Background: an optimization exercise with open tools, aiming at small area, a short achievable clock period and few clock cycles. Do not read the settings as production practice. Where RTL was checked, it was by simulation tests only, not by an equivalence proof against the original. Not every run is shown, and edits may drop behaviour that the tests do not exercise. For runs 2 to 6 and 8 to 11, only the layout was checked, not whether the RTL still works. The clock port is modelled as an ideal driver; clocking choices that lean on that would not hold on a real chip.

==> design/flow/design.v <==
`timescale 1ns/1ps
module PC(clk, rst, PCNext, PC);
	input clk, rst;
	input [31:0] PCNext;
	output reg [31:0] PC;
	always @ (posedge clk or posedge rst)
	begin
		if (rst) PC <= 0;
		else 
		begin
			PC <= PCNext;
		end
	end
endmodule
`timescale 1ns/1ps
module mainDecoder(RegWrite, ImmSrc, ALUSrc, MemWrite, ResultSrc, Branch, jump, ALUOp, opcode);
	input [6:0] opcode;	
	output reg RegWrite;
	output reg [1:0] ALUOp;
	output reg [1:0] ImmSrc;
	output reg ALUSrc;
	output reg MemWrite;
	output reg [1:0] ResultSrc;
	output reg Branch;
	output reg jump;
	always @ (*)    
	begin
	RegWrite = 1'b0;
	ImmSrc = 2'b00;
	ALUSrc = 1'b0;
	MemWrite = 1'b0;
	ResultSrc = 2'b00;
	Branch = 1'b0;
	jump = 1'b0;
	ALUOp = 2'b00;
	if (opcode == 7'b0000011)   
	begin
		RegWrite = 1;
		ImmSrc = 2'b00;
		ALUSrc = 1'b1;
		MemWrite = 1'b0;
		ResultSrc = 2'b01;
		ALUOp = 2'b00;
	end
	else if (opcode == 7'b0100011)   
	begin
		RegWrite = 0;
		ImmSrc = 2'b01;
		ALUSrc = 1'b1;
		MemWrite = 1'b1;
		ALUOp = 2'b00;
	end	
	else if (opcode == 7'b0110011)   
	begin
		RegWrite = 1;
		ALUSrc = 1'b0;
		MemWrite = 1'b0;
		ResultSrc = 2'b00;
		ALUOp = 2'b10;
	end
	else if (opcode == 7'b1100011)   
	begin 
		RegWrite = 0;
		ImmSrc = 2'b10;
		ALUSrc = 1'b0;
		MemWrite = 1'b0;
		Branch = 1'b1;
		ALUOp = 2'b01;
	end
	else if (opcode == 7'b0010011)   
	begin
		RegWrite = 1;
		ImmSrc = 2'b00;
		ALUSrc = 1'b1;
		MemWrite = 1'b0;
		ResultSrc = 2'b00;
		ALUOp = 2'b10;
	end
	else if (opcode == 7'b1101111)   
	begin
		RegWrite = 1;
		ImmSrc = 2'b11;
		MemWrite = 1'b0;
		ResultSrc = 2'b10;
		ALUOp = 2'b10;     
		jump = 1'b1;
		Branch = 1'b0;
	end
	end
endmodule
`timescale 1ns/1ps
module signExt(in, out, ImmSrc);
	input [31:0] in;    
	input [1:0] ImmSrc;
	output reg [31:0] out;
	always @ (*)
	begin
	case (ImmSrc)
	2'b00:           
		out = {{20{in[31]}}, in[31:20]};
	2'b01:             
		out = {{20{in[31]}}, in[31:25], in[11:7]};
	2'b10:     
		out = {{20{in[31]}}, in[7], in[30:25], in[11:8], 1'b1};
	default:  
		out = {{12{in[31]}}, in[19:12], in[20], in[30:21], 1'b0};
	endcase
	end
endmodule
`timescale 1ns/1ps
module ALUDecoder(ALUop, func3, op5, func7_5, ALUControl);
	input [1:0] ALUop;
	input [2:0] func3;
	input op5;
	input func7_5;
	output reg [2:0] ALUControl;
	always @ (*)
	begin
	if (ALUop == 2'b10) 
	begin
		if (func3 == 3'b000)
		begin
			if ({op5, func7_5} == 2'b11)
				ALUControl = 3'b001;   
			else
				ALUControl = 3'b000;    
		end	
		else if (func3 == 3'b010)
		begin
			ALUControl = 3'b101;   
		end	
		else if (func3 == 3'b100)
		begin
			ALUControl = 3'b110;   
		end	
		else if (func3 == 3'b110)
		begin
			ALUControl = 3'b011;   
		end	
		else if (func3 == 3'b111)
		begin
			ALUControl = 3'b010;   
		end	
		else
		begin
			ALUControl = 3'b111;   
		end
	end
	else 
	begin
		ALUControl = 3'b111;   
	end
	end
endmodule
`timescale 1ns/1ps
module RegFile(clk, rst, data_in, writeEn, addr, data_out1, data_out2, readAddr1, readAddr2);       
	input clk, rst, writeEn;
	input [4:0] addr, readAddr1, readAddr2;             
	input [31:0] data_in;
	output reg [31:0] data_out1, data_out2;
	parameter noOfReg = 32;
	parameter sizeofOneReg = 32;        
	wire [0:sizeofOneReg - 1] GPRs [0:noOfReg - 1];
	genvar j;
	always @ (*)
	begin
		data_out1 = GPRs[readAddr1];
		data_out2 = GPRs[readAddr2];
	end
	generate
	for (j = 0; j < noOfReg; j = j + 1)
	begin : gpr
		reg [0:sizeofOneReg - 1] r;
		assign GPRs[j] = r;
		always @ (posedge clk or posedge rst)
		begin
			if (rst == 1) 
			begin
				r <= 32'b0;
			end
			else
			begin
				if (writeEn) 
				begin 
					if (addr != 5'b00000 && addr == j)     
						r <= data_in;
				end
			end
		end
	end
	endgenerate
endmodule
`timescale 1ns/1ps
module ALU(ALUout, ALUin1, ALUin2, control, zFlag);
	input [2:0] control;
	input [31:0] ALUin1, ALUin2;
	output reg [31:0] ALUout;
	output reg zFlag;
	always @ (*)
	begin
		zFlag = (ALUin1 == ALUin2);
		case (control)
			3'b000: begin
					ALUout <= ALUin1 + ALUin2;     
			end
			3'b001: begin                           
					ALUout <= ALUin1 - ALUin2;
			end			
			3'b010: begin
			       ALUout <= ALUin1 & ALUin2;      
			end
			3'b011: begin
					ALUout <= ALUin1 | ALUin2;      
			end
			3'b101: begin  
					if((ALUin1 - ALUin2) >= 32'h80000000) ALUout <= 32'b1; 			                 
					else ALUout <= 32'b0;                  
			end
			3'b100: begin
					if ((ALUin1 - ALUin2) >= 32'b0) ALUout <= 32'b0;
					else ALUout <= 32'b1;
			end
			3'b110: begin
					ALUout <= ALUin1 ^ ALUin2;            
			end 
			default: begin ALUout <= ALUin1 + ALUin2; end
		endcase
	end
endmodule
`timescale 1ns/1ps
module mux_2x1(in0, in1, out, s);
	input [31:0] in0, in1;
	input s;
	output [31:0] out;
	assign out = (s) ? in1 : in0;
endmodule
`timescale 1ns/1ps
module mux_2x1_2_bit(in0, in1, in2, out, s);
	input [31:0] in0, in1, in2;
	input [1:0] s;
	output reg [31:0] out;
	always @ (*)
	begin
		if (s == 2'b00) out = in0;
		else if (s == 2'b01) out = in1;
		else out = in2;     
	end
endmodule
`timescale 1ns/1ps
module adder(in, out);
	input [31:0] in;
	output [31:0] out;
	assign out = in + 1;
endmodule
`timescale 1ns/1ps
module normalAdder(in1, in2, out);
	input [31:0] in1, in2;
	output [31:0] out;
	assign out = in1 + in2;
endmodule
`timescale 1ns/1ps
module RISC(clk, rst, imem_addr, imem_rdata, dmem_addr, dmem_wdata, dmem_we, dmem_rdata);
	input clk, rst;
	output [31:0] imem_addr;     
	input  [31:0] imem_rdata;    
	output [31:0] dmem_addr;     
	output [31:0] dmem_wdata;    
	output        dmem_we;       
	input  [31:0] dmem_rdata;    
	wire [31:0] ALUout;    
	wire PCSrc;
	wire [31:0] PCNext;
	wire [31:0] PC;
	wire [31:0] PCPlus4;
	wire [31:0] PCTarget;
	wire [31:0] InsOut;   
	wire [31:0] ALUin2;
	wire [6:0] opcode;
	wire op5;
	wire RegWrite;    
	wire [2:0] func3;
	wire func7_5;
	wire [2:0] ALUControl;
	assign func3 = InsOut[14:12];
	assign opcode = InsOut[6:0];
	assign op5 = InsOut[5];
	assign func7_5 = InsOut[30];
	wire [1:0] ALUOp;
	wire [31:0] ImmExt;
	wire [1:0] ImmSrc;
	wire [31:0] RD1;    
	wire [31:0] RD2;	 
	wire [31:0] WD3;    
	wire ALUSrc;
	wire [31:0] RD;     
	wire MemWrite;
	wire [1:0] ResultSrc;
	wire Branch;
	wire jump;
	wire zFlag;
	PC pc1(clk, rst, PCNext, PC);
	assign imem_addr = PC;
	assign InsOut = rst ? 32'b0 : imem_rdata;    
	mainDecoder main_decoder(.RegWrite(RegWrite), .ImmSrc(ImmSrc), .ALUSrc(ALUSrc), .MemWrite(MemWrite), .ResultSrc(ResultSrc), .Branch(Branch), .jump(jump), .ALUOp(ALUOp), .opcode(opcode));
	assign PCSrc = (Branch & zFlag) | jump;    
	signExt extend(.in(InsOut), .out(ImmExt), .ImmSrc(ImmSrc));
	ALUDecoder aluDecod(.ALUop(ALUOp), .func3(func3), .op5(op5), .func7_5(func7_5), .ALUControl(ALUControl));
	assign dmem_addr = ALUout;     
	assign dmem_wdata = RD2;
	assign dmem_we = MemWrite;
	assign RD = dmem_rdata;
	RegFile regFile(.clk(clk), .rst(rst), .data_in(WD3), .writeEn(RegWrite), .addr(InsOut[11:7]), .data_out1(RD1), .data_out2(RD2), .readAddr1(InsOut[19:15]), .readAddr2(InsOut[24:20]));
	ALU alu(.ALUout(ALUout), .ALUin1(RD1), .ALUin2(ALUin2), .control(ALUControl), .zFlag(zFlag));
	mux_2x1 mux1(.in0(RD2), .in1(ImmExt), .out(ALUin2), .s(ALUSrc));
	mux_2x1_2_bit mux2(.in0(ALUout), .in1(RD), .in2(PCPlus4), .out(WD3), .s(ResultSrc));
	adder ADDER_for_PC(.in(PC), .out(PCPlus4));    
	normalAdder adder_beq(.in1(PC), .in2(ImmExt), .out(PCTarget));         
	mux_2x1 mux3(.in0(PCPlus4), .in1(PCTarget), .out(PCNext), .s(PCSrc));    
endmodule
==> design/flow/run.sh <==
#!/bin/bash
# synth_recipe.tcl (not shown) runs the flow's synth.tcl, then flattens the netlist and writes it again
# the make line also repeats each setting of config.mk as NAME=value (left out here)
make -C /OpenROAD-flow-scripts/flow DESIGN_CONFIG=/design/flow/config.mk WORK_HOME=/design/flow/orfs CLKGATE_MAP_FILE= SYNTH_SCRIPT=/design/flow/synth_recipe.tcl finish
==> design/flow/config.mk <==
export PLATFORM = sky130hd
export DESIGN_NAME = RISC
export DESIGN_NICKNAME = RISC
export VERILOG_FILES = /design/flow/design.v
export SDC_FILE = /design/flow/constraint.sdc
export NUM_CORES = 8
export LEC_CHECK = 0
export CAP_MARGIN = 20
export CORE_MARGIN = 2
export CORE_UTILIZATION = 40
export SETUP_SLACK_MARGIN = 1.0
export SLEW_MARGIN = 20
==> design/flow/constraint.sdc <==
create_clock -name core_clock -period 11.0 [get_ports {clk}]
set_input_delay 2.2000 -clock core_clock [delete_from_list [all_inputs] [get_ports {clk}]]
set_output_delay 2.2000 -clock core_clock [all_outputs]
set_load 0.01 [all_outputs]
==> summary.md, run 1 <==
In the final design, more cell area goes to multi-input combinational cells than to any other class. The number of cells on the worst reg-to-reg path is 23. The post-synthesis share of cell area spent on full adders, half adders and majority gates is 2.92%.

The run gives 126 mm as the routed length on met2. The flow ran to the end and the layout has no timing, DRC or antenna violations. The proportion of synthesized flip-flops having asynchronous set or reset was 100%. For this design, the slowest cell found on the critical path is nor2_4. The worst relative slew slack is 16.6%. After detailed routing, the average wire length per cell comes to 37.2 um.

STA classifies the critical path startpoint as an input port. Static timing analysis puts the maximum clock frequency at 0.100 GHz. The run gives 64100 um2 as the cell area after placement. The met1 global-route usage is 57.9%. The sink of the worst hold path was regFile.gpr[27].r[29]. Critical path's top delay family: buffers and inverters. Routing layer with the top usage in global route: met2. Global routing used 43.7% of the available tracks. The initial antenna violation count is 9, and the minimum setup slack in the final design is 1.03 ns.

Among the stages of the critical path, the cell type that occurs most often is buf_4. The final HPWL from detailed placement is 214 mm. For this block, wires on met1 add up to 126 mm. The logs give 137 for the count of standard-cell rows and 8.80 ns for the data required time at the worst endpoint. The count of instances resized after the clock tree is built was 125. The run gives 0.0581 ns as the worst setup slack after placement.

The plain and repair buffers instantiated in the layout total 844. The number of maximum-capacitance constraint violations was 0. The first global-routing pass estimated 449 mm of wire.

For met3 alone, demand over resource in global routing was 17.6%. TritonCTS built the clock tree. The sequential portion of the cell area works out to 36.5%.

In this design, the stage delay of the slowest critical-path cell is 0.78 ns. The buffers plus inverters on the worst setup path is 7. The worst setup path is of the input port to primary output kind. The design has 1024 sequential cells. In this run, the number of DRC markers left after iteration 0 of detailed routing was 10700. The measured slew at the worst slew-check pin is 1.25 ns. The total die area came out at 144000 um2. The layout net count is 6964. The fraction of the mapped netlist area in simple logic gates is 14.6%.

The routed layout has 60600 vias.
Testbench counts for the RTL of run 1, summed over its fixed seeds: cycles 96,876.
run 1: registers in the layout, indices dropped and copies added (netlist names):
signal and count:
pc1.PC 32, regFile.gpr.r 992
run 1: cells in the mapped netlist (12+ instances only):
library cell,number,area (um2)
dfrtp_1,1024,25600
nand2_1,746,2800
o21ai_0,642,3210
nor2_1,627,2350
clkbuf_1,475,1780
a21oi_1,474,2370
a22oi_1,442,3320
a221oi_1,273,2390
a22o_1,269,2360
nand3_1,204,1020
ha_1,127,1590
inv_1,117,439
mux2_2,102,1150
nand4_1,97,607
nor3_1,69,345
o31ai_1,69,518
and3_1,53,332
xnor2_1,48,420
buf_2,40,200
a21o_1,37,278
buf_1,36,135
a21oi_2,30,263
nor2b_1,26,163
xor2_1,24,210
a222oi_1,21,210
o211ai_1,21,158
a211oi_1,20,150
o21ai_1,20,100
mux2i_1,18,180
nand2b_1,18,113
o21bai_1,15,113
or3_1,13,81.3
a211o_1,12,105
nor4_1,12,75.1
run_1/clocks.png
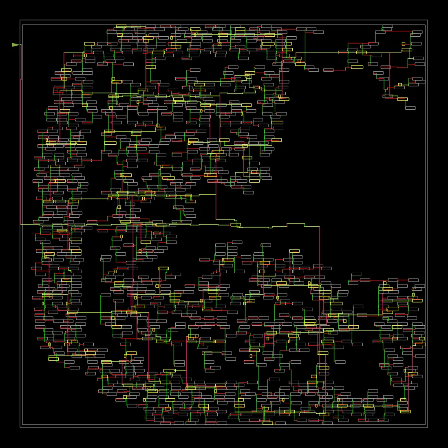
TritonCTS Sinks: 1024
TritonCTS buffer count: 112

run_1/power_grid.png
Pins as bars on the die edge.
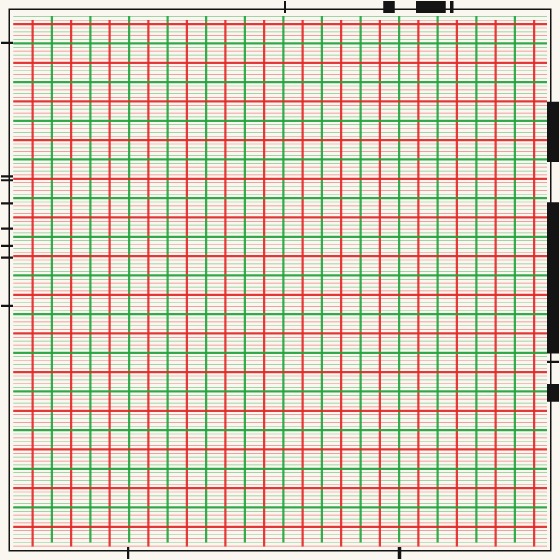
Key: VSS = red; VDD = green
The core has 137 rows. 163 signal pins sit on the boundary. 27 straps on met5.
Die Y-Extent: 380 um
Core Area: 140000 um2

run_1/io_placement.png
Bar = 100 um. Pins as bars across the die edge, other pins in grey.
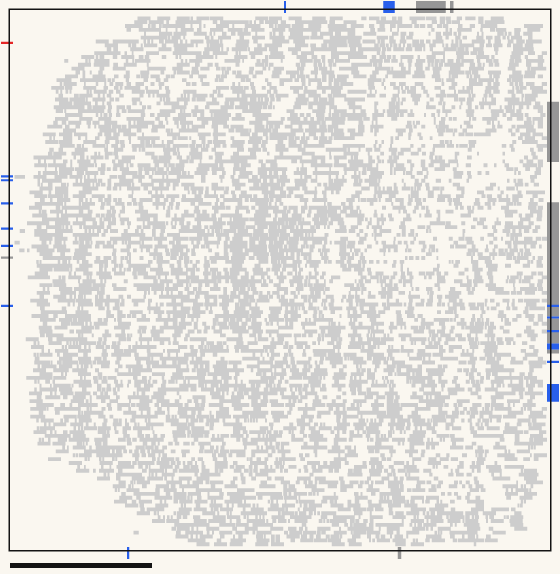
Key: `clk` = red [pins 1, direction input, edge left]; `dmem_wdata` = blue [pins 32, direction output, edge 16 right, 9 top, 6 left, 1 bottom]
Buffers on Ports: 162
x dimension of the die: 380 um

run_1/chip.png
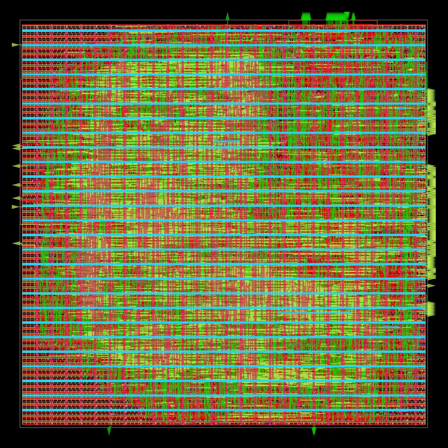
end-of-flow core utilization: 50.2%
post-route cell area: 70200 um2

==> run 2: a larger rewrite; changed files in full <==
==> design/flow/design.v <==
`timescale 1ns/1ps
module RegFile(clk, rst, we, wa, wd, ra1, ra2, rd1, rd2);
	input clk, rst, we;
	input [4:0] wa, ra1, ra2;
	input [31:0] wd;
	output reg [31:0] rd1, rd2;
	wire [31:0] r [0:31];
	assign r[0] = 32'b0;
	genvar i;
	generate
	for (i = 1; i < 32; i = i + 1)
	begin : gpr
		reg [31:0] q;
		always @(posedge clk)
			if (rst | (we & (wa == i)))
				q <= wd;
		assign r[i] = q;
	end
	endgenerate
	integer k;
	always @(*)
	begin
		rd1 = 32'b0;
		rd2 = 32'b0;
		for (k = 1; k < 32; k = k + 1)
		begin
			rd1 = rd1 | (r[k] & {32{ra1 == k}});
			rd2 = rd2 | (r[k] & {32{ra2 == k}});
		end
	end
endmodule
`timescale 1ns/1ps
module RISC(clk, rst, imem_addr, imem_rdata, dmem_addr, dmem_wdata, dmem_we, dmem_rdata);
	input clk, rst;
	output [31:0] imem_addr;
	input  [31:0] imem_rdata;
	output [31:0] dmem_addr;
	output [31:0] dmem_wdata;
	output        dmem_we;
	input  [31:0] dmem_rdata;
	localparam [6:0] OP_LOAD = 7'b0000011, OP_STORE = 7'b0100011, OP_R = 7'b0110011,
	                 OP_I = 7'b0010011, OP_B = 7'b1100011, OP_J = 7'b1101111;
	reg  [9:0]  fpc;           
	reg         e_valid;       
	reg  [31:0] e_pc;          
	reg  [31:0] e_a, e_b;      
	reg  [24:0] e_ins;         
	reg         e_load, e_store, e_br, e_jal, e_wr, e_pt, e_imm;
	reg         e_sub, e_slt, e_xor, e_or, e_and;
	reg         e_fa, e_fb;    
	reg  [31:0] m_res;         
	reg  [31:0] m_sd;          
	reg  [4:0]  m_rd;
	reg         m_we, m_wr, m_load;
	wire [31:0] ins = imem_rdata;
	wire [6:0]  f_op  = ins[6:0];
	wire [4:0]  f_rd  = ins[11:7];
	wire [2:0]  f_f3  = ins[14:12];
	wire [4:0]  f_rs1 = ins[19:15];
	wire [4:0]  f_rs2 = ins[24:20];
	wire f_load  = (f_op == OP_LOAD);
	wire f_store = (f_op == OP_STORE);
	wire f_r     = (f_op == OP_R);
	wire f_i     = (f_op == OP_I);
	wire f_br    = (f_op == OP_B);
	wire f_jal   = (f_op == OP_J);
	wire f_use1  = f_load | f_store | f_r | f_i | f_br;
	wire f_use2  = f_store | f_r | f_br;
	wire f_wr    = (f_load | f_r | f_i | f_jal) & (f_rd != 5'd0);
	wire f_pt    = f_jal | (f_br & (f_rs1 == f_rs2));    
	wire f_alu   = f_r | f_i;
	wire [4:0]  e_rd = e_ins[4:0];
	wire        e_w  = e_valid & e_wr;                   
	wire stall = e_valid & e_load & e_wr &
	             ((f_use1 & (f_rs1 == e_rd)) | (f_use2 & (f_rs2 == e_rd)));
	wire        e_mis;
	wire [31:0] e_tgt;
	wire [9:0] fpc_seq = fpc + 10'd1;
	wire [9:0] fpc_jal = fpc + {ins[29:21], 1'b0};
	wire [9:0] fpc_br  = fpc + {ins[29:25], ins[11:8], 1'b1};
	always @(posedge clk or posedge rst)
		if (rst)
			fpc <= 10'd0;
		else if (e_mis)
			fpc <= e_tgt[9:0];
		else if (!stall)
			fpc <= f_jal ? fpc_jal : (f_pt ? fpc_br : fpc_seq);
	assign imem_addr = {22'd0, fpc};
	wire [31:0] m_wd = m_load ? dmem_rdata : m_res;
	wire [31:0] rf1, rf2;
	RegFile regFile(.clk(clk), .rst(rst), .we(m_wr), .wa(m_rd), .wd(m_wd),
	                .ra1(f_rs1), .ra2(f_rs2), .rd1(rf1), .rd2(rf2));
	wire [31:0] f_a = (m_wr & (m_rd == f_rs1)) ? m_wd : rf1;
	wire [31:0] f_b = (m_wr & (m_rd == f_rs2)) ? m_wd : rf2;
	always @(posedge clk or posedge rst)
		if (rst)
			e_valid <= 1'b0;
		else
			e_valid <= ~e_mis & ~stall;
	always @(posedge clk)
	begin
		e_a     <= f_a;
		e_b     <= f_b;
		e_ins   <= ins[31:7];
		e_load  <= f_load;
		e_store <= f_store;
		e_br    <= f_br;
		e_jal   <= f_jal;
		e_wr    <= f_wr;
		e_pt    <= f_pt;
		e_imm   <= f_i | f_load | f_store;
		e_sub   <= (f_r & (f_f3 == 3'b000) & ins[30]) | (f_alu & (f_f3 == 3'b010));
		e_slt   <= f_alu & (f_f3 == 3'b010);
		e_xor   <= f_alu & (f_f3 == 3'b100);
		e_or    <= f_alu & (f_f3 == 3'b110);
		e_and   <= f_alu & (f_f3 == 3'b111);
		e_fa    <= e_w & (e_rd == f_rs1);
		e_fb    <= e_w & (e_rd == f_rs2);
	end
	wire [31:0] immI = {{20{e_ins[24]}}, e_ins[24:13]};
	wire [31:0] immS = {{20{e_ins[24]}}, e_ins[24:18], e_ins[4:0]};
	wire [31:0] immB = {{20{e_ins[24]}}, e_ins[0], e_ins[23:18], e_ins[4:1], 1'b1};
	wire [31:0] immJ = {{12{e_ins[24]}}, e_ins[12:5], e_ins[13], e_ins[23:14], 1'b0};
	wire [31:0] A   = e_fa ? m_res : e_a;
	wire [31:0] Bv  = e_fb ? m_res : e_b;
	wire [31:0] B   = e_imm ? (e_store ? immS : immI) : Bv;
	wire [31:0] sum = A + (e_sub ? ~B : B) + {31'd0, e_sub};
	wire        eq  = (A == Bv);
	wire [31:0] pc_inc = e_pc + 32'd1;
	assign      e_tgt  = e_pc + (e_jal ? immJ : immB);
	wire        taken  = e_jal | (e_br & eq);
	assign      e_mis  = e_valid & e_br & ~e_pt & eq;
	wire [31:0] res = e_jal ? pc_inc :
	                  e_xor ? (A ^ B) :
	                  e_or  ? (A | B) :
	                  e_and ? (A & B) :
	                  e_slt ? {31'd0, sum[31]} : sum;
	always @(posedge clk or posedge rst)
		if (rst)
			e_pc <= 32'd0;
		else if (e_valid)
			e_pc <= taken ? e_tgt : pc_inc;
	always @(posedge clk or posedge rst)
		if (rst)
		begin
			m_res  <= 32'd0;       
			m_we   <= 1'b0;
			m_wr   <= 1'b0;
			m_load <= 1'b0;
		end
		else
		begin
			m_res  <= res;
			m_we   <= e_valid & e_store;
			m_wr   <= e_w;
			m_load <= e_load;
		end
	always @(posedge clk)
	begin
		m_sd <= Bv;
		m_rd <= e_rd;
	end
	assign dmem_addr  = m_res;
	assign dmem_wdata = m_sd;
	assign dmem_we    = m_we;
endmodule
run_2/layer_met3.png
Bar = 100 um. Cells faint in the background.
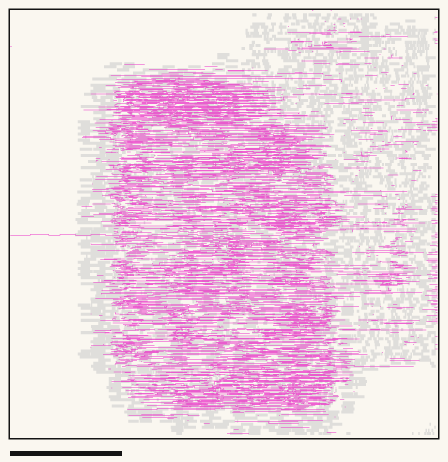
The longest straight run is 186 um. The wires run mostly horizontal. The layer holds 17% of the routed length.
wirelength, routed: 268 mm
global-route track usage on met3: 16.0%
vias: 47600

run_2/io_placement.png
Bar = 100 um. Pins as bars across the die edge, other pins in grey.
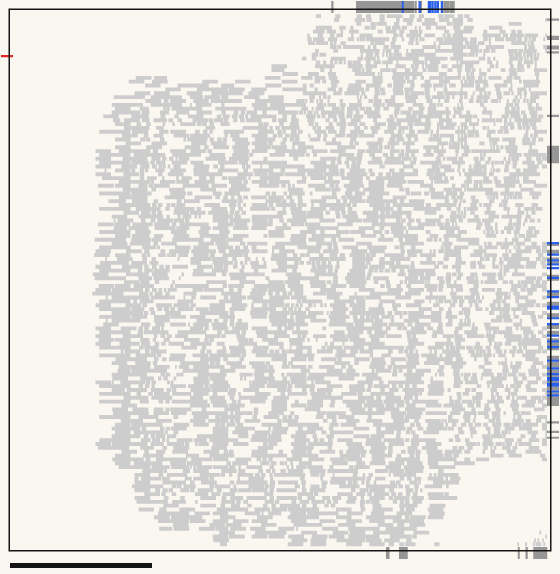
Key: `clk` = red [pins 1, direction input, edge left]; `dmem_wdata` = blue [pins 32, direction output, edge 24 right, 8 top]
All pins by edge: 81 right, 61 top, 20 bottom, 1 left.
x dimension of the die: 381 um
Buffers on Ports: 140
Die Y-Extent: 381 um

==> summary.md, run 2 <==
The tools report the detailed router's first-iteration violation count as 11400 (+5.8%). The path with the worst hold slack has its endpoint at m_load. The initial antenna violation count is 10 (+1), and the number of sinks driven by the clock tree is 1210 (+18%). The average wire length per cell after detail routing is 41.5 um (+12%). The measured slew at the worst slew-check pin works out to 1.21 ns (-0.0371 ns). After synthesis, the cell types taking the most area are edfxtp_1 52%, a221oi_1 7.2%, a22o_1 7.0%.

Biggest area consumer among synthesized cells: edfxtp_1. The element type at the critical path start was an input port. The delay of the slowest cell on the worst path was 0.82 ns (+0.04 ns). The remaining number of nets flagged by the antenna check after routing came out at 0. TritonCTS built the clock tree. The core area is 141000 um2 (+1.1%), and the proportion of synthesized flip-flops having asynchronous set or reset is 6.45% (-94 points). The tools report the aggregate global-route resource usage as 35.7% (-8.1 points). By count the netlist is led by 992 x edfxtp_1, 470 x a221oi_1, 454 x a22o_1. The fraction of post-synthesis cell area in the top cell type by area came out at 52.4% (+7.0 points). Cell with the most instances after synthesis: edfxtp_1.

The final HPWL from detailed placement came out at 145 mm (-32%). The layout net count is 4662 (-33%), and the count of instances resized after the clock tree is built is 0 (-100%). The tools report the total die area as 145000 um2 (+0.65%). The setup path with the least slack is of type input port to register. The fraction of the mapped netlist area in simple logic gates is 6.42% (-8.1 points). The logs give 11.64 ns (+2.84 ns) for the data required time at the worst endpoint and 361 mm (-20%) for the first-pass GRT wire length. The post-synthesis share of cell area spent on full adders, half adders and majority gates was 3.26% (+0.35 points).

The flow ran to the end and the layout has no timing, DRC or antenna violations. The cell with the largest stage delay on the worst path was clkdlybuf4s50_1. The count of standard-cell rows is 138 (+0.73%). The critical path's top delay family is compound AO/OA/AOI/OAI gates. The core occupancy in the finished layout is 46.2% (-4.0 points), and the flip-flop count of the largest register, all copies and words added is 992 (unchanged).

Ranked by flip-flop count, first place goes to regFile.gpr.q. The number of maximum-capacitance constraint violations came out at 0 (unchanged). The minimum setup slack in the final design was 5.06 ns (+4.02 ns). The run gives 16.9% (+0.33 points) as the worst relative slew slack.

The buffers plus inverters on the worst setup path was 1 (-6); the maximum clock rate was 0.168 GHz (+68%). The logs give 61000 um2 (-4.8%) for the cell area after placement and 120 (+7.1%) for the CTS buffer count.
## run 2: area by class of cell
| cell class | instances | area (um2) | area share, % |
|---|---|---|---|
| Inverter | 137 | 519 | 0.795 |
| Multi-Input combinational cell | 2715 | 21300 | 32.6 |
| Timing Repair Buffer | 266 | 2390 | 3.66 |
| Clock buffer | 167 | 3390 | 5.19 |
| Sequential cell | 1210 | 34600 | 52.9 |
| Antenna cell | 11 | 27.5 | 0.0422 |
| Clock inverter | 63 | 769 | 1.18 |
| Tap cell | 1890 | 2360 | 3.62 |
## run 2: routing by layer
layer | track usage [%] | up-vias | wire [um]
met2 | 51.0 | 5119 | 108000
met1 | 42.8 | 22900 | 88400
met3 | 16.0 | 1525 | 46100
li1 | - | 18000 | -
met5 | 0.893 | - | 273
met4 | 24.6 | 19 | 24800
## Run 3: what changed since run 2
--- a/design/flow/design.v
+++ b/design/flow/design.v
@@ -1,9 +1,44 @@
 `timescale 1ns/1ps
-module RegFile(clk, rst, we, wa, wd, ra1, ra2, rd1, rd2);
-	input clk, rst, we;
+module aoi222(a0, s0, a1, s1, a2, s2, y);
+	input a0, s0, a1, s1, a2, s2;
+	output y;
+	assign y = ~((a0 & s0) | (a1 & s1) | (a2 & s2));
+endmodule
+module nand2c(a, b, y);
+	input a, b;
+	output y;
+	assign y = ~(a & b);
+endmodule
+module or_nand11(y, z);
+	input [10:0] y;
+	output z;
+	assign z = ~(y[0] & y[1] & y[2] & y[3]) | ~(y[4] & y[5] & y[6] & y[7]) | ~(y[8] & y[9] & y[10]);
+endmodule
+module rdport(q, sel, d);
+	input [31*32-1:0] q;     
+	input [31:1] sel;        
+	output [31:0] d;
+	genvar b, g;
+	generate
+	for (b = 0; b < 32; b = b + 1)
+	begin : bt
+		wire [10:0] y;
+		for (g = 0; g < 10; g = g + 1)
+		begin : grp
+			aoi222 u(.a0(q[32*(3*g) + b]),   .s0(sel[3*g+1]),
+			         .a1(q[32*(3*g+1) + b]), .s1(sel[3*g+2]),
+			         .a2(q[32*(3*g+2) + b]), .s2(sel[3*g+3]), .y(y[g]));
+		end
+		nand2c u31(.a(q[32*30 + b]), .b(sel[31]), .y(y[10]));
+		or_nand11 o(.y(y), .z(d[b]));
+	end
+	endgenerate
+endmodule
+module RegFile(clk, clr, we, wa, wd, ra1, ra2, rd1, rd2);
+	input clk, clr, we;
 	input [4:0] wa, ra1, ra2;
 	input [31:0] wd;
-	output reg [31:0] rd1, rd2;
-	wire [31:0] r [0:31];
-	assign r[0] = 32'b0;
+	output [31:0] rd1, rd2;
+	wire [31*32-1:0] q;
+	wire [31:1] s1, s2;
 	genvar i;
@@ -12,20 +47,13 @@
 	begin : gpr
-		reg [31:0] q;
+		reg [31:0] r;
 		always @(posedge clk)
-			if (rst | (we & (wa == i)))
-				q <= wd;
-		assign r[i] = q;
+			if (clr | (we & (wa == i)))
+				r <= wd;
+		assign q[32*(i-1) +: 32] = r;
+		assign s1[i] = (ra1 == i);
+		assign s2[i] = (ra2 == i);
 	end
 	endgenerate
-	integer k;
-	always @(*)
-	begin
-		rd1 = 32'b0;
-		rd2 = 32'b0;
-		for (k = 1; k < 32; k = k + 1)
-		begin
-			rd1 = rd1 | (r[k] & {32{ra1 == k}});
-			rd2 = rd2 | (r[k] & {32{ra2 == k}});
-		end
-	end
+	rdport p1(.q(q), .sel(s1), .d(rd1));
+	rdport p2(.q(q), .sel(s2), .d(rd2));
 endmodule
@@ -90,3 +118,9 @@
 	wire [31:0] rf1, rf2;
-	RegFile regFile(.clk(clk), .rst(rst), .we(m_wr), .wa(m_rd), .wd(m_wd),
+	reg rf_clr;
+	always @(posedge clk or posedge rst)
+		if (rst)
+			rf_clr <= 1'b1;
+		else
+			rf_clr <= 1'b0;
+	RegFile regFile(.clk(clk), .clr(rf_clr), .we(m_wr), .wa(m_rd), .wd(m_wd),
 	                .ra1(f_rs1), .ra2(f_rs2), .rd1(rf1), .rd2(rf2));
--- a/design/flow/config.mk
+++ b/design/flow/config.mk
@@ -7,2 +7,3 @@
 export LEC_CHECK = 0
+export ABC_CLOCK_PERIOD_IN_PS = 3000
 export CAP_MARGIN = 20
@@ -10,3 +11,4 @@
 export CORE_UTILIZATION = 40
-export SETUP_SLACK_MARGIN = 1.0
+export SETUP_SLACK_MARGIN = 5
 export SLEW_MARGIN = 20
+export SYNTH_HIERARCHICAL = 1
run_3/clk_routes.png
Bar = 100 um.
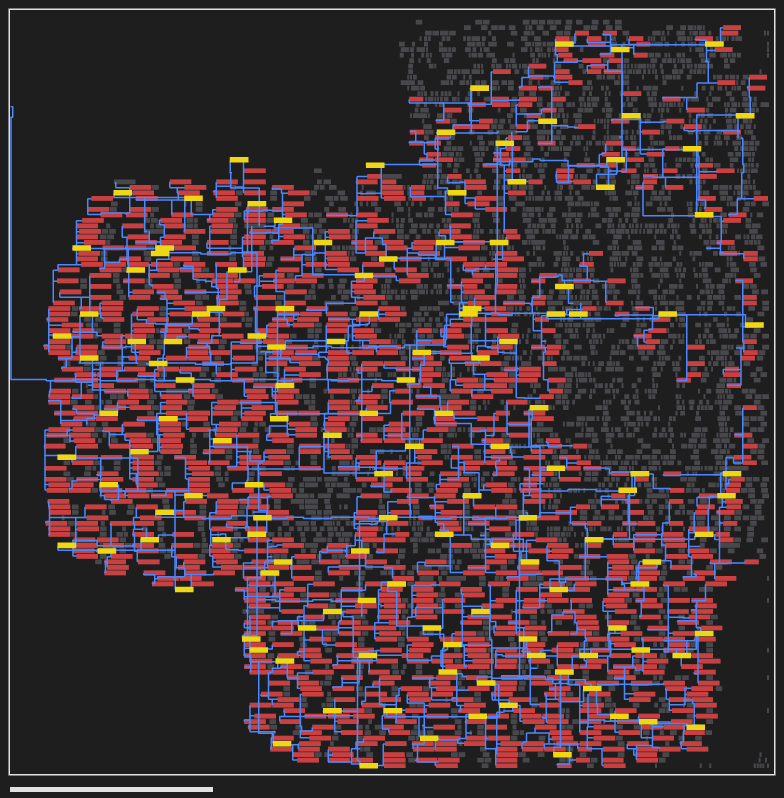
Key: clock drivers = yellow [count 133]; flip-flops = red [count 1211]; clock wires = blue [length 14100 um]
There are 134 routed clock nets.
clock network latency to the later pin of the worst-skew pair: 0.80 ns

run_3/io_placement.png
Bar = 100 um. Pins as bars across the die edge, other pins in grey.
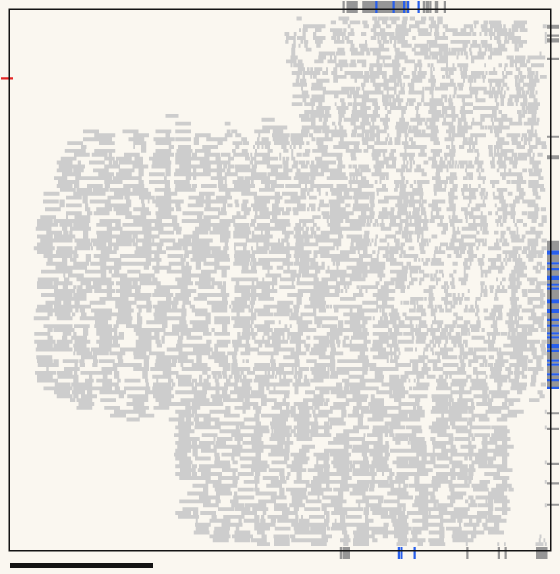
Key: `clk` = red [pins 1, direction input, edge left]; `dmem_wdata` = blue [pins 32, direction output, edge 24 right, 5 top, 3 bottom]
x dimension of the die: 377 um
Die Y-Extent: 377 um

==> summary.md, run 3 <==
The fraction of post-synthesis cell area in the top cell type by area came out at 53.5% (+1.1 points). Cell with the most instances after synthesis: edfxtp_1. Buffers plus inverters on the worst setup path: 2 (+1).

The critical path's top delay family was compound AO/OA/AOI/OAI gates. The met3 track demand over resource in global routing was 8.84% (-7.2 points); the maximum clock rate was 0.177 GHz (+4.9%). The flip-flop count of the largest register, all copies and words added was 992 (unchanged). The run gives 79.7 mm (-9.9%) as the met1 routed wirelength after detailed routing. The sum of routed wire length over all layers was 218 mm (-19%); the fraction of the mapped netlist area in simple logic gates was 8.28% (+1.9 points). The tools report the flip-flop and latch area as 34600 um2 (about the same).

By area the synthesized netlist is led by edfxtp_1 53%, a222oi_1 12%, dfxtp_1 5.0%. Path type of the worst setup path: input port to register. The tools report the number of maximum-capacitance constraint violations as 0 (unchanged).

Sink of the worst hold path: m_load. The final-layout non-clock buffer area share is 3.81% (+0.15 points). The measured slew at the worst slew-check pin works out to 1.24 ns (+0.0271 ns). The portion of the layout cell area used by clock cells came out at 6.62% (+0.25 points). Of all cell types, the one taking the most synthesized area is edfxtp_1. The delay of the slowest cell on the worst path is 0.69 ns (-0.13 ns), and the length of routed met3 wiring is 30.1 mm (-35%).

The routed length on met2 came out at 94.7 mm (-13%). The register with the most flip-flops in the final layout is regFile.gpr.r. The data required time at the worst endpoint is 11.68 ns (+0.04 ns). The final HPWL from detailed placement was 135 mm (-6.6%). The count of non-CTS buffers in the layout came out at 259 (-2.6%). The core area is 138000 um2 (-2.5%). In the final design, more cell area goes to sequential cells than to any other class.

The number of diodes came out at 6 (-5). The run finished with no timing, DRC or antenna violations. TritonCTS built the clock tree. The count of standard-cell rows came out at 136 (-1.4%). The minimum setup slack in the final design is 5.34 ns (+0.280 ns), and the sequential portion of the cell area is 53.4% (+0.46 points). The routing layer with the top usage in global route is met2. For the count of multi-input combinational gates, the log shows 2644 (-2.6%).

The remaining number of nets flagged by the antenna check after routing was 0 (unchanged). The post-synthesis share of cell area spent on full adders, half adders and majority gates came out at 3.44% (+0.18 points). The aggregate global-route resource usage came out at 29.6% (-6.0 points).

The count of instances resized after the clock tree is built is 0 (unchanged), and the layout net count is 4623 (-0.84%). The CTS buffer count is 133 (+11%), and the clock buffer instance count of the final layout is 170 (+1.8%). The port buffer count is 140 (unchanged). The run gives 301 mm (-17%) as the first-pass GRT wire length. The met2 track demand over resource in global routing came out at 44.0% (-7.0 points). Total area of multi-input combinational cells: 20600 um2 (-3.2%).

For the number of flip-flops and latches, the log shows 1211 (+0.083%). The core occupancy in the finished layout is 47.0% (+0.83 points). Worst relative slew slack: 16.1% (-0.80 points). The cell with the largest stage delay on the worst path is clkdlybuf4s50_1.

For the initial antenna violation count, the log shows 14 (+4).
==> run 3: changes by cell type after synthesis, sizes merged, moves of 52 or more <==
cell	delta
a222oi	+577
clkbuf	-191
nor3	-52
a22o	-447
or3	+63
nand3	+64
a221oi	-447
==> run 3: how the worst max path moves through the flow <==
| stage | from | to | slack (ns) | cells past startpoint |
|---|---|---|---|---|
| 2_1_floorplan | imem_rdata[21] | fpc[9] | 5.77 | 15 |
| 3_3_place_gp | imem_rdata[16] | fpc[9] | 4.43 | 16 |
| 3_5_place_dp | imem_rdata[16] | fpc[9] | 4.49 | 16 |
| 4_1_cts | imem_rdata[16] | fpc[9] | 5.32 | 16 |
| 5_1_grt | imem_rdata[16] | fpc[9] | 5.10 | 16 |
| 6_report | imem_rdata[16] | fpc[9] | 5.34 | 16 |
==> run 3: worst reg2reg max path, stage by stage, from the launching register on <==
cell and delay, ns:
dfxtp_2 0.31, buf_4 0.51, mux2_2 0.53, mux2i_1 0.29
xnor2_1 0.12, ha_1 0.44, a21oi_1 0.17, a21o_1 0.18
a31o_2 0.27, nor3_1 0.19, a21oi_1 0.14, o311ai_1 1.02
a21oi_1 0.20, xor2_1 0.21, a221o_1 0.36
## Run 4: what changed since run 3
--- a/design/flow/design.v
+++ b/design/flow/design.v
@@ -72,3 +72,4 @@
 	reg         e_valid;       
-	reg  [31:0] e_pc;          
+	reg  [31:0] e_pcn;         
+	reg  [9:0]  e_btgt;        
 	reg  [31:0] e_a, e_b;      
@@ -104,6 +105,4 @@
 	wire        e_mis;
-	wire [31:0] e_tgt;
 	wire [9:0] fpc_seq = fpc + 10'd1;
-	wire [9:0] fpc_jal = fpc + {ins[29:21], 1'b0};
-	wire [9:0] fpc_br  = fpc + {ins[29:25], ins[11:8], 1'b1};
+	wire [9:0] fpc_tgt = fpc + {ins[29:25], (f_jal ? {ins[24:21], 1'b0} : {ins[11:8], 1'b1})};
 	always @(posedge clk or posedge rst)
@@ -112,5 +111,5 @@
 		else if (e_mis)
-			fpc <= e_tgt[9:0];
+			fpc <= e_btgt;
 		else if (!stall)
-			fpc <= f_jal ? fpc_jal : (f_pt ? fpc_br : fpc_seq);
+			fpc <= f_pt ? fpc_tgt : fpc_seq;
 	assign imem_addr = {22'd0, fpc};
@@ -138,2 +137,3 @@
 		e_ins   <= ins[31:7];
+		e_btgt  <= fpc_tgt;
 		e_load  <= f_load;
@@ -162,7 +162,6 @@
 	wire        eq  = (A == Bv);
-	wire [31:0] pc_inc = e_pc + 32'd1;
-	assign      e_tgt  = e_pc + (e_jal ? immJ : immB);
 	wire        taken  = e_jal | (e_br & eq);
+	wire [31:0] pcn_next = e_pcn + (taken ? (e_jal ? immJ : immB) : 32'd1);
 	assign      e_mis  = e_valid & e_br & ~e_pt & eq;
-	wire [31:0] res = e_jal ? pc_inc :
+	wire [31:0] res = e_jal ? e_pcn :
 	                  e_xor ? (A ^ B) :
@@ -173,5 +172,5 @@
 		if (rst)
-			e_pc <= 32'd0;
+			e_pcn <= 32'd1;
 		else if (e_valid)
-			e_pc <= taken ? e_tgt : pc_inc;
+			e_pcn <= pcn_next;
 	always @(posedge clk or posedge rst)
==> design/flow/flow/run.sh (new file) <==
#!/bin/bash
# Layout flow: the standard synthesis, then the standard ORFS steps with
# timing repair aimed below the clock period (SETUP_SLACK_MARGIN, in ns) and
# plain buffers on the ports, and standard.sh to write out/final.def.
# Each tool's output goes to a log file here; ORFS's per-step logs are under
# orfs/logs.
set -euo pipefail
MARGIN=$(cat flow/margin.txt)
bash standard.sh synth > synth_standard.log 2>&1
make -C "$FLOW_HOME" DESIGN_CONFIG="$FLOW_CONFIG" WORK_HOME="$PWD/orfs" \
  CLKGATE_MAP_FILE= SYNTH_SCRIPT="$PWD/synth_recipe.tcl" \
  SETUP_SLACK_MARGIN="$MARGIN" \
  BUFFER_PORTS_ARGS="-buffer_cell sky130_fd_sc_hd__buf_2" \
  finish > make_finish.log 2>&1
bash standard.sh finish > write_def.log 2>&1
==> design/flow/flow/margin.txt (new file) <==
7.5
==> design/flow/standard.sh (new file) <==
#!/bin/bash
# synth_recipe.tcl (not shown) runs the flow's synth.tcl, then flattens the netlist and writes it again
# the make line also repeats each setting of config.mk as NAME=value (left out here)
make -C /OpenROAD-flow-scripts/flow DESIGN_CONFIG=/design/flow/config.mk WORK_HOME=/design/flow/orfs CLKGATE_MAP_FILE= SYNTH_SCRIPT=/design/flow/synth_recipe.tcl "${@:-finish}"
--- a/design/flow/config.mk
+++ b/design/flow/config.mk
@@ -7,3 +7,2 @@
 export LEC_CHECK = 0
-export ABC_CLOCK_PERIOD_IN_PS = 3000
 export CAP_MARGIN = 20
@@ -11,3 +10,5 @@
 export CORE_UTILIZATION = 40
-export SETUP_SLACK_MARGIN = 5
+export CTS_CLUSTER_DIAMETER = 80
+export CTS_CLUSTER_SIZE = 25
+export SETUP_SLACK_MARGIN = 1.0
 export SLEW_MARGIN = 20
removed: design/flow/run.sh
run_4/clk_routes.png
Bar = 100 um.
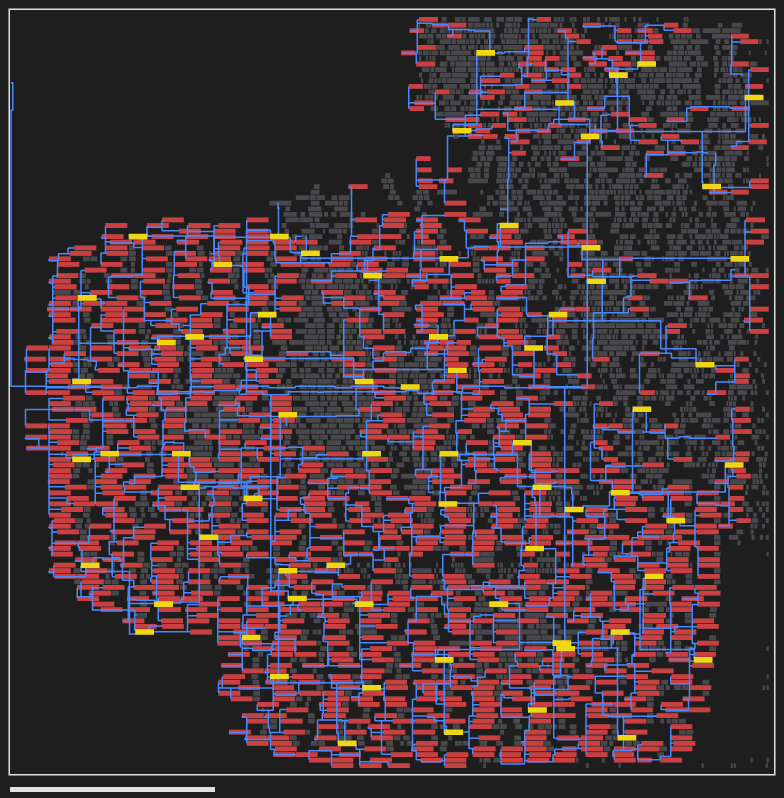
Key: clock drivers = yellow [count 70]; clock wires = blue [length 13400 um]; flip-flops = red [count 1221]
There are 71 routed clock nets. Position of the flops: spread over the die.
clock skew after layout: 0.0517 ns
clock network latency to the later pin of the worst-skew pair: 0.73 ns

run_4/chip.png
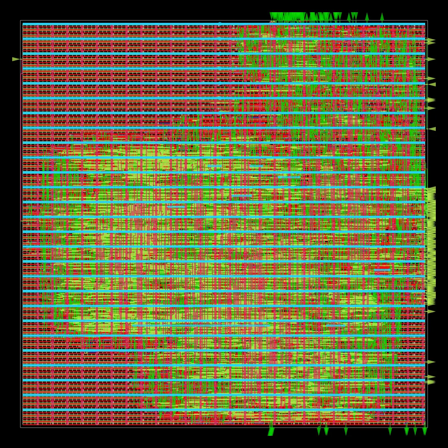
Placement Rows: 135
post-route insts no fill: 6377
wirelength, routed: 243 mm
post-route cell area: 68900 um2
Die Y-Extent: 373 um

==> summary.md, run 4 <==
The run finished with no timing, DRC or antenna violations. The tools report the sink of the worst hold path as fpc[1]. met2 is the most crowded layer. The worst relative slew slack is 12.7% (-3.4 points). The aggregate global-route resource usage was 32.4% (+2.7 points); the horizontal die dimension was 373 um (-1.1%). The run gives 15 (+9) as the number of diodes. The run gives 135000 um2 (-1.8%) as the core area.

The flip-flop count of the largest register, all copies and words added is 992 (unchanged), and the fraction of post-synthesis cell area in the top cell type by area is 54.6% (+1.2 points). The met2 track demand over resource in global routing was 47.3% (+3.3 points); the CTS buffer count was 70 (-47%). The tools report the clock buffer instance count of the final layout as 97 (-43%). The run gives 17 (+3) as the initial antenna violation count. The maximum clock rate was 0.204 GHz (+15%).

Yosys instantiated no cell more often than edfxtp_1. TritonCTS built the clock tree. The buffers plus inverters on the worst setup path works out to 4 (+2).

Post-synthesis share of cell area spent on full adders, half adders and majority gates: 3.21% (-0.24 points). The core occupancy in the finished layout is 51.0% (+4.0 points). Path type of the worst setup path: register to register.

The count of multi-input combinational gates is 2451 (-7.3%). The number of flip-flops and latches came out at 1221 (+0.83%). The run gives 0 (unchanged) as the remaining number of nets flagged by the antenna check after routing.

The port buffer count was 140 (unchanged). The layout net count was 4727 (+2.2%); the portion of the layout cell area used by clock cells was 3.50% (-3.1 points). Biggest area consumer among synthesized cells: edfxtp_1. The data required time at the worst endpoint was 11.58 ns (-0.10 ns). The tools report the met3 track demand over resource in global routing as 11.8% (+2.9 points).

The count of non-CTS buffers in the layout was 615 (+140%); the delay of the slowest cell on the worst path was 0.46 ns (-0.23 ns). Count of cell instances traversed by the critical path: 21 (+5).
## run 4: cell types whose count changed after synthesis, moves of 10 or more
cell and delta:
a221o_1 -11, clkbuf_1 -12, o211ai_1 -17, nand4_1 -13, xor2_1 -13, nor2_1 -13
nand3_1 -17, dfxtp_1 +10, o21a_1 +15, mux2i_1 -16, o21ai_0 -13, xnor2_1 -30
ha_1 -12, nand2_1 -47
## run 4: cells by family (layout without fill, tap and decap cells)
family                     after synthesis  count (layout)
other                                    1              38
buffers and inverters                  275             909
muxes                                  127             127
adders and majority gates              138             138
DFF                                   1221            1221
and+or+nand+nor                        796             805
AOI/OAI and AO/OA                     1195            1198
xor gates and xnor gates               160             160
## run 4: per-module statistics from Yosys (local to each module, per instance), a selection
module,area (um2),cells,flip-flops and latches
RegFile,30600,1136,992
RISC,15700,1817,229
or_nand11,23.8,4,0
aoi222,10.0,1,0
nand2c,3.75,1,0
## Run 5: what changed since run 4
--- a/design/flow/design.v
+++ b/design/flow/design.v
@@ -58,2 +58,41 @@
 	rdport p2(.q(q), .sel(s2), .d(rd2));
+endmodule
+`timescale 1ns/1ps
+module addc32(a, b, ci, s);
+	input  [31:0] a, b;
+	input         ci;
+	output [31:0] s;
+	wire   [32:0] t = {a, 1'b1} + {b, ci};
+	assign s = t[32:1];
+endmodule
+module add32(a, b, s);
+	input  [31:0] a, b;
+	output [31:0] s;
+	assign s = a + b;
+endmodule
+module sel32(s, x, y, r);
+	input         s;
+	input  [31:0] x, y;
+	output [31:0] r;
+	assign r = s ? x : y;
+endmodule
+module inc32(a, s);
+	input  [31:0] a;
+	output [31:0] s;
+	assign s = a + 32'd1;
+endmodule
+module add10(a, b, s);
+	input  [9:0] a, b;
+	output [9:0] s;
+	assign s = a + b;
+endmodule
+module inc10(a, s);
+	input  [9:0] a;
+	output [9:0] s;
+	assign s = a + 10'd1;
+endmodule
+module eq32(a, b, eq);
+	input  [31:0] a, b;
+	output        eq;
+	assign eq = (a == b);
 endmodule
@@ -105,4 +144,6 @@
 	wire        e_mis;
-	wire [9:0] fpc_seq = fpc + 10'd1;
-	wire [9:0] fpc_tgt = fpc + {ins[29:25], (f_jal ? {ins[24:21], 1'b0} : {ins[11:8], 1'b1})};
+	wire [9:0] fpc_seq, fpc_jal, fpc_br;
+	inc10 u_fseq(.a(fpc), .s(fpc_seq));
+	add10 u_fjal(.a(fpc), .b({ins[29:21], 1'b0}), .s(fpc_jal));
+	add10 u_fbr (.a(fpc), .b({ins[29:25], ins[11:8], 1'b1}), .s(fpc_br));
 	always @(posedge clk or posedge rst)
@@ -113,3 +154,3 @@
 		else if (!stall)
-			fpc <= f_pt ? fpc_tgt : fpc_seq;
+			fpc <= f_jal ? fpc_jal : (f_pt ? fpc_br : fpc_seq);
 	assign imem_addr = {22'd0, fpc};
@@ -137,3 +178,3 @@
 		e_ins   <= ins[31:7];
-		e_btgt  <= fpc_tgt;
+		e_btgt  <= fpc_br;
 		e_load  <= f_load;
@@ -160,12 +201,19 @@
 	wire [31:0] B   = e_imm ? (e_store ? immS : immI) : Bv;
-	wire [31:0] sum = A + (e_sub ? ~B : B) + {31'd0, e_sub};
-	wire        eq  = (A == Bv);
+	wire [31:0] sum;
+	wire        eq;
+	addc32 u_alu(.a(A), .b(B ^ {32{e_sub}}), .ci(e_sub), .s(sum));
+	eq32  u_eq(.a(A), .b(Bv), .eq(eq));
 	wire        taken  = e_jal | (e_br & eq);
-	wire [31:0] pcn_next = e_pcn + (taken ? (e_jal ? immJ : immB) : 32'd1);
+	wire [31:0] pcn_off, pcn_inc;
+	add32 u_pcoff(.a(e_pcn), .b(e_jal ? immJ : immB), .s(pcn_off));
+	inc32 u_pcinc(.a(e_pcn), .s(pcn_inc));
+	wire [31:0] pcn_next = taken ? pcn_off : pcn_inc;
 	assign      e_mis  = e_valid & e_br & ~e_pt & eq;
-	wire [31:0] res = e_jal ? e_pcn :
-	                  e_xor ? (A ^ B) :
-	                  e_or  ? (A | B) :
-	                  e_and ? (A & B) :
-	                  e_slt ? {31'd0, sum[31]} : sum;
+	wire        e_logic = e_jal | e_xor | e_or | e_and;
+	wire [31:0] lres = e_jal ? e_pcn :
+	                   e_xor ? (A ^ B) :
+	                   e_or  ? (A | B) : (A & B);
+	wire [31:0] ares = e_slt ? {31'd0, sum[31]} : sum;
+	wire [31:0] res;
+	sel32 u_res(.s(e_logic), .x(lres), .y(ares), .r(res));
 	always @(posedge clk or posedge rst)
run_5/io_placement.png
Bar = 100 um. Pins as bars across the die edge, other pins in grey.
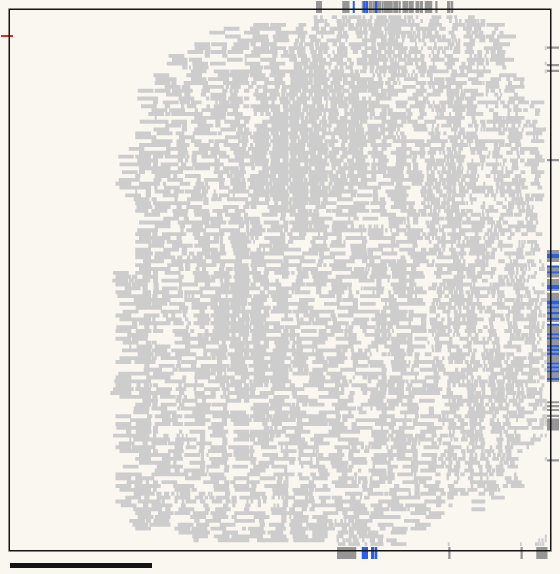
Key: `dmem_wdata` = blue [pins 32, direction output, edge 21 right, 7 bottom, 4 top]; `clk` = red [pins 1, direction input, edge left]
All pins by edge: 78 right, 53 top, 31 bottom, 1 left.
x dimension of the die: 379 um
Die Y-Extent: 379 um

run_5/clocks.png
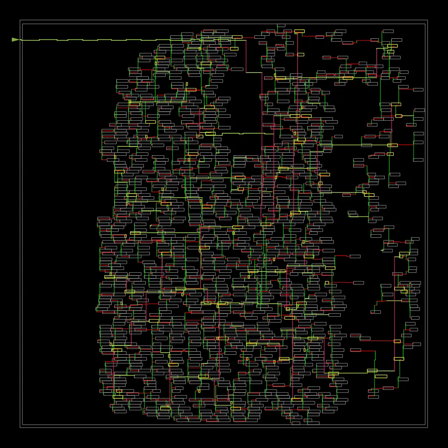
clock network latency to the later pin of the worst-skew pair: 0.75 ns
TritonCTS Sinks: 1221
clock skew after layout: 0.0626 ns

==> summary.md, run 5 <==
The final instance count without filler cells is 6611 (+3.7%). The number of diodes was 13 (-2); the port buffer count was 140 (unchanged). The CTS buffer count is 60 (-14%). The post-synthesis share of cell area spent on full adders, half adders and majority gates came out at 3.39% (+0.18 points).

The aggregate global-route resource usage was 32.8% (+0.49 points).

Data required time at the worst endpoint: 11.60 ns (+0.02 ns). The portion of the layout cell area used by clock cells is 2.75% (-0.76 points).

The worst relative slew slack is 23.7% (+11 points), and the sum of routed wire length over all layers is 250 mm (+2.9%).

The run finished with no timing, DRC or antenna violations. The initial antenna violation count is 23 (+6), and the met3 track demand over resource in global routing is 11.0% (-0.80 points). The met2 track demand over resource in global routing is 49.6% (+2.3 points). The count of multi-input combinational gates is 2621 (+6.9%).

The area of all placed cells without fillers came out at 69100 um2 (+0.20%). The core area is 140000 um2 (+3.1%), and the count of standard-cell rows is 137 (+1.5%). The count of cell instances traversed by the critical path was 16 (-24%).
[run 5: cell count changes in the layout (fill, tap and decap cells not counted), sizes merged, moves of 16 or more]
| cell | previous run | this run |
|---|---|---|
| mux2i | 78 | 133 |
| nand3 | 86 | 125 |
| nor2 | 208 | 246 |
| xor2 | 58 | 90 |
| nor2b | 15 | 38 |
| mux2 | 49 | 71 |
| nand4 | 135 | 156 |
| a221oi | 24 | 5 |
| o21a | 24 | 6 |
| nor3 | 45 | 29 |
[run 5: what timing repair did]
item | CTS | global route
pin swaps | 293 | 188
resized for setup | 534 | 116
endpoints found under the setup margin | 250 | 266
gates cloned | 46 | 10
buffers inserted | 230 | 73
[run 5: through the flow]
step           util [%]  hold slack, ns  setup slack (ns)
2_1_floorplan         -           0.332              7.06
3_5_place_dp       43.2           0.355              5.72
5_1_grt            49.5           0.391              7.03
4_1_cts            48.6           0.375              7.12
3_3_place_gp       43.2           0.362              5.78
6_report           49.5           0.382              7.07
[run 5: cells by family after synthesis]
group	count (synthesis)
and+or+nand+nor	930
buffers and inverters	299
other	2
AOI/OAI and AO/OA	1106
muxes	204
adders and majority gates	150
xor gates and xnor gates	205
DFF	1221
## Run 6: files that changed since run 5, shown whole
==> design/flow/design.v <==
`timescale 1ns/1ps
module aoi222(a0, s0, a1, s1, a2, s2, y);
	input a0, s0, a1, s1, a2, s2;
	output y;
	assign y = ~((a0 & s0) | (a1 & s1) | (a2 & s2));
endmodule
module nand2c(a, b, y);
	input a, b;
	output y;
	assign y = ~(a & b);
endmodule
module and11(y, zn);
	input [10:0] y;
	output zn;
	assign zn = ~(~(y[0] & y[1] & y[2] & y[3]) | ~(y[4] & y[5] & y[6] & y[7]) | ~(y[8] & y[9] & y[10]));
endmodule
module rdport(q, sel, dn);
	input [31*32-1:0] q;     
	input [31:1] sel;        
	output [31:0] dn;        
	genvar b, g;
	generate
	for (b = 0; b < 32; b = b + 1)
	begin : bt
		wire [10:0] y;
		for (g = 0; g < 10; g = g + 1)
		begin : grp
			aoi222 u(.a0(q[32*(3*g) + b]),   .s0(sel[3*g+1]),
			         .a1(q[32*(3*g+1) + b]), .s1(sel[3*g+2]),
			         .a2(q[32*(3*g+2) + b]), .s2(sel[3*g+3]), .y(y[g]));
		end
		nand2c u31(.a(q[32*30 + b]), .b(sel[31]), .y(y[10]));
		and11 o(.y(y), .zn(dn[b]));
	end
	endgenerate
endmodule
module RegFile(clk, clr, we, wa, wd, ra1, ra2, rd1n, rd2n);
	input clk, clr, we;
	input [4:0] wa, ra1, ra2;
	input [31:0] wd;
	output [31:0] rd1n, rd2n;    
	wire [31*32-1:0] q;
	wire [31:1] s1, s2;
	genvar i;
	generate
	for (i = 1; i < 32; i = i + 1)
	begin : gpr
		reg [31:0] r;
		always @(posedge clk)
			if (clr | (we & (wa == i)))
				r <= wd;
		assign q[32*(i-1) +: 32] = r;
		assign s1[i] = (ra1 == i);
		assign s2[i] = (ra2 == i);
	end
	endgenerate
	rdport p1(.q(q), .sel(s1), .dn(rd1n));
	rdport p2(.q(q), .sel(s2), .dn(rd2n));
endmodule
`timescale 1ns/1ps
module addc32(a, b, ci, s);
	input  [31:0] a, b;
	input         ci;
	output [31:0] s;
	wire   [32:0] t = {a, 1'b1} + {b, ci};
	assign s = t[32:1];
endmodule
module add32(a, b, s);
	input  [31:0] a, b;
	output [31:0] s;
	assign s = a + b;
endmodule
module inc32(a, s);
	input  [31:0] a;
	output [31:0] s;
	assign s = a + 32'd1;
endmodule
module add10(a, b, s);
	input  [9:0] a, b;
	output [9:0] s;
	assign s = a + b;
endmodule
module inc10(a, s);
	input  [9:0] a;
	output [9:0] s;
	assign s = a + 10'd1;
endmodule
module eq32(a, b, eq);
	input  [31:0] a, b;
	output        eq;
	assign eq = (a == b);
endmodule
module resmux(lg, slt, lres, sum, res);
	input         lg, slt;
	input  [31:0] lres, sum;
	output [31:0] res;
	assign res[0]    = lg ? lres[0] : (slt ? sum[31] : sum[0]);
	assign res[31:1] = lg ? lres[31:1] : (sum[31:1] & {31{~slt}});
endmodule
`timescale 1ns/1ps
module RISC(clk, rst, imem_addr, imem_rdata, dmem_addr, dmem_wdata, dmem_we, dmem_rdata);
	input clk, rst;
	output [31:0] imem_addr;
	input  [31:0] imem_rdata;
	output [31:0] dmem_addr;
	output [31:0] dmem_wdata;
	output        dmem_we;
	input  [31:0] dmem_rdata;
	localparam [6:0] OP_LOAD = 7'b0000011, OP_STORE = 7'b0100011, OP_R = 7'b0110011,
	                 OP_I = 7'b0010011, OP_B = 7'b1100011, OP_J = 7'b1101111;
	reg  [9:0]  fpc;           
	reg         e_valid;       
	reg  [31:0] e_pcn;         
	reg  [9:0]  e_btgt;        
	reg  [31:0] e_a;           
	reg  [31:0] e_b;           
	reg         e_binv;        
	reg  [31:0] e_s;           
	reg  [20:0] e_off;         
	reg  [4:0]  e_rd;
	reg         e_load, e_store, e_br, e_jal, e_wr, e_pt;
	reg         e_sub, e_slt, e_xor, e_or, e_and, e_logic;
	reg         e_fa, e_fb, e_fs;  
	reg  [31:0] m_res;         
	reg  [31:0] m_sd;          
	reg  [4:0]  m_rd;
	reg         m_we, m_wr, m_load;
	wire [31:0] ins = imem_rdata;
	wire [6:0]  f_op  = ins[6:0];
	wire [4:0]  f_rd  = ins[11:7];
	wire [2:0]  f_f3  = ins[14:12];
	wire [4:0]  f_rs1 = ins[19:15];
	wire [4:0]  f_rs2 = ins[24:20];
	wire f_load  = (f_op == OP_LOAD);
	wire f_store = (f_op == OP_STORE);
	wire f_r     = (f_op == OP_R);
	wire f_i     = (f_op == OP_I);
	wire f_br    = (f_op == OP_B);
	wire f_jal   = (f_op == OP_J);
	wire f_use1  = f_load | f_store | f_r | f_i | f_br;
	wire f_use2  = f_store | f_r | f_br;
	wire f_imm   = f_i | f_load | f_store;
	wire f_wr    = (f_load | f_r | f_i | f_jal) & (f_rd != 5'd0);
	wire f_pt    = f_jal | (f_br & (f_rs1 == f_rs2));    
	wire f_alu   = f_r | f_i;
	wire f_slt   = f_alu & (f_f3 == 3'b010);
	wire f_sub   = (f_r & (f_f3 == 3'b000) & ins[30]) | f_slt;
	wire        e_w = e_valid & e_wr;                    
	wire stall = e_valid & e_load & e_wr &
	             ((f_use1 & (f_rs1 == e_rd)) | (f_use2 & (f_rs2 == e_rd)));
	wire        e_mis;
	wire [9:0] fpc_seq, fpc_jal, fpc_br;
	inc10 u_fseq(.a(fpc), .s(fpc_seq));
	add10 u_fjal(.a(fpc), .b({ins[29:21], 1'b0}), .s(fpc_jal));
	add10 u_fbr (.a(fpc), .b({ins[29:25], ins[11:8], 1'b1}), .s(fpc_br));
	always @(posedge clk or posedge rst)
		if (rst)
			fpc <= 10'd0;
		else if (e_mis)
			fpc <= e_btgt;
		else if (!stall)
			fpc <= f_jal ? fpc_jal : (f_pt ? fpc_br : fpc_seq);
	assign imem_addr = {22'd0, fpc};
	wire [31:0] m_wd = m_load ? dmem_rdata : m_res;
	wire [31:0] rf1n, rf2n;    
	reg rf_clr;
	always @(posedge clk or posedge rst)
		if (rst)
			rf_clr <= 1'b1;
		else
			rf_clr <= 1'b0;
	RegFile regFile(.clk(clk), .clr(rf_clr), .we(m_wr), .wa(m_rd), .wd(m_wd),
	                .ra1(f_rs1), .ra2(f_rs2), .rd1n(rf1n), .rd2n(rf2n));
	wire [31:0] f_a = (m_wr & (m_rd == f_rs1)) ? m_wd : ~rf1n;
	wire [31:0] f_b = (m_wr & (m_rd == f_rs2)) ? m_wd : ~rf2n;
	wire [31:0] f_immI = {{20{ins[31]}}, ins[31:20]};
	wire [31:0] f_immS = {{20{ins[31]}}, ins[31:25], ins[11:7]};
	wire [31:0] f_imm32 = f_store ? f_immS : f_immI;
	always @(posedge clk or posedge rst)
		if (rst)
			e_valid <= 1'b0;
		else
			e_valid <= ~e_mis & ~stall;
	always @(posedge clk)
	begin
		e_a     <= f_a;
		e_b     <= f_imm ? (f_imm32 ^ {32{f_sub}}) : f_b;
		e_binv  <= f_sub & ~f_imm;
		e_s     <= f_b;
		e_off   <= f_jal ? {ins[31], ins[19:12], ins[20], ins[30:21], 1'b0}
		                 : {{9{ins[31]}}, ins[7], ins[30:25], ins[11:8], 1'b1};
		e_rd    <= f_rd;
		e_btgt  <= fpc_br;
		e_load  <= f_load;
		e_store <= f_store;
		e_br    <= f_br;
		e_jal   <= f_jal;
		e_wr    <= f_wr;
		e_pt    <= f_pt;
		e_sub   <= f_sub;
		e_slt   <= f_slt;
		e_xor   <= f_alu & (f_f3 == 3'b100);
		e_or    <= f_alu & (f_f3 == 3'b110);
		e_and   <= f_alu & (f_f3 == 3'b111);
		e_logic <= f_jal | (f_alu & f_f3[2] & (f_f3 != 3'b101));
		e_fa    <= e_w & (e_rd == f_rs1);
		e_fb    <= e_w & (e_rd == f_rs2) & ~f_imm;
		e_fs    <= e_w & (e_rd == f_rs2);
	end
	wire [31:0] A  = e_fa ? m_res : e_a;
	wire [31:0] B  = e_fb ? (m_res ^ {32{e_sub}}) : (e_b ^ {32{e_binv}});    
	wire [31:0] R2 = e_fs ? m_res : e_s;                     
	wire [31:0] sum;
	wire        eq;
	addc32 u_alu(.a(A), .b(B), .ci(e_sub), .s(sum));
	eq32  u_eq(.a(A), .b(R2), .eq(eq));
	wire        taken  = e_jal | (e_br & eq);
	wire [31:0] pcn_off, pcn_inc;
	add32 u_pcoff(.a(e_pcn), .b({{11{e_off[20]}}, e_off}), .s(pcn_off));
	inc32 u_pcinc(.a(e_pcn), .s(pcn_inc));
	wire [31:0] pcn_next = taken ? pcn_off : pcn_inc;
	assign      e_mis  = e_valid & e_br & ~e_pt & eq;
	wire [31:0] lres = e_jal ? e_pcn :
	                   e_xor ? (A ^ B) :
	                   e_or  ? (A | B) : (A & B);
	wire [31:0] res;
	resmux u_res(.lg(e_logic), .slt(e_slt), .lres(lres), .sum(sum), .res(res));
	always @(posedge clk or posedge rst)
		if (rst)
			e_pcn <= 32'd1;
		else if (e_valid)
			e_pcn <= pcn_next;
	always @(posedge clk or posedge rst)
		if (rst)
		begin
			m_res  <= 32'd0;       
			m_we   <= 1'b0;
			m_wr   <= 1'b0;
			m_load <= 1'b0;
		end
		else
		begin
			m_res  <= res;
			m_we   <= e_valid & e_store;
			m_wr   <= e_w;
			m_load <= e_load;
		end
	always @(posedge clk)
	begin
		m_sd <= R2;
		m_rd <= e_rd;
	end
	assign dmem_addr  = m_res;
	assign dmem_wdata = m_sd;
	assign dmem_we    = m_we;
endmodule
run_6/chip.png
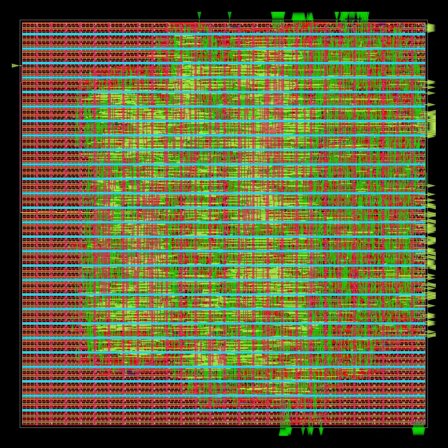
x dimension of the die: 383 um
post-route cell area: 69000 um2
end-of-flow core utilization: 48.2%
ports placed on the boundary: 163
wirelength, routed: 227 mm

run_6/clocks.png
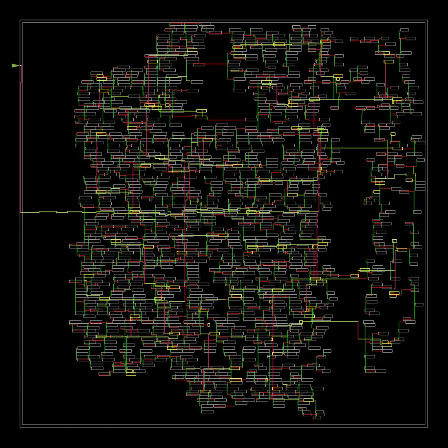
clock skew after layout: 0.0463 ns
clock network latency to the later pin of the worst-skew pair: 0.70 ns
sequential cell count of the final layout: 1255
TritonCTS Sinks: 1255
clkbuf count: 82

==> summary.md, run 6 <==
Clock input transition at the sequential cells of the worst setup and hold paths: 0.10 ns. The buffers plus inverters on the worst setup path is 3. Setup total negative slack on the finished layout was measured at 0 ns. Max-cap violations in this run came to 0.

For the final instance count without filler cells, the log shows 6581 (-0.45%). The dominant combinational cell family by area after synthesis was compound AO/OA/AOI/OAI gates. The run gives 7.10 ns (+0.0318 ns) as the minimum setup slack in the final design.

The CTS buffer count came out at 67 (+12%). The flip-flop count of the largest register, all copies and words added works out to 992. The run gives 4177 as the gate count of the mapped netlist. Aggregate global-route resource usage: 28.8% (-4.1 points). The met2 track demand over resource in global routing is 45.7% (-3.9 points). The run finished with no timing, DRC or antenna violations.

The maximum clock rate is 0.257 GHz. The logs give 0.348 ns (-0.0338 ns) for the worst hold slack and 143000 um2 (+2.6%) for the core area. For the count of standard-cell rows, the log shows 139 (+1.5%). The layout net count is 4857, and the count of placed standard cells including taps is 6210.

Via count of the first global-routing pass: 41500. The data required time at the worst endpoint is 11.55 ns (-0.05 ns). The share of final-layout standard cells stronger than drive strength 1 was 22.1%; the met3 track demand over resource in global routing was 6.84% (-4.1 points). Traced cell by cell, the critical path runs through buf_12, nand2b_4, buf_4, nor3_4, buf_4, a222oi_1, nand3_1, nor3_2, mux2i_1, nand2_1, o21ai_1.

Counting flops with an async set or reset pin after synthesis yields a share of 6.29%. The minimum period implied by the final worst setup slack is 3.90 ns. Setup violations remaining at the end of the flow were counted as 0.

Setup repair after global routing could not meet its margin everywhere. The port buffer count works out to 140 (unchanged). The run gives 2 (-91%) as the initial antenna violation count. The portion of the clock cycle consumed by the worst path in the final layout came out at 35.4%. The post-synthesis share of cell area spent on full adders, half adders and majority gates was 3.31% (-0.075 points). The detail-routed via count per cell was 6.84; the worst relative slew slack was 26.3% (+2.6 points). The run gives 61.6% as the portion of the post-synthesis area used by sequential elements. The worst setup slack after placement was 5.70 ns (-0.0239 ns). Entering global routing, the biggest net connects 69 pins.
[run 6: layout make-up]
type	instances	area, um2
well taps	1903	2380
diodes	2	5.00
fillers	12300	74100
repair inverters	3	20.0
clock buffers	82	1820
inverters	163	643
clock inverters	22	335
flip-flops and latches	1255	35500
repair buffers	511	5720
multi-input cells	2640	22500
[run 6: worst paths after layout]
check	endpoint	slack [ns]	cells after the start
worst max-delay path	e_b[6]	7.10	11
worst min-delay path	m_load	0.35	0
worst max register to register	m_res[0]	7.51	15
worst min register to register	m_load	0.35	0
max in group asynchronous	fpc[4]	8.05	3
min in group asynchronous	e_pcn[21]	1.55	2
[run 6: cells by family (layout without fill, tap and decap cells)]
group / count (synthesis) / in the layout
flip-flops: 1255 / 1255
AO/OA/AOI/OAI: 1102 / 1102
AND/OR/NAND/NOR: 883 / 884
buffers and inverters: 306 / 781
XOR/XNOR: 248 / 248
multiplexers: 231 / 231
adder cells (fa/ha/maj): 150 / 150
other: 2 / 27
[run 6: what timing repair did]
action                                  in CTS  in global routing
endpoints found under the setup margin     229                208
gates cloned                                31                 20
buffers inserted                           122                 90
resized for setup                          325                173
pin swaps                                  191                135
## Run 7: what changed since run 6
--- a/design/flow/design.v
+++ b/design/flow/design.v
@@ -6,6 +6,6 @@
 endmodule
-module nand2c(a, b, y);
-	input a, b;
+module aoi22(a0, s0, a1, s1, y);
+	input a0, s0, a1, s1;
 	output y;
-	assign y = ~(a & b);
+	assign y = ~((a0 & s0) | (a1 & s1));
 endmodule
@@ -16,6 +16,8 @@
 endmodule
-module rdport(q, sel, dn);
+module rdport1(q, sel, xd, xs, dn);
 	input [31*32-1:0] q;     
 	input [31:1] sel;        
-	output [31:0] dn;        
+	input [31:0] xd;
+	input xs;
+	output [31:0] dn;
 	genvar b, g;
@@ -31,3 +33,3 @@
 		end
-		nand2c u31(.a(q[32*30 + b]), .b(sel[31]), .y(y[10]));
+		aoi22 u31(.a0(q[32*30 + b]), .s0(sel[31]), .a1(xd[b]), .s1(xs), .y(y[10]));
 		and11 o(.y(y), .zn(dn[b]));
@@ -42,3 +44,3 @@
 	wire [31*32-1:0] q;
-	wire [31:1] s1, s2;
+	wire [31:1] s1, s2, wen;
 	genvar i;
@@ -48,12 +50,15 @@
 		reg [31:0] r;
+		assign wen[i] = we & (wa == i);
 		always @(posedge clk)
-			if (clr | (we & (wa == i)))
+			if (clr | wen[i])
 				r <= wd;
 		assign q[32*(i-1) +: 32] = r;
-		assign s1[i] = (ra1 == i);
-		assign s2[i] = (ra2 == i);
+		assign s1[i] = (ra1 == i) & ~wen[i];
+		assign s2[i] = (ra2 == i) & ~wen[i];
 	end
 	endgenerate
-	rdport p1(.q(q), .sel(s1), .dn(rd1n));
-	rdport p2(.q(q), .sel(s2), .dn(rd2n));
+	wire byp1 = we & (ra1 == wa);
+	wire byp2 = we & (ra2 == wa);
+	rdport1 p1(.q(q), .sel(s1), .xd(wd), .xs(byp1), .dn(rd1n));
+	rdport1 p2(.q(q), .sel(s2), .xd(wd), .xs(byp2), .dn(rd2n));
 endmodule
@@ -117,4 +122,4 @@
 	reg         e_binv;        
-	reg  [31:0] e_s;           
 	reg  [20:0] e_off;         
+	reg         e_imm;         
 	reg  [4:0]  e_rd;
@@ -173,7 +178,2 @@
 	                .ra1(f_rs1), .ra2(f_rs2), .rd1n(rf1n), .rd2n(rf2n));
-	wire [31:0] f_a = (m_wr & (m_rd == f_rs1)) ? m_wd : ~rf1n;
-	wire [31:0] f_b = (m_wr & (m_rd == f_rs2)) ? m_wd : ~rf2n;
-	wire [31:0] f_immI = {{20{ins[31]}}, ins[31:20]};
-	wire [31:0] f_immS = {{20{ins[31]}}, ins[31:25], ins[11:7]};
-	wire [31:0] f_imm32 = f_store ? f_immS : f_immI;
 	always @(posedge clk or posedge rst)
@@ -185,8 +185,10 @@
 	begin
-		e_a     <= f_a;
-		e_b     <= f_imm ? (f_imm32 ^ {32{f_sub}}) : f_b;
+		e_a     <= ~rf1n;
+		e_b     <= ~rf2n;
 		e_binv  <= f_sub & ~f_imm;
-		e_s     <= f_b;
-		e_off   <= f_jal ? {ins[31], ins[19:12], ins[20], ins[30:21], 1'b0}
-		                 : {{9{ins[31]}}, ins[7], ins[30:25], ins[11:8], 1'b1};
+		e_off   <= f_jal   ? {ins[31], ins[19:12], ins[20], ins[30:21], 1'b0} :
+		           f_store ? {{9{ins[31]}}, ins[31:25], ins[11:7]} :
+		           f_imm   ? {{9{ins[31]}}, ins[31:20]} ^ {21{f_sub}}
+		                   : {{9{ins[31]}}, ins[7], ins[30:25], ins[11:8], 1'b1};
+		e_imm   <= f_imm;
 		e_rd    <= f_rd;
@@ -210,4 +212,5 @@
 	wire [31:0] A  = e_fa ? m_res : e_a;
-	wire [31:0] B  = e_fb ? (m_res ^ {32{e_sub}}) : (e_b ^ {32{e_binv}});    
-	wire [31:0] R2 = e_fs ? m_res : e_s;                     
+	wire [31:0] B  = e_imm   ? {{11{e_off[20]}}, e_off} :
+	                 e_fb    ? (m_res ^ {32{e_sub}}) : (e_b ^ {32{e_binv}});
+	wire [31:0] R2 = e_fs ? m_res : e_b;                     
 	wire [31:0] sum;
run_7/clk_routes.png
Bar = 100 um.
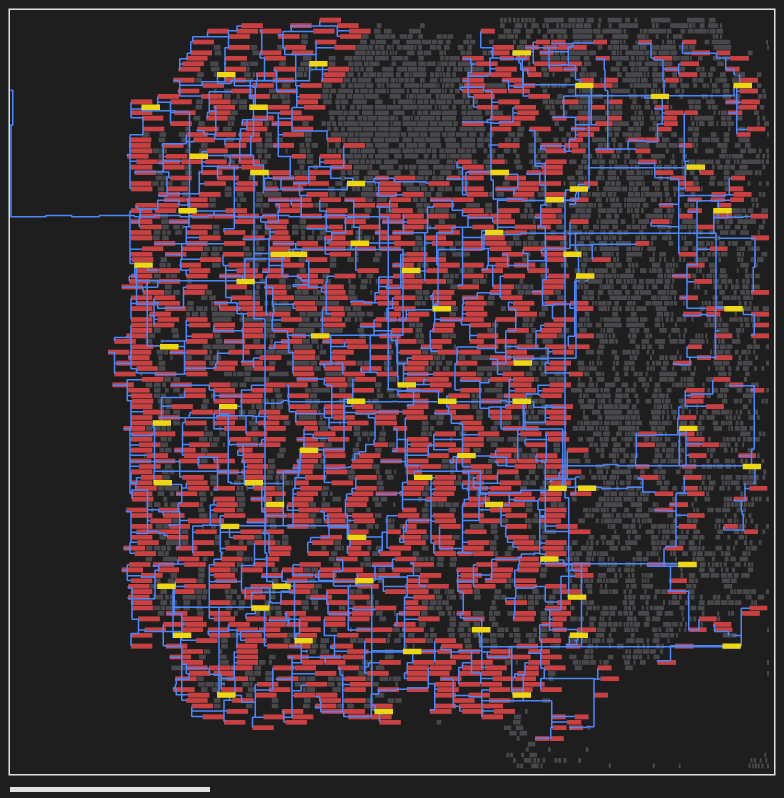
Key: flip-flops = red [count 1224]; clock wires = blue [length 13500 um]; clock drivers = yellow [count 66]
There are 67 routed clock nets.
clock skew after layout: 0.0351 ns
clock network latency to the later pin of the worst-skew pair: 0.68 ns

run_7/power_grid.png
Pins as bars on the die edge.
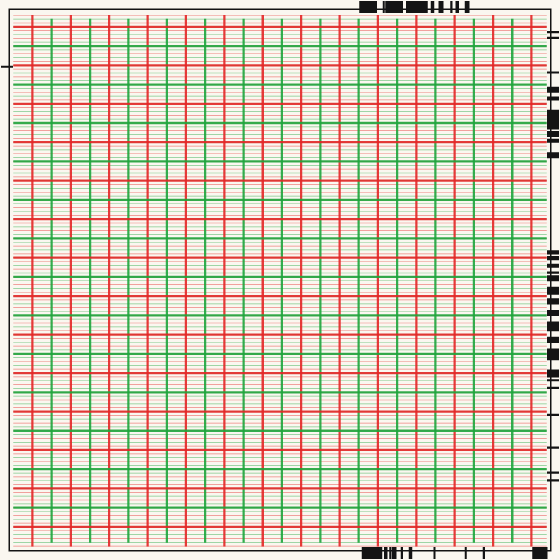
Key: VDD = green; VSS = red
27 straps on met5. 27 straps on met4. 163 signal pins sit on the boundary.
Core Area: 142000 um2
Die Y-Extent: 382 um
x dimension of the die: 382 um

==> summary.md, run 7 <==
The flip-flop count of the largest register, all copies and words added is 992 (unchanged). The run finished with no timing, DRC or antenna violations. For the count of placed standard cells including taps, the log shows 6159 (-0.82%). The tools report the total area of multi-input combinational cells as 22800 um2 (+1.0%).

The detail-routed via count per cell came out at 6.95 (+1.6%). The final-layout setup total negative slack was 0 ns (unchanged); the number of tap cells added at floorplan was 1890 (-0.68%). The count of non-CTS buffers in the layout is 555 (+8.6%), and the count of multi-input combinational gates is 2591 (-1.9%). The depth of the worst register-to-register path is 17 (+2). The biggest slice of the area belongs to sequential cells.

The post-synthesis share of cell area spent on full adders, half adders and majority gates is 3.34% (+0.025 points), and the number of flip-flops and latches is 1224 (-2.5%). The minimum setup slack in the final design was 7.18 ns (+0.0758 ns). Walking the worst path, the cells encountered are buf_16, nand2b_4, or2_4, buf_6, nor3_4, buf_12, buf_12, a222oi_1, nand4_1, nor3_4, inv_1. The worst relative slew slack is 23.7% (-2.5 points).

The sequential portion of the cell area was 50.6% (-0.85 points); the worst setup slack after placement was 5.98 ns (+0.278 ns). The clock input transition at the sequential cells of the worst setup and hold paths was 0.10 ns (about the same). The largest net degree at the start of global routing is 66 (-4.3%), and the initial antenna violation count is 5 (+3). The CTS buffer count was 66 (-1.5%). Worst hold slack: 0.359 ns (+0.0111 ns). By area, the combinational part of the netlist is dominated by compound AO/OA/AOI/OAI gates. For the clock buffer instance count of the final layout, the log shows 96 (+17%). Portion of the layout cell area used by clock cells: 3.09% (-0.032 points). Count of inverters other than clock inverters in the layout: 198 (+19%). The port buffer count was 140 (unchanged). Number of sinks driven by the clock tree: 1224 (-2.5%).
Testbench counts for the RTL of run 7, summed over its fixed seeds: cycles 102,949.
run 7: cell types whose count changed in the layout (fill, tap and decap cells not counted), moves of 24 or more:
| cell | delta |
|---|---|
| nand2_1 | -142 |
| mux2i_1 | -75 |
| nor2_1 | +71 |
| a22oi_2 | +64 |
| nor2_4 | -49 |
| buf_4 | +45 |
| inv_1 | +42 |
| dfxtp_1 | -33 |
| or2_2 | +30 |
| nor3_4 | +26 |
| mux2_2 | +25 |
| a21oi_1 | +24 |
run 7: timing repair:
item	4_1_cts	5_1_grt
pin swaps	69	196
setup buffers	151	108
endpoints found under the setup margin	195	94
cloned	23	16
resized for setup	322	164
hold buffers	0	0
run 7: per-module statistics from Yosys (local to each module, per instance), a selection:
module  cells inside  copies in the design
RISC            1223                     1
add10             49                     2
add32            236                     1
addc32           223                     1
and11              4                    64
aoi222             1                   640
inc10             24                     1
resmux            46                     1
run 7: layer usage:
layer / track usage (%) / vias up / wire length (um)
met5: 0.331 / - / 29
met4: 17.3 / 4 / 16600
met3: 8.09 / 847 / 32600
met2: 47.2 / 3818 / 106000
met1: 37.9 / 22500 / 82400
li1: - / 18500 / -
## Run 8: what changed since run 7
--- a/design/flow/design.v
+++ b/design/flow/design.v
@@ -16,11 +16,51 @@
 endmodule
-module rdport1(q, sel, xd, xs, dn);
-	input [31*32-1:0] q;     
-	input [31:1] sel;        
-	input [31:0] xd;
-	input xs;
-	output [31:0] dn;
+module dec2(a, y);
+	input  [1:0] a;
+	output [3:0] y;
+	assign y[0] = ~a[1] & ~a[0];
+	assign y[1] = ~a[1] &  a[0];
+	assign y[2] =  a[1] & ~a[0];
+	assign y[3] =  a[1] &  a[0];
+endmodule
+module dec3(a, y);
+	input  [2:0] a;
+	output [7:0] y;
+	genvar k;
+	generate
+	for (k = 0; k < 8; k = k + 1)
+	begin : d
+		assign y[k] = (a == k);
+	end
+	endgenerate
+endmodule
+module selx(lo, hi, x, sel);
+	input  [3:0] lo;
+	input  [7:0] hi;
+	input  [31:1] x;
+	output [31:1] sel;
+	genvar k;
+	generate
+	for (k = 1; k < 32; k = k + 1)
+	begin : s
+		assign sel[k] = lo[k % 4] & hi[k / 4] & ~x[k];
+	end
+	endgenerate
+endmodule
+module rdgrp(q, ra, wen, we, wa, wd, dn);
+	input [31*8-1:0] q;      
+	input [4:0] ra, wa;
+	input [31:1] wen;        
+	input we;
+	input [7:0] wd;
+	output [7:0] dn;
+	wire [3:0] lo;
+	wire [7:0] hi;
+	wire [31:1] sel;
+	dec2 dl(.a(ra[1:0]), .y(lo));
+	dec3 dh(.a(ra[4:2]), .y(hi));
+	selx dx(.lo(lo), .hi(hi), .x(wen), .sel(sel));
+	wire xs = we & (ra == wa);
 	genvar b, g;
 	generate
-	for (b = 0; b < 32; b = b + 1)
+	for (b = 0; b < 8; b = b + 1)
 	begin : bt
@@ -29,7 +69,7 @@
 		begin : grp
-			aoi222 u(.a0(q[32*(3*g) + b]),   .s0(sel[3*g+1]),
-			         .a1(q[32*(3*g+1) + b]), .s1(sel[3*g+2]),
-			         .a2(q[32*(3*g+2) + b]), .s2(sel[3*g+3]), .y(y[g]));
+			aoi222 u(.a0(q[8*(3*g) + b]),   .s0(sel[3*g+1]),
+			         .a1(q[8*(3*g+1) + b]), .s1(sel[3*g+2]),
+			         .a2(q[8*(3*g+2) + b]), .s2(sel[3*g+3]), .y(y[g]));
 		end
-		aoi22 u31(.a0(q[32*30 + b]), .s0(sel[31]), .a1(xd[b]), .s1(xs), .y(y[10]));
+		aoi22 u31(.a0(q[8*30 + b]), .s0(sel[31]), .a1(wd[b]), .s1(xs), .y(y[10]));
 		and11 o(.y(y), .zn(dn[b]));
@@ -44,3 +84,3 @@
 	wire [31*32-1:0] q;
-	wire [31:1] s1, s2, wen;
+	wire [31:1] wen;
 	genvar i;
@@ -55,10 +95,17 @@
 		assign q[32*(i-1) +: 32] = r;
-		assign s1[i] = (ra1 == i) & ~wen[i];
-		assign s2[i] = (ra2 == i) & ~wen[i];
-	end
-	endgenerate
-	wire byp1 = we & (ra1 == wa);
-	wire byp2 = we & (ra2 == wa);
-	rdport1 p1(.q(q), .sel(s1), .xd(wd), .xs(byp1), .dn(rd1n));
-	rdport1 p2(.q(q), .sel(s2), .xd(wd), .xs(byp2), .dn(rd2n));
+	end
+	endgenerate
+	genvar g2, k2;
+	generate
+	for (g2 = 0; g2 < 4; g2 = g2 + 1)
+	begin : rg
+		wire [31*8-1:0] qg;
+		for (k2 = 1; k2 < 32; k2 = k2 + 1)
+		begin : rk
+			assign qg[8*(k2-1) +: 8] = q[32*(k2-1) + 8*g2 +: 8];
+		end
+		rdgrp p1(.q(qg), .ra(ra1), .wen(wen), .we(we), .wa(wa), .wd(wd[8*g2 +: 8]), .dn(rd1n[8*g2 +: 8]));
+		rdgrp p2(.q(qg), .ra(ra2), .wen(wen), .we(we), .wa(wa), .wd(wd[8*g2 +: 8]), .dn(rd2n[8*g2 +: 8]));
+	end
+	endgenerate
 endmodule
@@ -103,2 +150,8 @@
 	assign res[31:1] = lg ? lres[31:1] : (sum[31:1] & {31{~slt}});
+endmodule
+module sel5x10(s0, d0, s1, d1, s2, d2, s3, d3, s4, d4, y);
+	input        s0, s1, s2, s3, s4;
+	input  [9:0] d0, d1, d2, d3, d4;
+	output [9:0] y;
+	assign y = (d0 & {10{s0}}) | (d1 & {10{s1}}) | (d2 & {10{s2}}) | (d3 & {10{s3}}) | (d4 & {10{s4}});
 endmodule
@@ -148,3 +201,4 @@
 	wire f_wr    = (f_load | f_r | f_i | f_jal) & (f_rd != 5'd0);
-	wire f_pt    = f_jal | (f_br & (f_rs1 == f_rs2));    
+	wire f_same  = (f_rs1 == f_rs2);
+	wire f_pt    = f_jal | (f_br & f_same);              
 	wire f_alu   = f_r | f_i;
@@ -154,3 +208,3 @@
 	wire stall = e_valid & e_load & e_wr &
-	             ((f_use1 & (f_rs1 == e_rd)) | (f_use2 & (f_rs2 == e_rd)));
+	             ((f_rs1 == e_rd) | (f_rs2 == e_rd));
 	wire        e_mis;
@@ -160,2 +214,9 @@
 	add10 u_fbr (.a(fpc), .b({ins[29:25], ins[11:8], 1'b1}), .s(fpc_br));
+	wire       s_mis  = e_mis;
+	wire       s_hold = ~e_mis & stall;
+	wire       s_go   = ~e_mis & ~stall;
+	wire [9:0] fpc_next;
+	sel5x10 u_fnext(.s0(s_mis), .d0(e_btgt), .s1(s_hold), .d1(fpc),
+	                .s2(s_go & f_jal), .d2(fpc_jal), .s3(s_go & f_br & f_same), .d3(fpc_br),
+	                .s4(s_go & ~f_pt), .d4(fpc_seq), .y(fpc_next));
 	always @(posedge clk or posedge rst)
@@ -163,7 +224,11 @@
 			fpc <= 10'd0;
-		else if (e_mis)
-			fpc <= e_btgt;
-		else if (!stall)
-			fpc <= f_jal ? fpc_jal : (f_pt ? fpc_br : fpc_seq);
-	assign imem_addr = {22'd0, fpc};
+		else
+			fpc <= fpc_next;
+	reg  [9:0]  fpc_o;
+	always @(posedge clk)
+		if (rst)
+			fpc_o <= 10'd0;
+		else
+			fpc_o <= fpc_next;
+	assign imem_addr = {22'd0, fpc_o};
 	wire [31:0] m_wd = m_load ? dmem_rdata : m_res;
@@ -250,8 +315,10 @@
 		end
+	reg  [31:0] m_addr;
 	always @(posedge clk)
 	begin
-		m_sd <= R2;
-		m_rd <= e_rd;
-	end
-	assign dmem_addr  = m_res;
+		m_sd   <= R2;
+		m_rd   <= e_rd;
+		m_addr <= res;
+	end
+	assign dmem_addr  = m_addr;
 	assign dmem_wdata = m_sd;
run_8/io_placement.png
Bar = 100 um. Pins as bars across the die edge, other pins in grey.
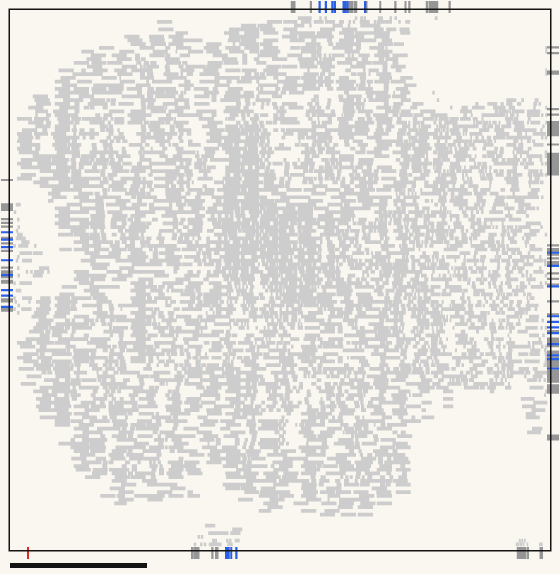
x dimension of the die: 393 um
Die Y-Extent: 393 um

run_8/clk_routes.png
Bar = 100 um.
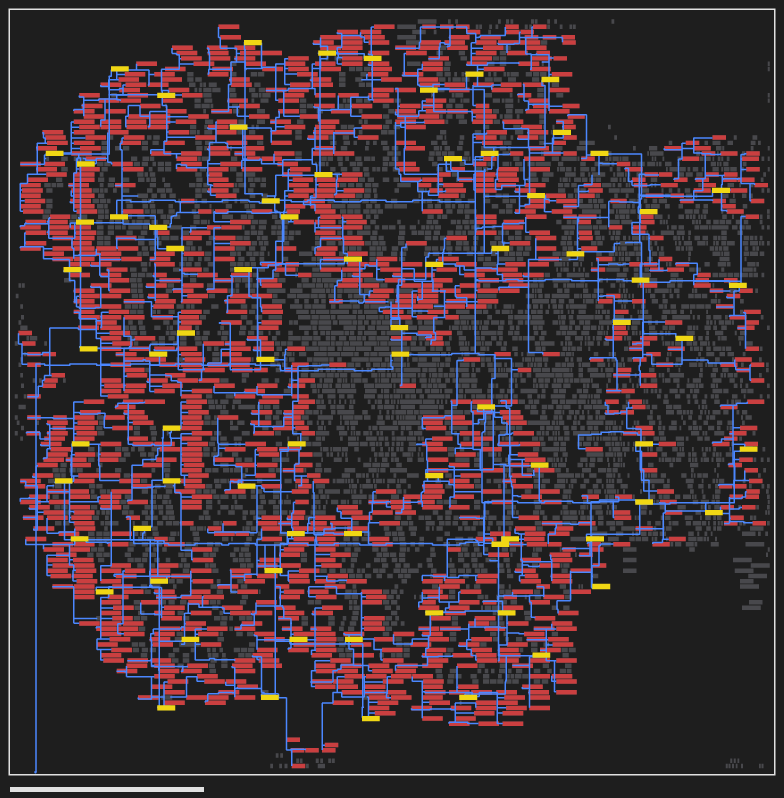
Key: clock drivers = yellow [count 75]; clock wires = blue [length 14300 um]; flip-flops = red [count 1266]
There are 76 routed clock nets.
clock skew after layout: 0.0774 ns

==> summary.md, run 8 <==
The portion of the layout cell area used by clock cells was 3.50% (+0.41 points). The run gives 6587 (+6.9%) as the count of placed standard cells including taps. The worst path in the final design needs a cycle of 3.77 ns, including I/O delays and setup. The detail-routed via count per cell came out at 7.03 (+1.2%). The depth of the worst register-to-register path came out at 8 (-9). The run gives 422 (+31%) as the count of instances resized after the clock tree is built.

The count of inverters other than clock inverters in the layout is 201 (+1.5%). The tools report the total setup buffers inserted after CTS as 120 (-21%). The worst setup slack after placement came out at 5.86 ns (-0.113 ns). The sequential portion of the cell area is 49.5% (-1.2 points).

The initial antenna violation count is 43 (+38). The count of non-CTS buffers in the layout works out to 466 (-16%). The number of tap cells added at floorplan is 2016 (+6.7%). The run gives 7.23 ns (+0.0533 ns) as the minimum setup slack in the final design. The post-synthesis share of cell area spent on full adders, half adders and majority gates was 3.14% (-0.20 points); the number of sinks driven by the clock tree was 1266 (+3.4%). The worst relative slew slack is 31.9% (+8.2 points).

The logs give 150000 um2 (+6.2%) for the core area and 0 ns (unchanged) for the final-layout setup total negative slack. For the clock buffer instance count of the final layout, the log shows 95 (-1.0%). The clock input transition at the sequential cells of the worst setup and hold paths is 0.10 ns (about the same), and the flip-flop count of the largest register, all copies and words added is 992 (unchanged).

The logs give 25700 um2 (+13%) for the total area of multi-input combinational cells and 0.361 ns (+0.00222 ns) for the worst hold slack. Traced cell by cell, the critical path runs through buf_16, buf_16, and2_4, and3b_2, a222oi_1, nand4_1, nor3_2, inv_1. The hold-fix buffer count after cts is 0 (unchanged), and the largest net degree at the start of global routing is 68 (+3.0%). The port buffer count is 140 (unchanged).

The run finished with no timing, DRC or antenna violations. The tools report the CTS buffer count as 75 (+14%). The largest contributor to cell area by class was sequential cells. After synthesis, the largest family of logic cells by area is compound AO/OA/AOI/OAI gates. Length of the first detailed-routing pass in iterations: 20. The routed design has 255 mm of wire.
-- run 8: final timing paths --
path,from,endpoint,slack (ns)
hold / removal,e_load,m_load,0.36
hold reg to reg,e_load,m_load,0.36
max in group asynchronous,rst,e_pcn[31],7.97
min in group asynchronous,rst,fpc[1],1.76
setup reg to reg,m_wr,e_a[8],7.31
setup / recovery,imem_rdata[15],e_a[4],7.23
-- run 8: metal layers --
layer  wire, um  share of wire, %  vias to the layer above  track usage, %
li1           -                 -                    19800               -
met1      92000                36                    24500            40.3
met2     107000                42                     4337            45.1
met3      37900                15                      955            11.2
met4      18200               7.1                        4            17.8
met5         63             0.025                        -           0.246
-- run 8: modules after synthesis (local to each module, per instance), excerpt --
module	cells inside	copies in the design	area (um2)	flip-flops and latches
inc10	24	1	164	0
aoi222	1	640	10.0	0
RISC	1239	1	12100	274
selx	31	8	272	0
sel5x10	35	1	246	0
inc32	86	1	611	0
and11	4	64	27.5	0
rdgrp	7	8	56.3	0
addc32	223	1	1680	0
resmux	46	1	364	0
add10	51	2	385	0
aoi22	1	64	12.5	0
add32	236	1	1710	0
dec3	8	8	65.1	0
## Run 9: what changed since run 8
--- a/design/flow/design.v
+++ b/design/flow/design.v
@@ -157,2 +157,17 @@
 endmodule
+module fctl(op, rs1, rs2, e_rd, e_ld, e_mis, stall, s_mis, s_hold, s_jal, s_br, s_seq, go);
+	input  [6:0] op;
+	input  [4:0] rs1, rs2, e_rd;
+	input        e_ld, e_mis;
+	output       stall, s_mis, s_hold, s_jal, s_br, s_seq, go;
+	wire jal  = (op == 7'b1101111);
+	wire br   = (op == 7'b1100011) & (rs1 == rs2);
+	assign stall  = e_ld & ((rs1 == e_rd) | (rs2 == e_rd));
+	assign go     = ~e_mis & ~stall;
+	assign s_mis  = e_mis;
+	assign s_hold = ~e_mis & stall;
+	assign s_jal  = go & jal;
+	assign s_br   = go & br;
+	assign s_seq  = go & ~jal & ~br;
+endmodule
 `timescale 1ns/1ps
@@ -207,4 +222,3 @@
 	wire        e_w = e_valid & e_wr;                    
-	wire stall = e_valid & e_load & e_wr &
-	             ((f_rs1 == e_rd) | (f_rs2 == e_rd));
+	wire stall, s_mis, s_hold, s_jal, s_br, s_seq, s_go;
 	wire        e_mis;
@@ -213,10 +227,11 @@
 	add10 u_fjal(.a(fpc), .b({ins[29:21], 1'b0}), .s(fpc_jal));
-	add10 u_fbr (.a(fpc), .b({ins[29:25], ins[11:8], 1'b1}), .s(fpc_br));
-	wire       s_mis  = e_mis;
-	wire       s_hold = ~e_mis & stall;
-	wire       s_go   = ~e_mis & ~stall;
+	add10 u_fbr (.a(fpc_seq), .b({ins[29:25], ins[11:8], 1'b0}), .s(fpc_br));
+	fctl u_fctl(.op(f_op), .rs1(f_rs1), .rs2(f_rs2), .e_rd(e_rd),
+	            .e_ld(e_valid & e_load & e_wr), .e_mis(e_mis),
+	            .stall(stall), .s_mis(s_mis), .s_hold(s_hold), .s_jal(s_jal),
+	            .s_br(s_br), .s_seq(s_seq), .go(s_go));
 	wire [9:0] fpc_next;
 	sel5x10 u_fnext(.s0(s_mis), .d0(e_btgt), .s1(s_hold), .d1(fpc),
-	                .s2(s_go & f_jal), .d2(fpc_jal), .s3(s_go & f_br & f_same), .d3(fpc_br),
-	                .s4(s_go & ~f_pt), .d4(fpc_seq), .y(fpc_next));
+	                .s2(s_jal), .d2(fpc_jal), .s3(s_br), .d3(fpc_br),
+	                .s4(s_seq), .d4(fpc_seq), .y(fpc_next));
 	always @(posedge clk or posedge rst)
@@ -226,9 +241,3 @@
 			fpc <= fpc_next;
-	reg  [9:0]  fpc_o;
-	always @(posedge clk)
-		if (rst)
-			fpc_o <= 10'd0;
-		else
-			fpc_o <= fpc_next;
-	assign imem_addr = {22'd0, fpc_o};
+	assign imem_addr = {22'd0, fpc};
 	wire [31:0] m_wd = m_load ? dmem_rdata : m_res;
@@ -247,3 +256,3 @@
 		else
-			e_valid <= ~e_mis & ~stall;
+			e_valid <= s_go;
 	always @(posedge clk)
run_9/clocks.png
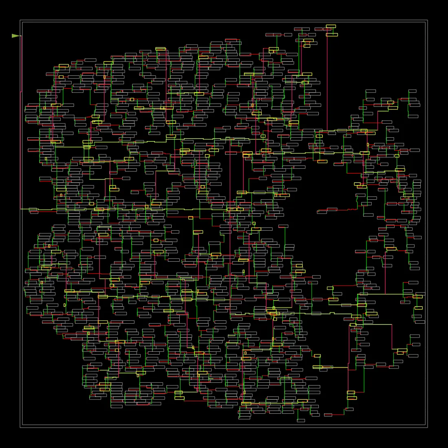
clkbuf count: 99
sequential cell count of the final layout: 1256
TritonCTS Sinks: 1256

run_9/chip.png
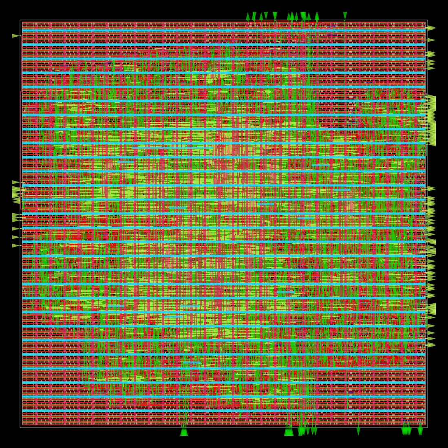
Die Y-Extent: 394 um
post-route cell area: 71500 um2
end-of-flow core utilization: 47.2%

==> summary.md, run 9 <==
The run finished with no timing, DRC or antenna violations. The length of routed met3 wiring was 34.6 mm (-8.8%). In this run the most critical hold path is launched from e_load. The worst hold path terminates at m_load.

For the minimum setup slack in the final design, the log shows 7.23 ns (-0.00371 ns). The total setup buffers inserted after CTS is 109 (-9.2%), and the minimum period implied by the final worst setup slack is 3.77 ns (+0.00371 ns). The routed length on met2 was 107 mm (about the same); the final-layout setup total negative slack was 0 ns (unchanged).

The routing layer with the top usage in global route was met2. The run gives 251 mm (-1.6%) as the sum of routed wire length over all layers. The worst setup slack after placement is 5.85 ns (-0.0124 ns). In this run the critical register-to-register path is launched from m_wr. The critical path goes through nand4bb_2, nor2_2, buf_4, and3b_2, a222oi_1, nand4_1, nor3_2, inv_1. The met2 track demand over resource in global routing was 45.9% (+0.86 points); the clock input transition at the sequential cells of the worst setup and hold paths was 0.10 ns (about the same). The core area is 151000 um2 (+0.70%). The met3 track demand over resource in global routing was 9.73% (-1.5 points).

Count of instances resized after the clock tree is built: 395 (-6.4%).

The hold-fix buffer count after cts is 0 (unchanged). After synthesis, the largest family of logic cells by area is compound AO/OA/AOI/OAI gates. The post-synthesis share of cell area spent on full adders, half adders and majority gates was 3.14% (-0.0039 points). The detail-routed via count per cell works out to 6.99 (-0.64%).
-- run 9: cell types whose count changed after synthesis, sizes merged, moves of 5 or more --
cell    before  now
a21oi      172  185
clkbuf      63   71
dfxtp      195  185
inv        201  152
mux2i       83   67
nand2      108  103
nand2b       8   43
nor2       196  180
nor2b       24   13
o21a         5   37
o21ai       86   78
xnor2      138  149
-- run 9: final cells by class --
cell class	count	area (um2)	area share [%]
Sequential cell	1256	35500	49.7
Multi-Input combinational cell	2946	25800	36.0
Timing Repair Buffer	425	4350	6.08
Tap cell	2030	2540	3.55
Clock buffer	99	2090	2.93
Clock inverter	44	623	0.872
Inverter	152	577	0.807
Antenna cell	15	37.5	0.0525
==> run 10: too many edits to list; what changed since run 9 <==
design/flow/design.v: 335 -> 782 lines; modules unchanged: 8
  rdport1: new, 22 lines
  RegFile: edited, 33 -> 26 lines
  g_xor2: new, 5 lines
  g_xnor2: new, 5 lines
  g_and2: new, 5 lines
  g_a21o: new, 5 lines
  g_a21oi: new, 5 lines
  g_o21ai: new, 5 lines
  g_nand2: new, 5 lines
  g_nor2: new, 5 lines
  g_inv: new, 5 lines
  addc32: edited, 7 -> 361 lines
  add10: edited, 5 -> 91 lines
  sel4x10: new, 6 lines
  mux10: new, 6 lines
  RISC: edited, 162 -> 179 lines
  removed: dec2, dec3, selx, rdgrp, sel5x10, fctl
==> module rdport1 as of run 10 <==
module rdport1(q, sel, xd, xs, dn);
	input [31*32-1:0] q;     
	input [31:1] sel;        
	input [31:0] xd;
	input xs;
	output [31:0] dn;
	genvar b, g;
	generate
	for (b = 0; b < 32; b = b + 1)
	begin : bt
		wire [10:0] y;
		for (g = 0; g < 10; g = g + 1)
		begin : grp
			aoi222 u(.a0(q[32*(3*g) + b]),   .s0(sel[3*g+1]),
			         .a1(q[32*(3*g+1) + b]), .s1(sel[3*g+2]),
			         .a2(q[32*(3*g+2) + b]), .s2(sel[3*g+3]), .y(y[g]));
		end
		aoi22 u31(.a0(q[32*30 + b]), .s0(sel[31]), .a1(xd[b]), .s1(xs), .y(y[10]));
		and11 o(.y(y), .zn(dn[b]));
	end
	endgenerate
endmodule
==> module g_nand2 as of run 10 <==
module g_nand2(a, b, y);
	input a, b;
	output y;
	assign y = ~(a & b);
endmodule
==> module mux10 as of run 10 <==
module mux10(s, d1, d0, y);
	input        s;
	input  [9:0] d1, d0;
	output [9:0] y;
	assign y = s ? d1 : d0;
endmodule
==> module sel4x10 as of run 10 <==
module sel4x10(s0, d0, s1, d1, s2, d2, s3, d3, y);
	input        s0, s1, s2, s3;
	input  [9:0] d0, d1, d2, d3;
	output [9:0] y;
	assign y = (d0 & {10{s0}}) | (d1 & {10{s1}}) | (d2 & {10{s2}}) | (d3 & {10{s3}});
endmodule
==> module g_a21o as of run 10 <==
module g_a21o(a1, a2, b1, y);
	input a1, a2, b1;
	output y;
	assign y = (a1 & a2) | b1;
endmodule
==> module g_xor2 as of run 10 <==
module g_xor2(a, b, y);
	input a, b;
	output y;
	assign y = a ^ b;
endmodule
==> module g_nor2 as of run 10 <==
module g_nor2(a, b, y);
	input a, b;
	output y;
	assign y = ~(a | b);
endmodule
==> module RegFile as of run 10 <==
module RegFile(clk, clr, we, wa, wd, ra1, ra2, rd1n, rd2n);
	input clk, clr, we;
	input [4:0] wa, ra1, ra2;
	input [31:0] wd;
	output [31:0] rd1n, rd2n;    
	wire [31*32-1:0] q;
	wire [31:1] s1, s2, wen;
	genvar i;
	generate
	for (i = 1; i < 32; i = i + 1)
	begin : gpr
		reg [31:0] r;
		assign wen[i] = we & (wa == i);
		always @(posedge clk)
			if (clr | wen[i])
				r <= wd;
		assign q[32*(i-1) +: 32] = r;
		assign s1[i] = (ra1 == i) & ~wen[i];
		assign s2[i] = (ra2 == i) & ~wen[i];
	end
	endgenerate
	wire byp1 = we & (ra1 == wa);
	wire byp2 = we & (ra2 == wa);
	rdport1 p1(.q(q), .sel(s1), .xd(wd), .xs(byp1), .dn(rd1n));
	rdport1 p2(.q(q), .sel(s2), .xd(wd), .xs(byp2), .dn(rd2n));
endmodule
==> module g_a21oi as of run 10 <==
module g_a21oi(a1, a2, b1, y);
	input a1, a2, b1;
	output y;
	assign y = ~((a1 & a2) | b1);
endmodule
==> module g_xnor2 as of run 10 <==
module g_xnor2(a, b, y);
	input a, b;
	output y;
	assign y = ~(a ^ b);
endmodule
==> module g_and2 as of run 10 <==
module g_and2(a, b, y);
	input a, b;
	output y;
	assign y = a & b;
endmodule
==> module g_o21ai as of run 10 <==
module g_o21ai(a1, a2, b1, y);
	input a1, a2, b1;
	output y;
	assign y = ~((a1 | a2) & b1);
endmodule
==> module g_inv as of run 10 <==
module g_inv(a, y);
	input a;
	output y;
	assign y = ~a;
endmodule
==> design/flow/flow/run.sh (replaced) <==
#!/bin/bash
# Layout flow: the standard synthesis, then the standard ORFS steps with
# timing repair aimed below the clock period (SETUP_SLACK_MARGIN, in ns),
# one more repair pass after CTS (flow/post_cts.tcl), plain buffers on the
# ports, and standard.sh to write out/final.def. Each tool's output
# goes to a log file here; ORFS's per-step logs are under orfs/logs.
set -euo pipefail
MARGIN=$(cat flow/margin.txt)
EXTRA=$(cat flow/extra_margin.txt)
bash standard.sh synth > synth_standard.log 2>&1
make -C "$FLOW_HOME" DESIGN_CONFIG="$FLOW_CONFIG" WORK_HOME="$PWD/orfs" \
  CLKGATE_MAP_FILE= SYNTH_SCRIPT="$PWD/synth_recipe.tcl" \
  SETUP_SLACK_MARGIN="$MARGIN" \
  BUFFER_PORTS_ARGS="-buffer_cell sky130_fd_sc_hd__buf_2" \
  POST_CTS_TCL="$PWD/flow/post_cts.tcl" EXTRA_MARGIN="$EXTRA" \
  finish > make_finish.log 2>&1
bash standard.sh finish > write_def.log 2>&1
==> design/flow/flow/extra_margin.txt (new file) <==
7.7
==> design/flow/flow/post_cts.tcl (new file) <==
# One more setup-repair pass after CTS, aimed EXTRA_MARGIN ns below the
# clock period: the standard pass stops early on this design.
set_propagated_clock [all_clocks]
estimate_parasitics -placement
repair_timing -setup -setup_margin $::env(EXTRA_MARGIN) -verbose
detailed_placement
check_placement -verbose
run_10/io_placement.png
Bar = 100 um. Pins as bars across the die edge, other pins in grey.
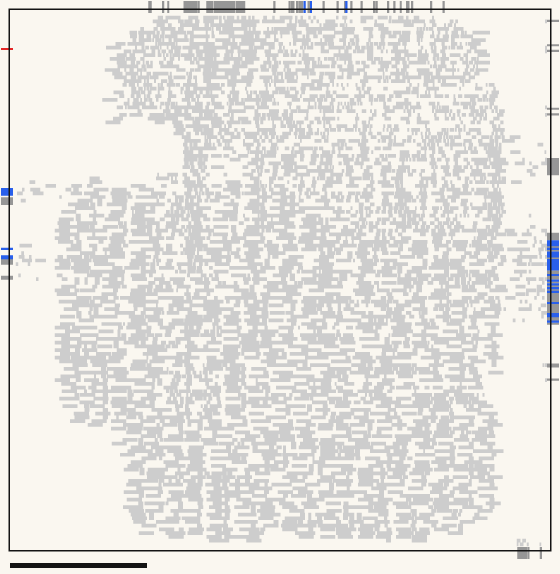
Key: `dmem_wdata` = blue [pins 32, direction output, edge 22 right, 7 left, 3 top]; `clk` = red [pins 1, direction input, edge left]
All pins by edge: 71 top, 66 right, 17 left, 9 bottom.
x dimension of the die: 393 um
Die Y-Extent: 393 um

run_10/power_grid.png
Pins as bars on the die edge.
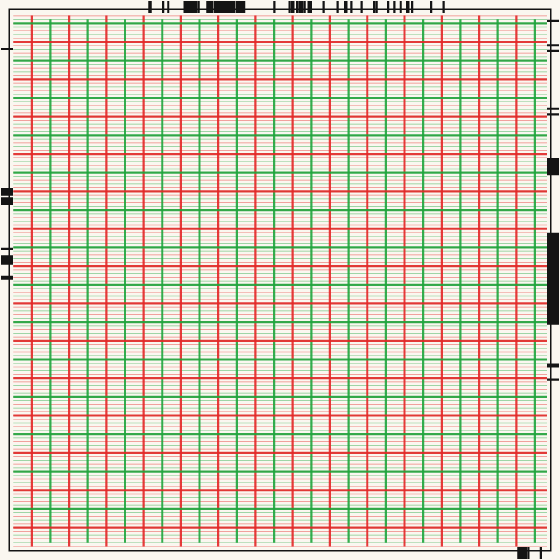
Core Area: 150000 um2

==> summary.md, run 10 <==
The flow ran to the end and the layout has no timing, DRC or antenna violations. Traced cell by cell, the critical path runs through nand4b_1, nor2_1, nor3_2, buf_4, a222oi_1, nand4_1, nor3_2, inv_1.

The clock input transition at the sequential cells of the worst setup and hold paths was 0.10 ns (about the same). The worst hold path terminates at e_btgt[3].

The minimum setup slack in the final design is 7.50 ns (+0.270 ns). For the final-layout setup total negative slack, the log shows 0 ns (unchanged). Routing layer with the top usage in global route: met2. The minimum period implied by the final worst setup slack is 3.50 ns (-0.270 ns). The worst hold path begins at d_btgt[3]. Detail-routed via count per cell: 6.70 (-4.1%). The post-synthesis share of cell area spent on full adders, half adders and majority gates works out to 2.04% (-1.1 points). The length of routed met3 wiring is 27.8 mm (-20%).

The run gives 43.7% (-2.2 points) as the met2 track demand over resource in global routing. The met3 track demand over resource in global routing was 6.24% (-3.5 points).

The startpoint identified for the worst register-to-register timing path is m_rd[3]. Routed length on met2: 101 mm (-5.9%).
run 10: changes by cell type in the layout (fill, tap and decap cells not counted), sizes merged, moves of 35 or more:
cell / before / now
and2: 16 / 55
and3b: 272 / 0
buf: 414 / 309
edfxtp: 992 / 1035
ha: 146 / 97
inv: 177 / 213
nand2: 103 / 223
nor3: 91 / 126
o21ai: 78 / 131
o21bai: 39 / 4
or2: 2 / 39
xor2: 137 / 236
run 10: final cells by class:
type | instances | area share, %
multi-input combinational | 2907 | 34.0
timing repair buffer | 309 | 3.43
antenna | 2 | 0.00734
clock buffer | 90 | 2.93
tap | 2016 | 3.70
clock inverter | 40 | 0.765
sequential | 1300 | 54.1
inverter | 195 | 1.08
run 10: through the flow:
stage               hold slack, ns  instances  area (um2)  utilization, %
floorplan                    0.323       4545       60800               -
global placement             0.323       6669       64500            43.0
detailed placement           0.328       6671       64600            43.0
global route                 0.351       6858       68200            45.4
finish                       0.349       6859       68200            45.4
## Run 11: what changed since run 10
--- a/design/flow/design.v
+++ b/design/flow/design.v
@@ -736,7 +736,3 @@
 	addc32 u_alu(.a(A), .b(B), .ci(e_sub), .s(sum));
-	wire        eq_ab, eq_mb, eq_am;
-	eq32  u_eqab(.a(e_a), .b(e_b), .eq(eq_ab));
-	eq32  u_eqmb(.a(m_res), .b(e_b), .eq(eq_mb));
-	eq32  u_eqam(.a(e_a), .b(m_res), .eq(eq_am));
-	assign eq = e_fa ? (e_fs | eq_mb) : (e_fs ? eq_am : eq_ab);
+	eq32  u_eq(.a(A), .b(R2), .eq(eq));
 	wire        taken  = e_jal | (e_br & eq);
run_11/clocks.png
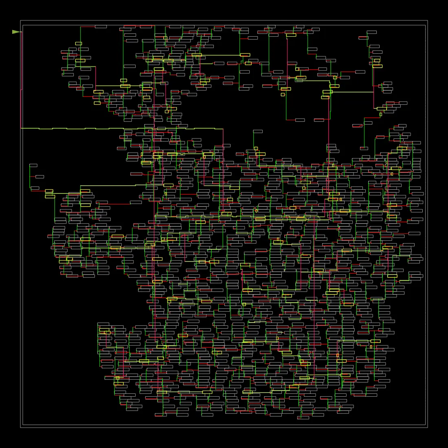
clkbuf count: 88
TritonCTS Sinks: 1300
clock network latency to the later pin of the worst-skew pair: 0.73 ns

run_11/io_placement.png
Bar = 100 um. Pins as bars across the die edge, other pins in grey.
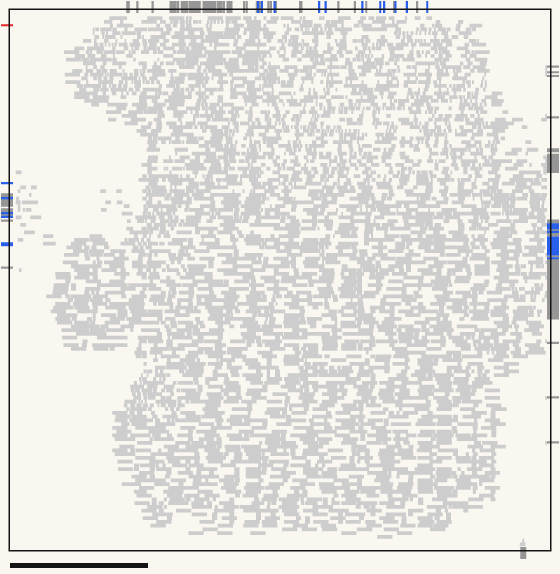
Key: `dmem_wdata` = blue [pins 32, direction output, edge 15 right, 11 top, 6 left]; `clk` = red [pins 1, direction input, edge left]
All pins by edge: 72 right, 69 top, 18 left, 4 bottom.
Die Y-Extent: 391 um
x dimension of the die: 391 um

==> summary.md, run 11 <==
The final-layout setup total negative slack is 0 ns (unchanged). The post-synthesis share of cell area spent on full adders, half adders and majority gates is 2.06% (+0.025 points). The share of the final layout cell area in multi-input gates is 33.4% (-0.63 points).

The sequential portion of the cell area is 54.8% (+0.71 points). The detail-routed via count per cell is 6.85 (+2.3%), and the minimum setup slack in the final design is 7.50 ns (+0.00680 ns). The portion of the layout cell area used by clock cells was 3.66% (-0.032 points); the number of tap cells added at floorplan was 1930 (-4.3%). The run finished with no timing, DRC or antenna violations.

Walking the worst path, the cells encountered are buf_6. The core area came out at 148000 um2 (-1.3%). The remaining number of nets flagged by the antenna check after routing came out at 0. The largest contributor to cell area by class was sequential cells. Final-layout non-clock buffer area share: 3.49% (+0.065 points). Buffers plus inverters on the worst setup path: 1.

The tools report the number of diodes as 2 (unchanged). The count of non-CTS buffers in the layout is 303 (-1.9%). The tools report the worst hold slack as 0.346 ns (-0.00229 ns). The final instance count without filler cells was 6632 (-3.3%); the maximum clock rate was 0.286 GHz. The count of inverters other than clock inverters in the layout is 194 (-0.51%).

The beginning of the worst register-to-register path is d_ins[18]. For the count of multi-input combinational gates, the log shows 2781 (-4.3%).

The number of flip-flops and latches was 1300 (unchanged); the count of placed standard cells including taps was 6461 (-3.1%). The first global-routing pass estimated 313 mm of wire.
run 11: changes by cell type in the layout (fill, tap and decap cells not counted), moves of 11 or more:
cell	change
a21oi_1	+34
a31oi_1	-32
buf_2	-23
buf_6	+23
dfxtp_1	-17
dfxtp_4	+11
mux2i_1	+26
nand2_1	-61
nor4_1	-13
xor2_1	-71
run 11: how the worst min path moves through the flow:
stage | end | cells past startpoint | from | slack (ns)
5_1_grt | e_btgt[6] | 0 | d_btgt[6] | 0.36
2_1_floorplan | e_btgt[0] | 0 | d_btgt[0] | 0.32
3_3_place_gp | e_btgt[8] | 0 | d_btgt[8] | 0.32
3_5_place_dp | e_btgt[9] | 0 | d_btgt[9] | 0.33
6_report | e_btgt[3] | 0 | d_btgt[3] | 0.35
run 11: layer usage:
metal	track usage, %	vias up	part of all wire (%)
li1	-	18800	-
met1	39.4	22700	38
met2	41.6	3450	43
met3	6.05	504	13
met4	15.3	8	5.7
met5	0	-	0.023
run 11: stage by stage:
stage	instance area (um2)	util, %
after floorplan	60200	-
after global routing	67400	45.5
final	67400	45.5
after detailed placement	63800	43.1
after global placement	63800	43.1

==> layout pictures side by side <==
Top view of the die.
shot_01.png
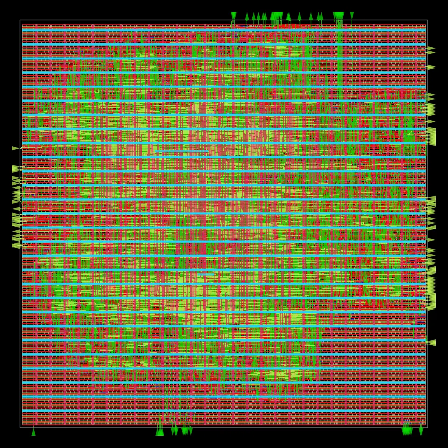
shot_02.png
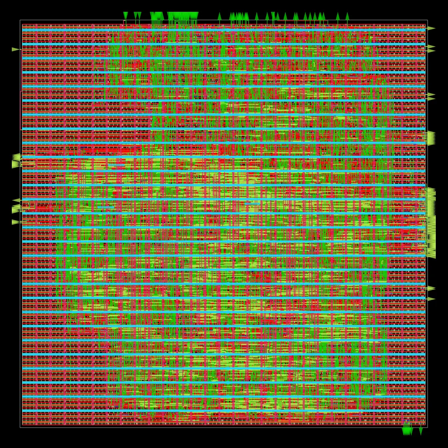
shot_03.png
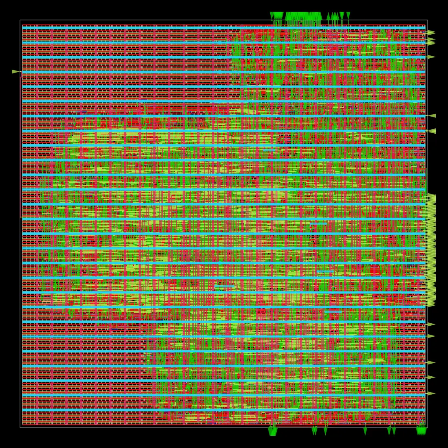
| picture | from |
|---|---|
| shot_03.png | run 3 |
| shot_01.png | run 8 |
| shot_02.png | run 10 |


==> gallery <==
Routed clock nets over the placement.
Bar = 100 um.
panel A
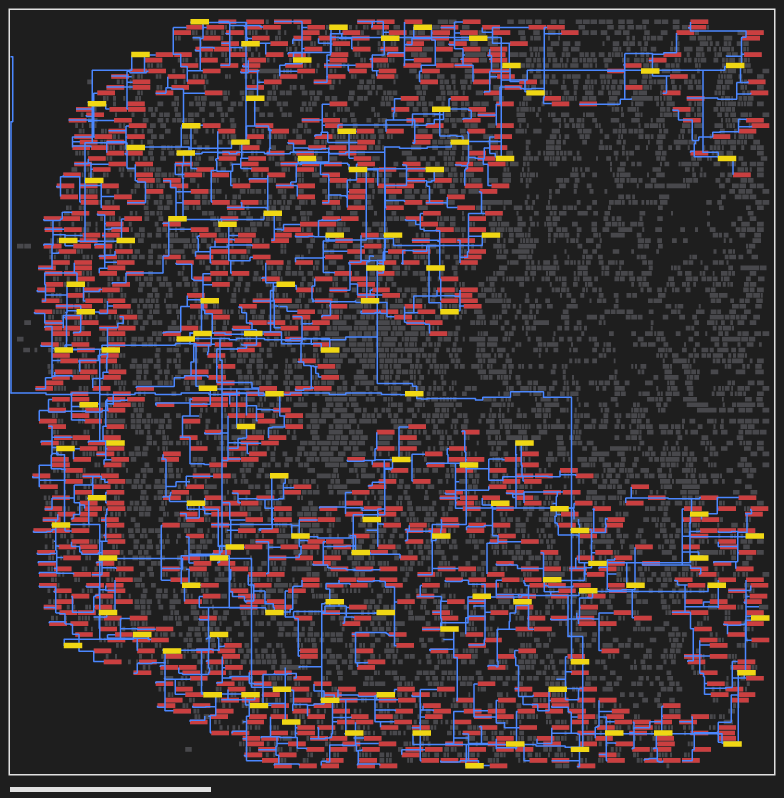
panel B
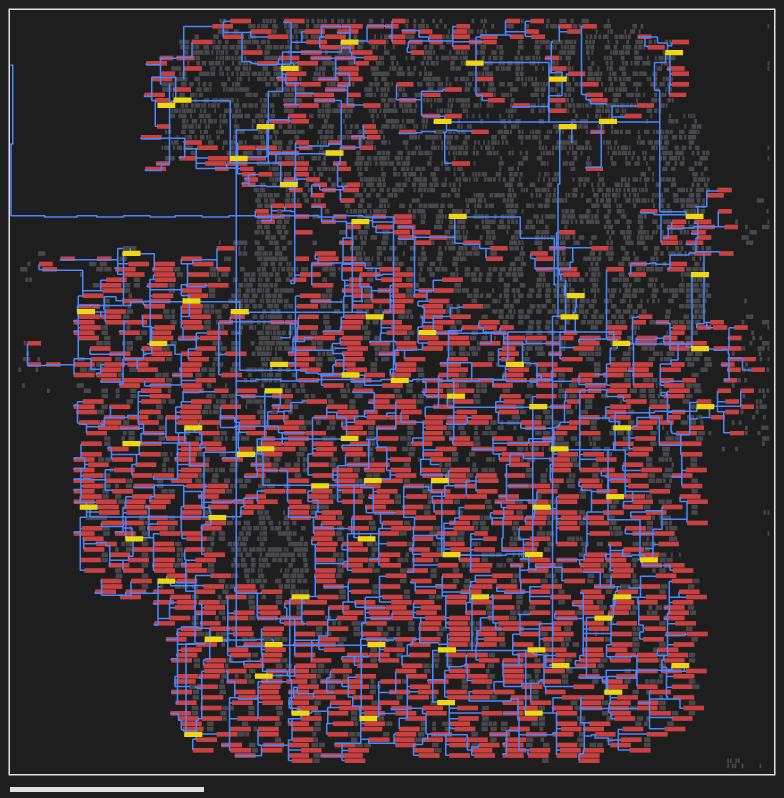
panel C
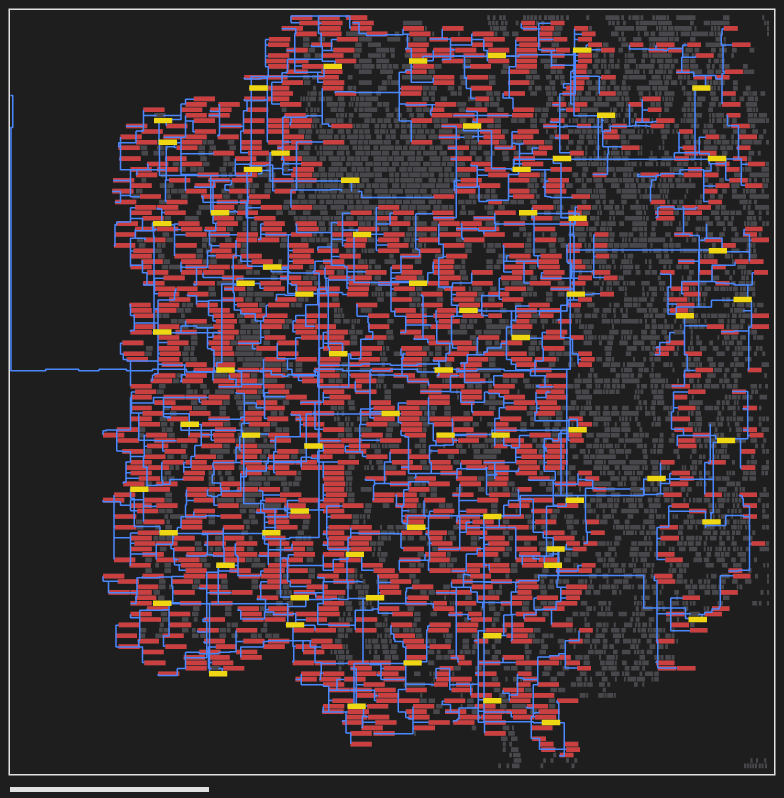
panel D
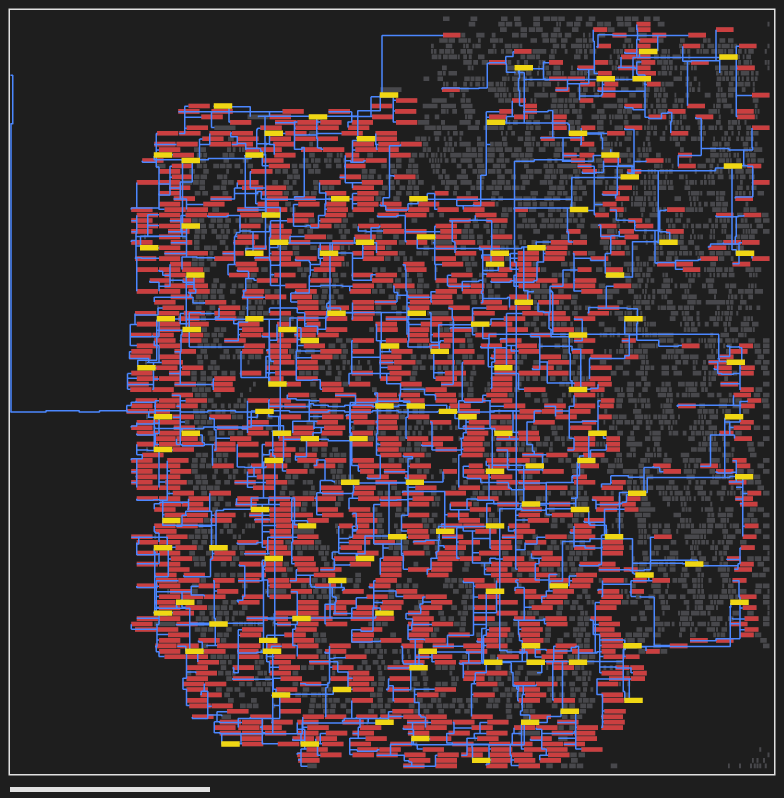
panel E
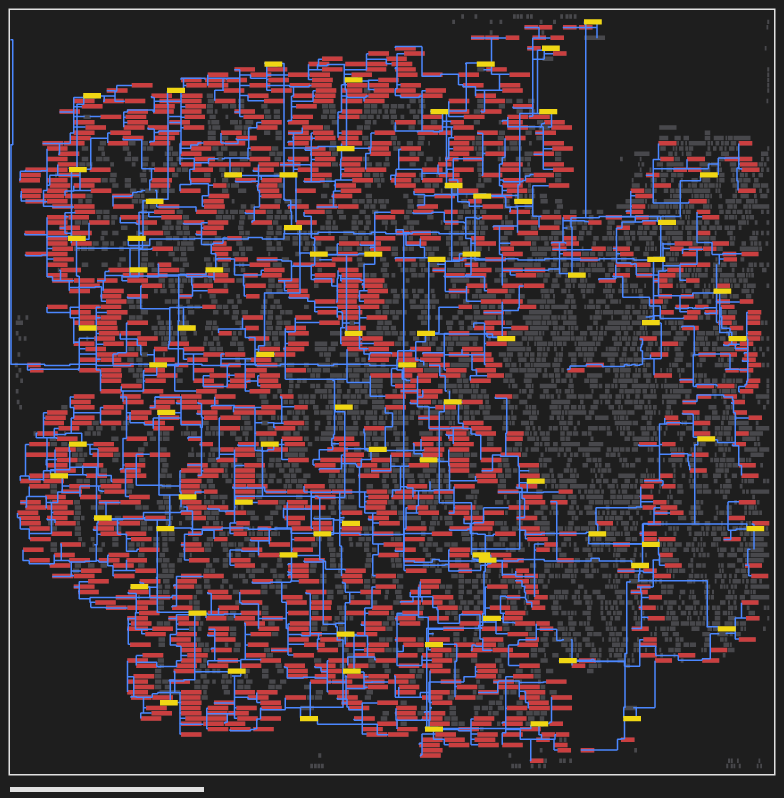
| from | picture |
|---|---|
| run 2 | panel D |
| run 1 | panel A |
| run 6 | panel C |
| run 9 | panel E |
| run 10 | panel B |
- fewest sequential cells: panel A

Key to panel D:
Key: clock wires = blue [length 14800 um]; flip-flops = red [count 1210]; clock drivers = yellow [count 120]
There are 121 routed clock nets.

static timing again, ports no longer ideal:
How much do the figures lean on ideal ports? The routed layouts below were timed once more, with nothing changed but the port constraints. Step 1 sets driving cells, clkbuf_16 on the clock port and buf_2 on the other inputs (assumed; they add their load-dependent delay and slew). Step 2 also shifts input and output timing later by t, the mid clock arrival at the registers, as if the neighbouring blocks saw the same clock. a / b / c = no drivers / after step 1 / after step 2; a / b = the first two.
run	shift t [ns]	setup WS [ns]	clock arrival spread, ns	worst data-port slew with drivers (ns)	pins driven straight from the clock port
run 1	0.845	1.035 / 1.000 / 1.000	0.066 / 0.066	0.11	1
run 2	0.845	5.055 / 5.096 / 4.251	0.045 / 0.045	0.12	1
run 3	0.851	5.335 / 5.379 / 4.528	0.048 / 0.049	0.09	1
run 4	0.780	6.088 / 6.088 / 5.604	0.055 / 0.055	0.34	1
run 5	0.809	7.070 / 7.043 / 6.233	0.063 / 0.063	0.22	1
run 6	0.750	7.102 / 7.033 / 6.283	0.047 / 0.047	0.19	1
run 7	0.746	7.178 / 7.070 / 6.324	0.036 / 0.036	0.22	1
run 8	0.812	7.231 / 7.204 / 6.391	0.077 / 0.077	0.15	1
run 9	0.793	7.227 / 7.101 / 6.307	0.050 / 0.049	0.35	1
run 10	0.794	7.497 / 7.425 / 6.912	0.048 / 0.049	0.11	1
run 11	0.773	7.504 / 7.427 / 6.960	0.068 / 0.068	0.14	1
After both steps setup and hold are still met in every run listed. For run 9, which loses most, drivers alone change the setup slack by -0.126 ns; drivers and shift together by -0.920 ns.
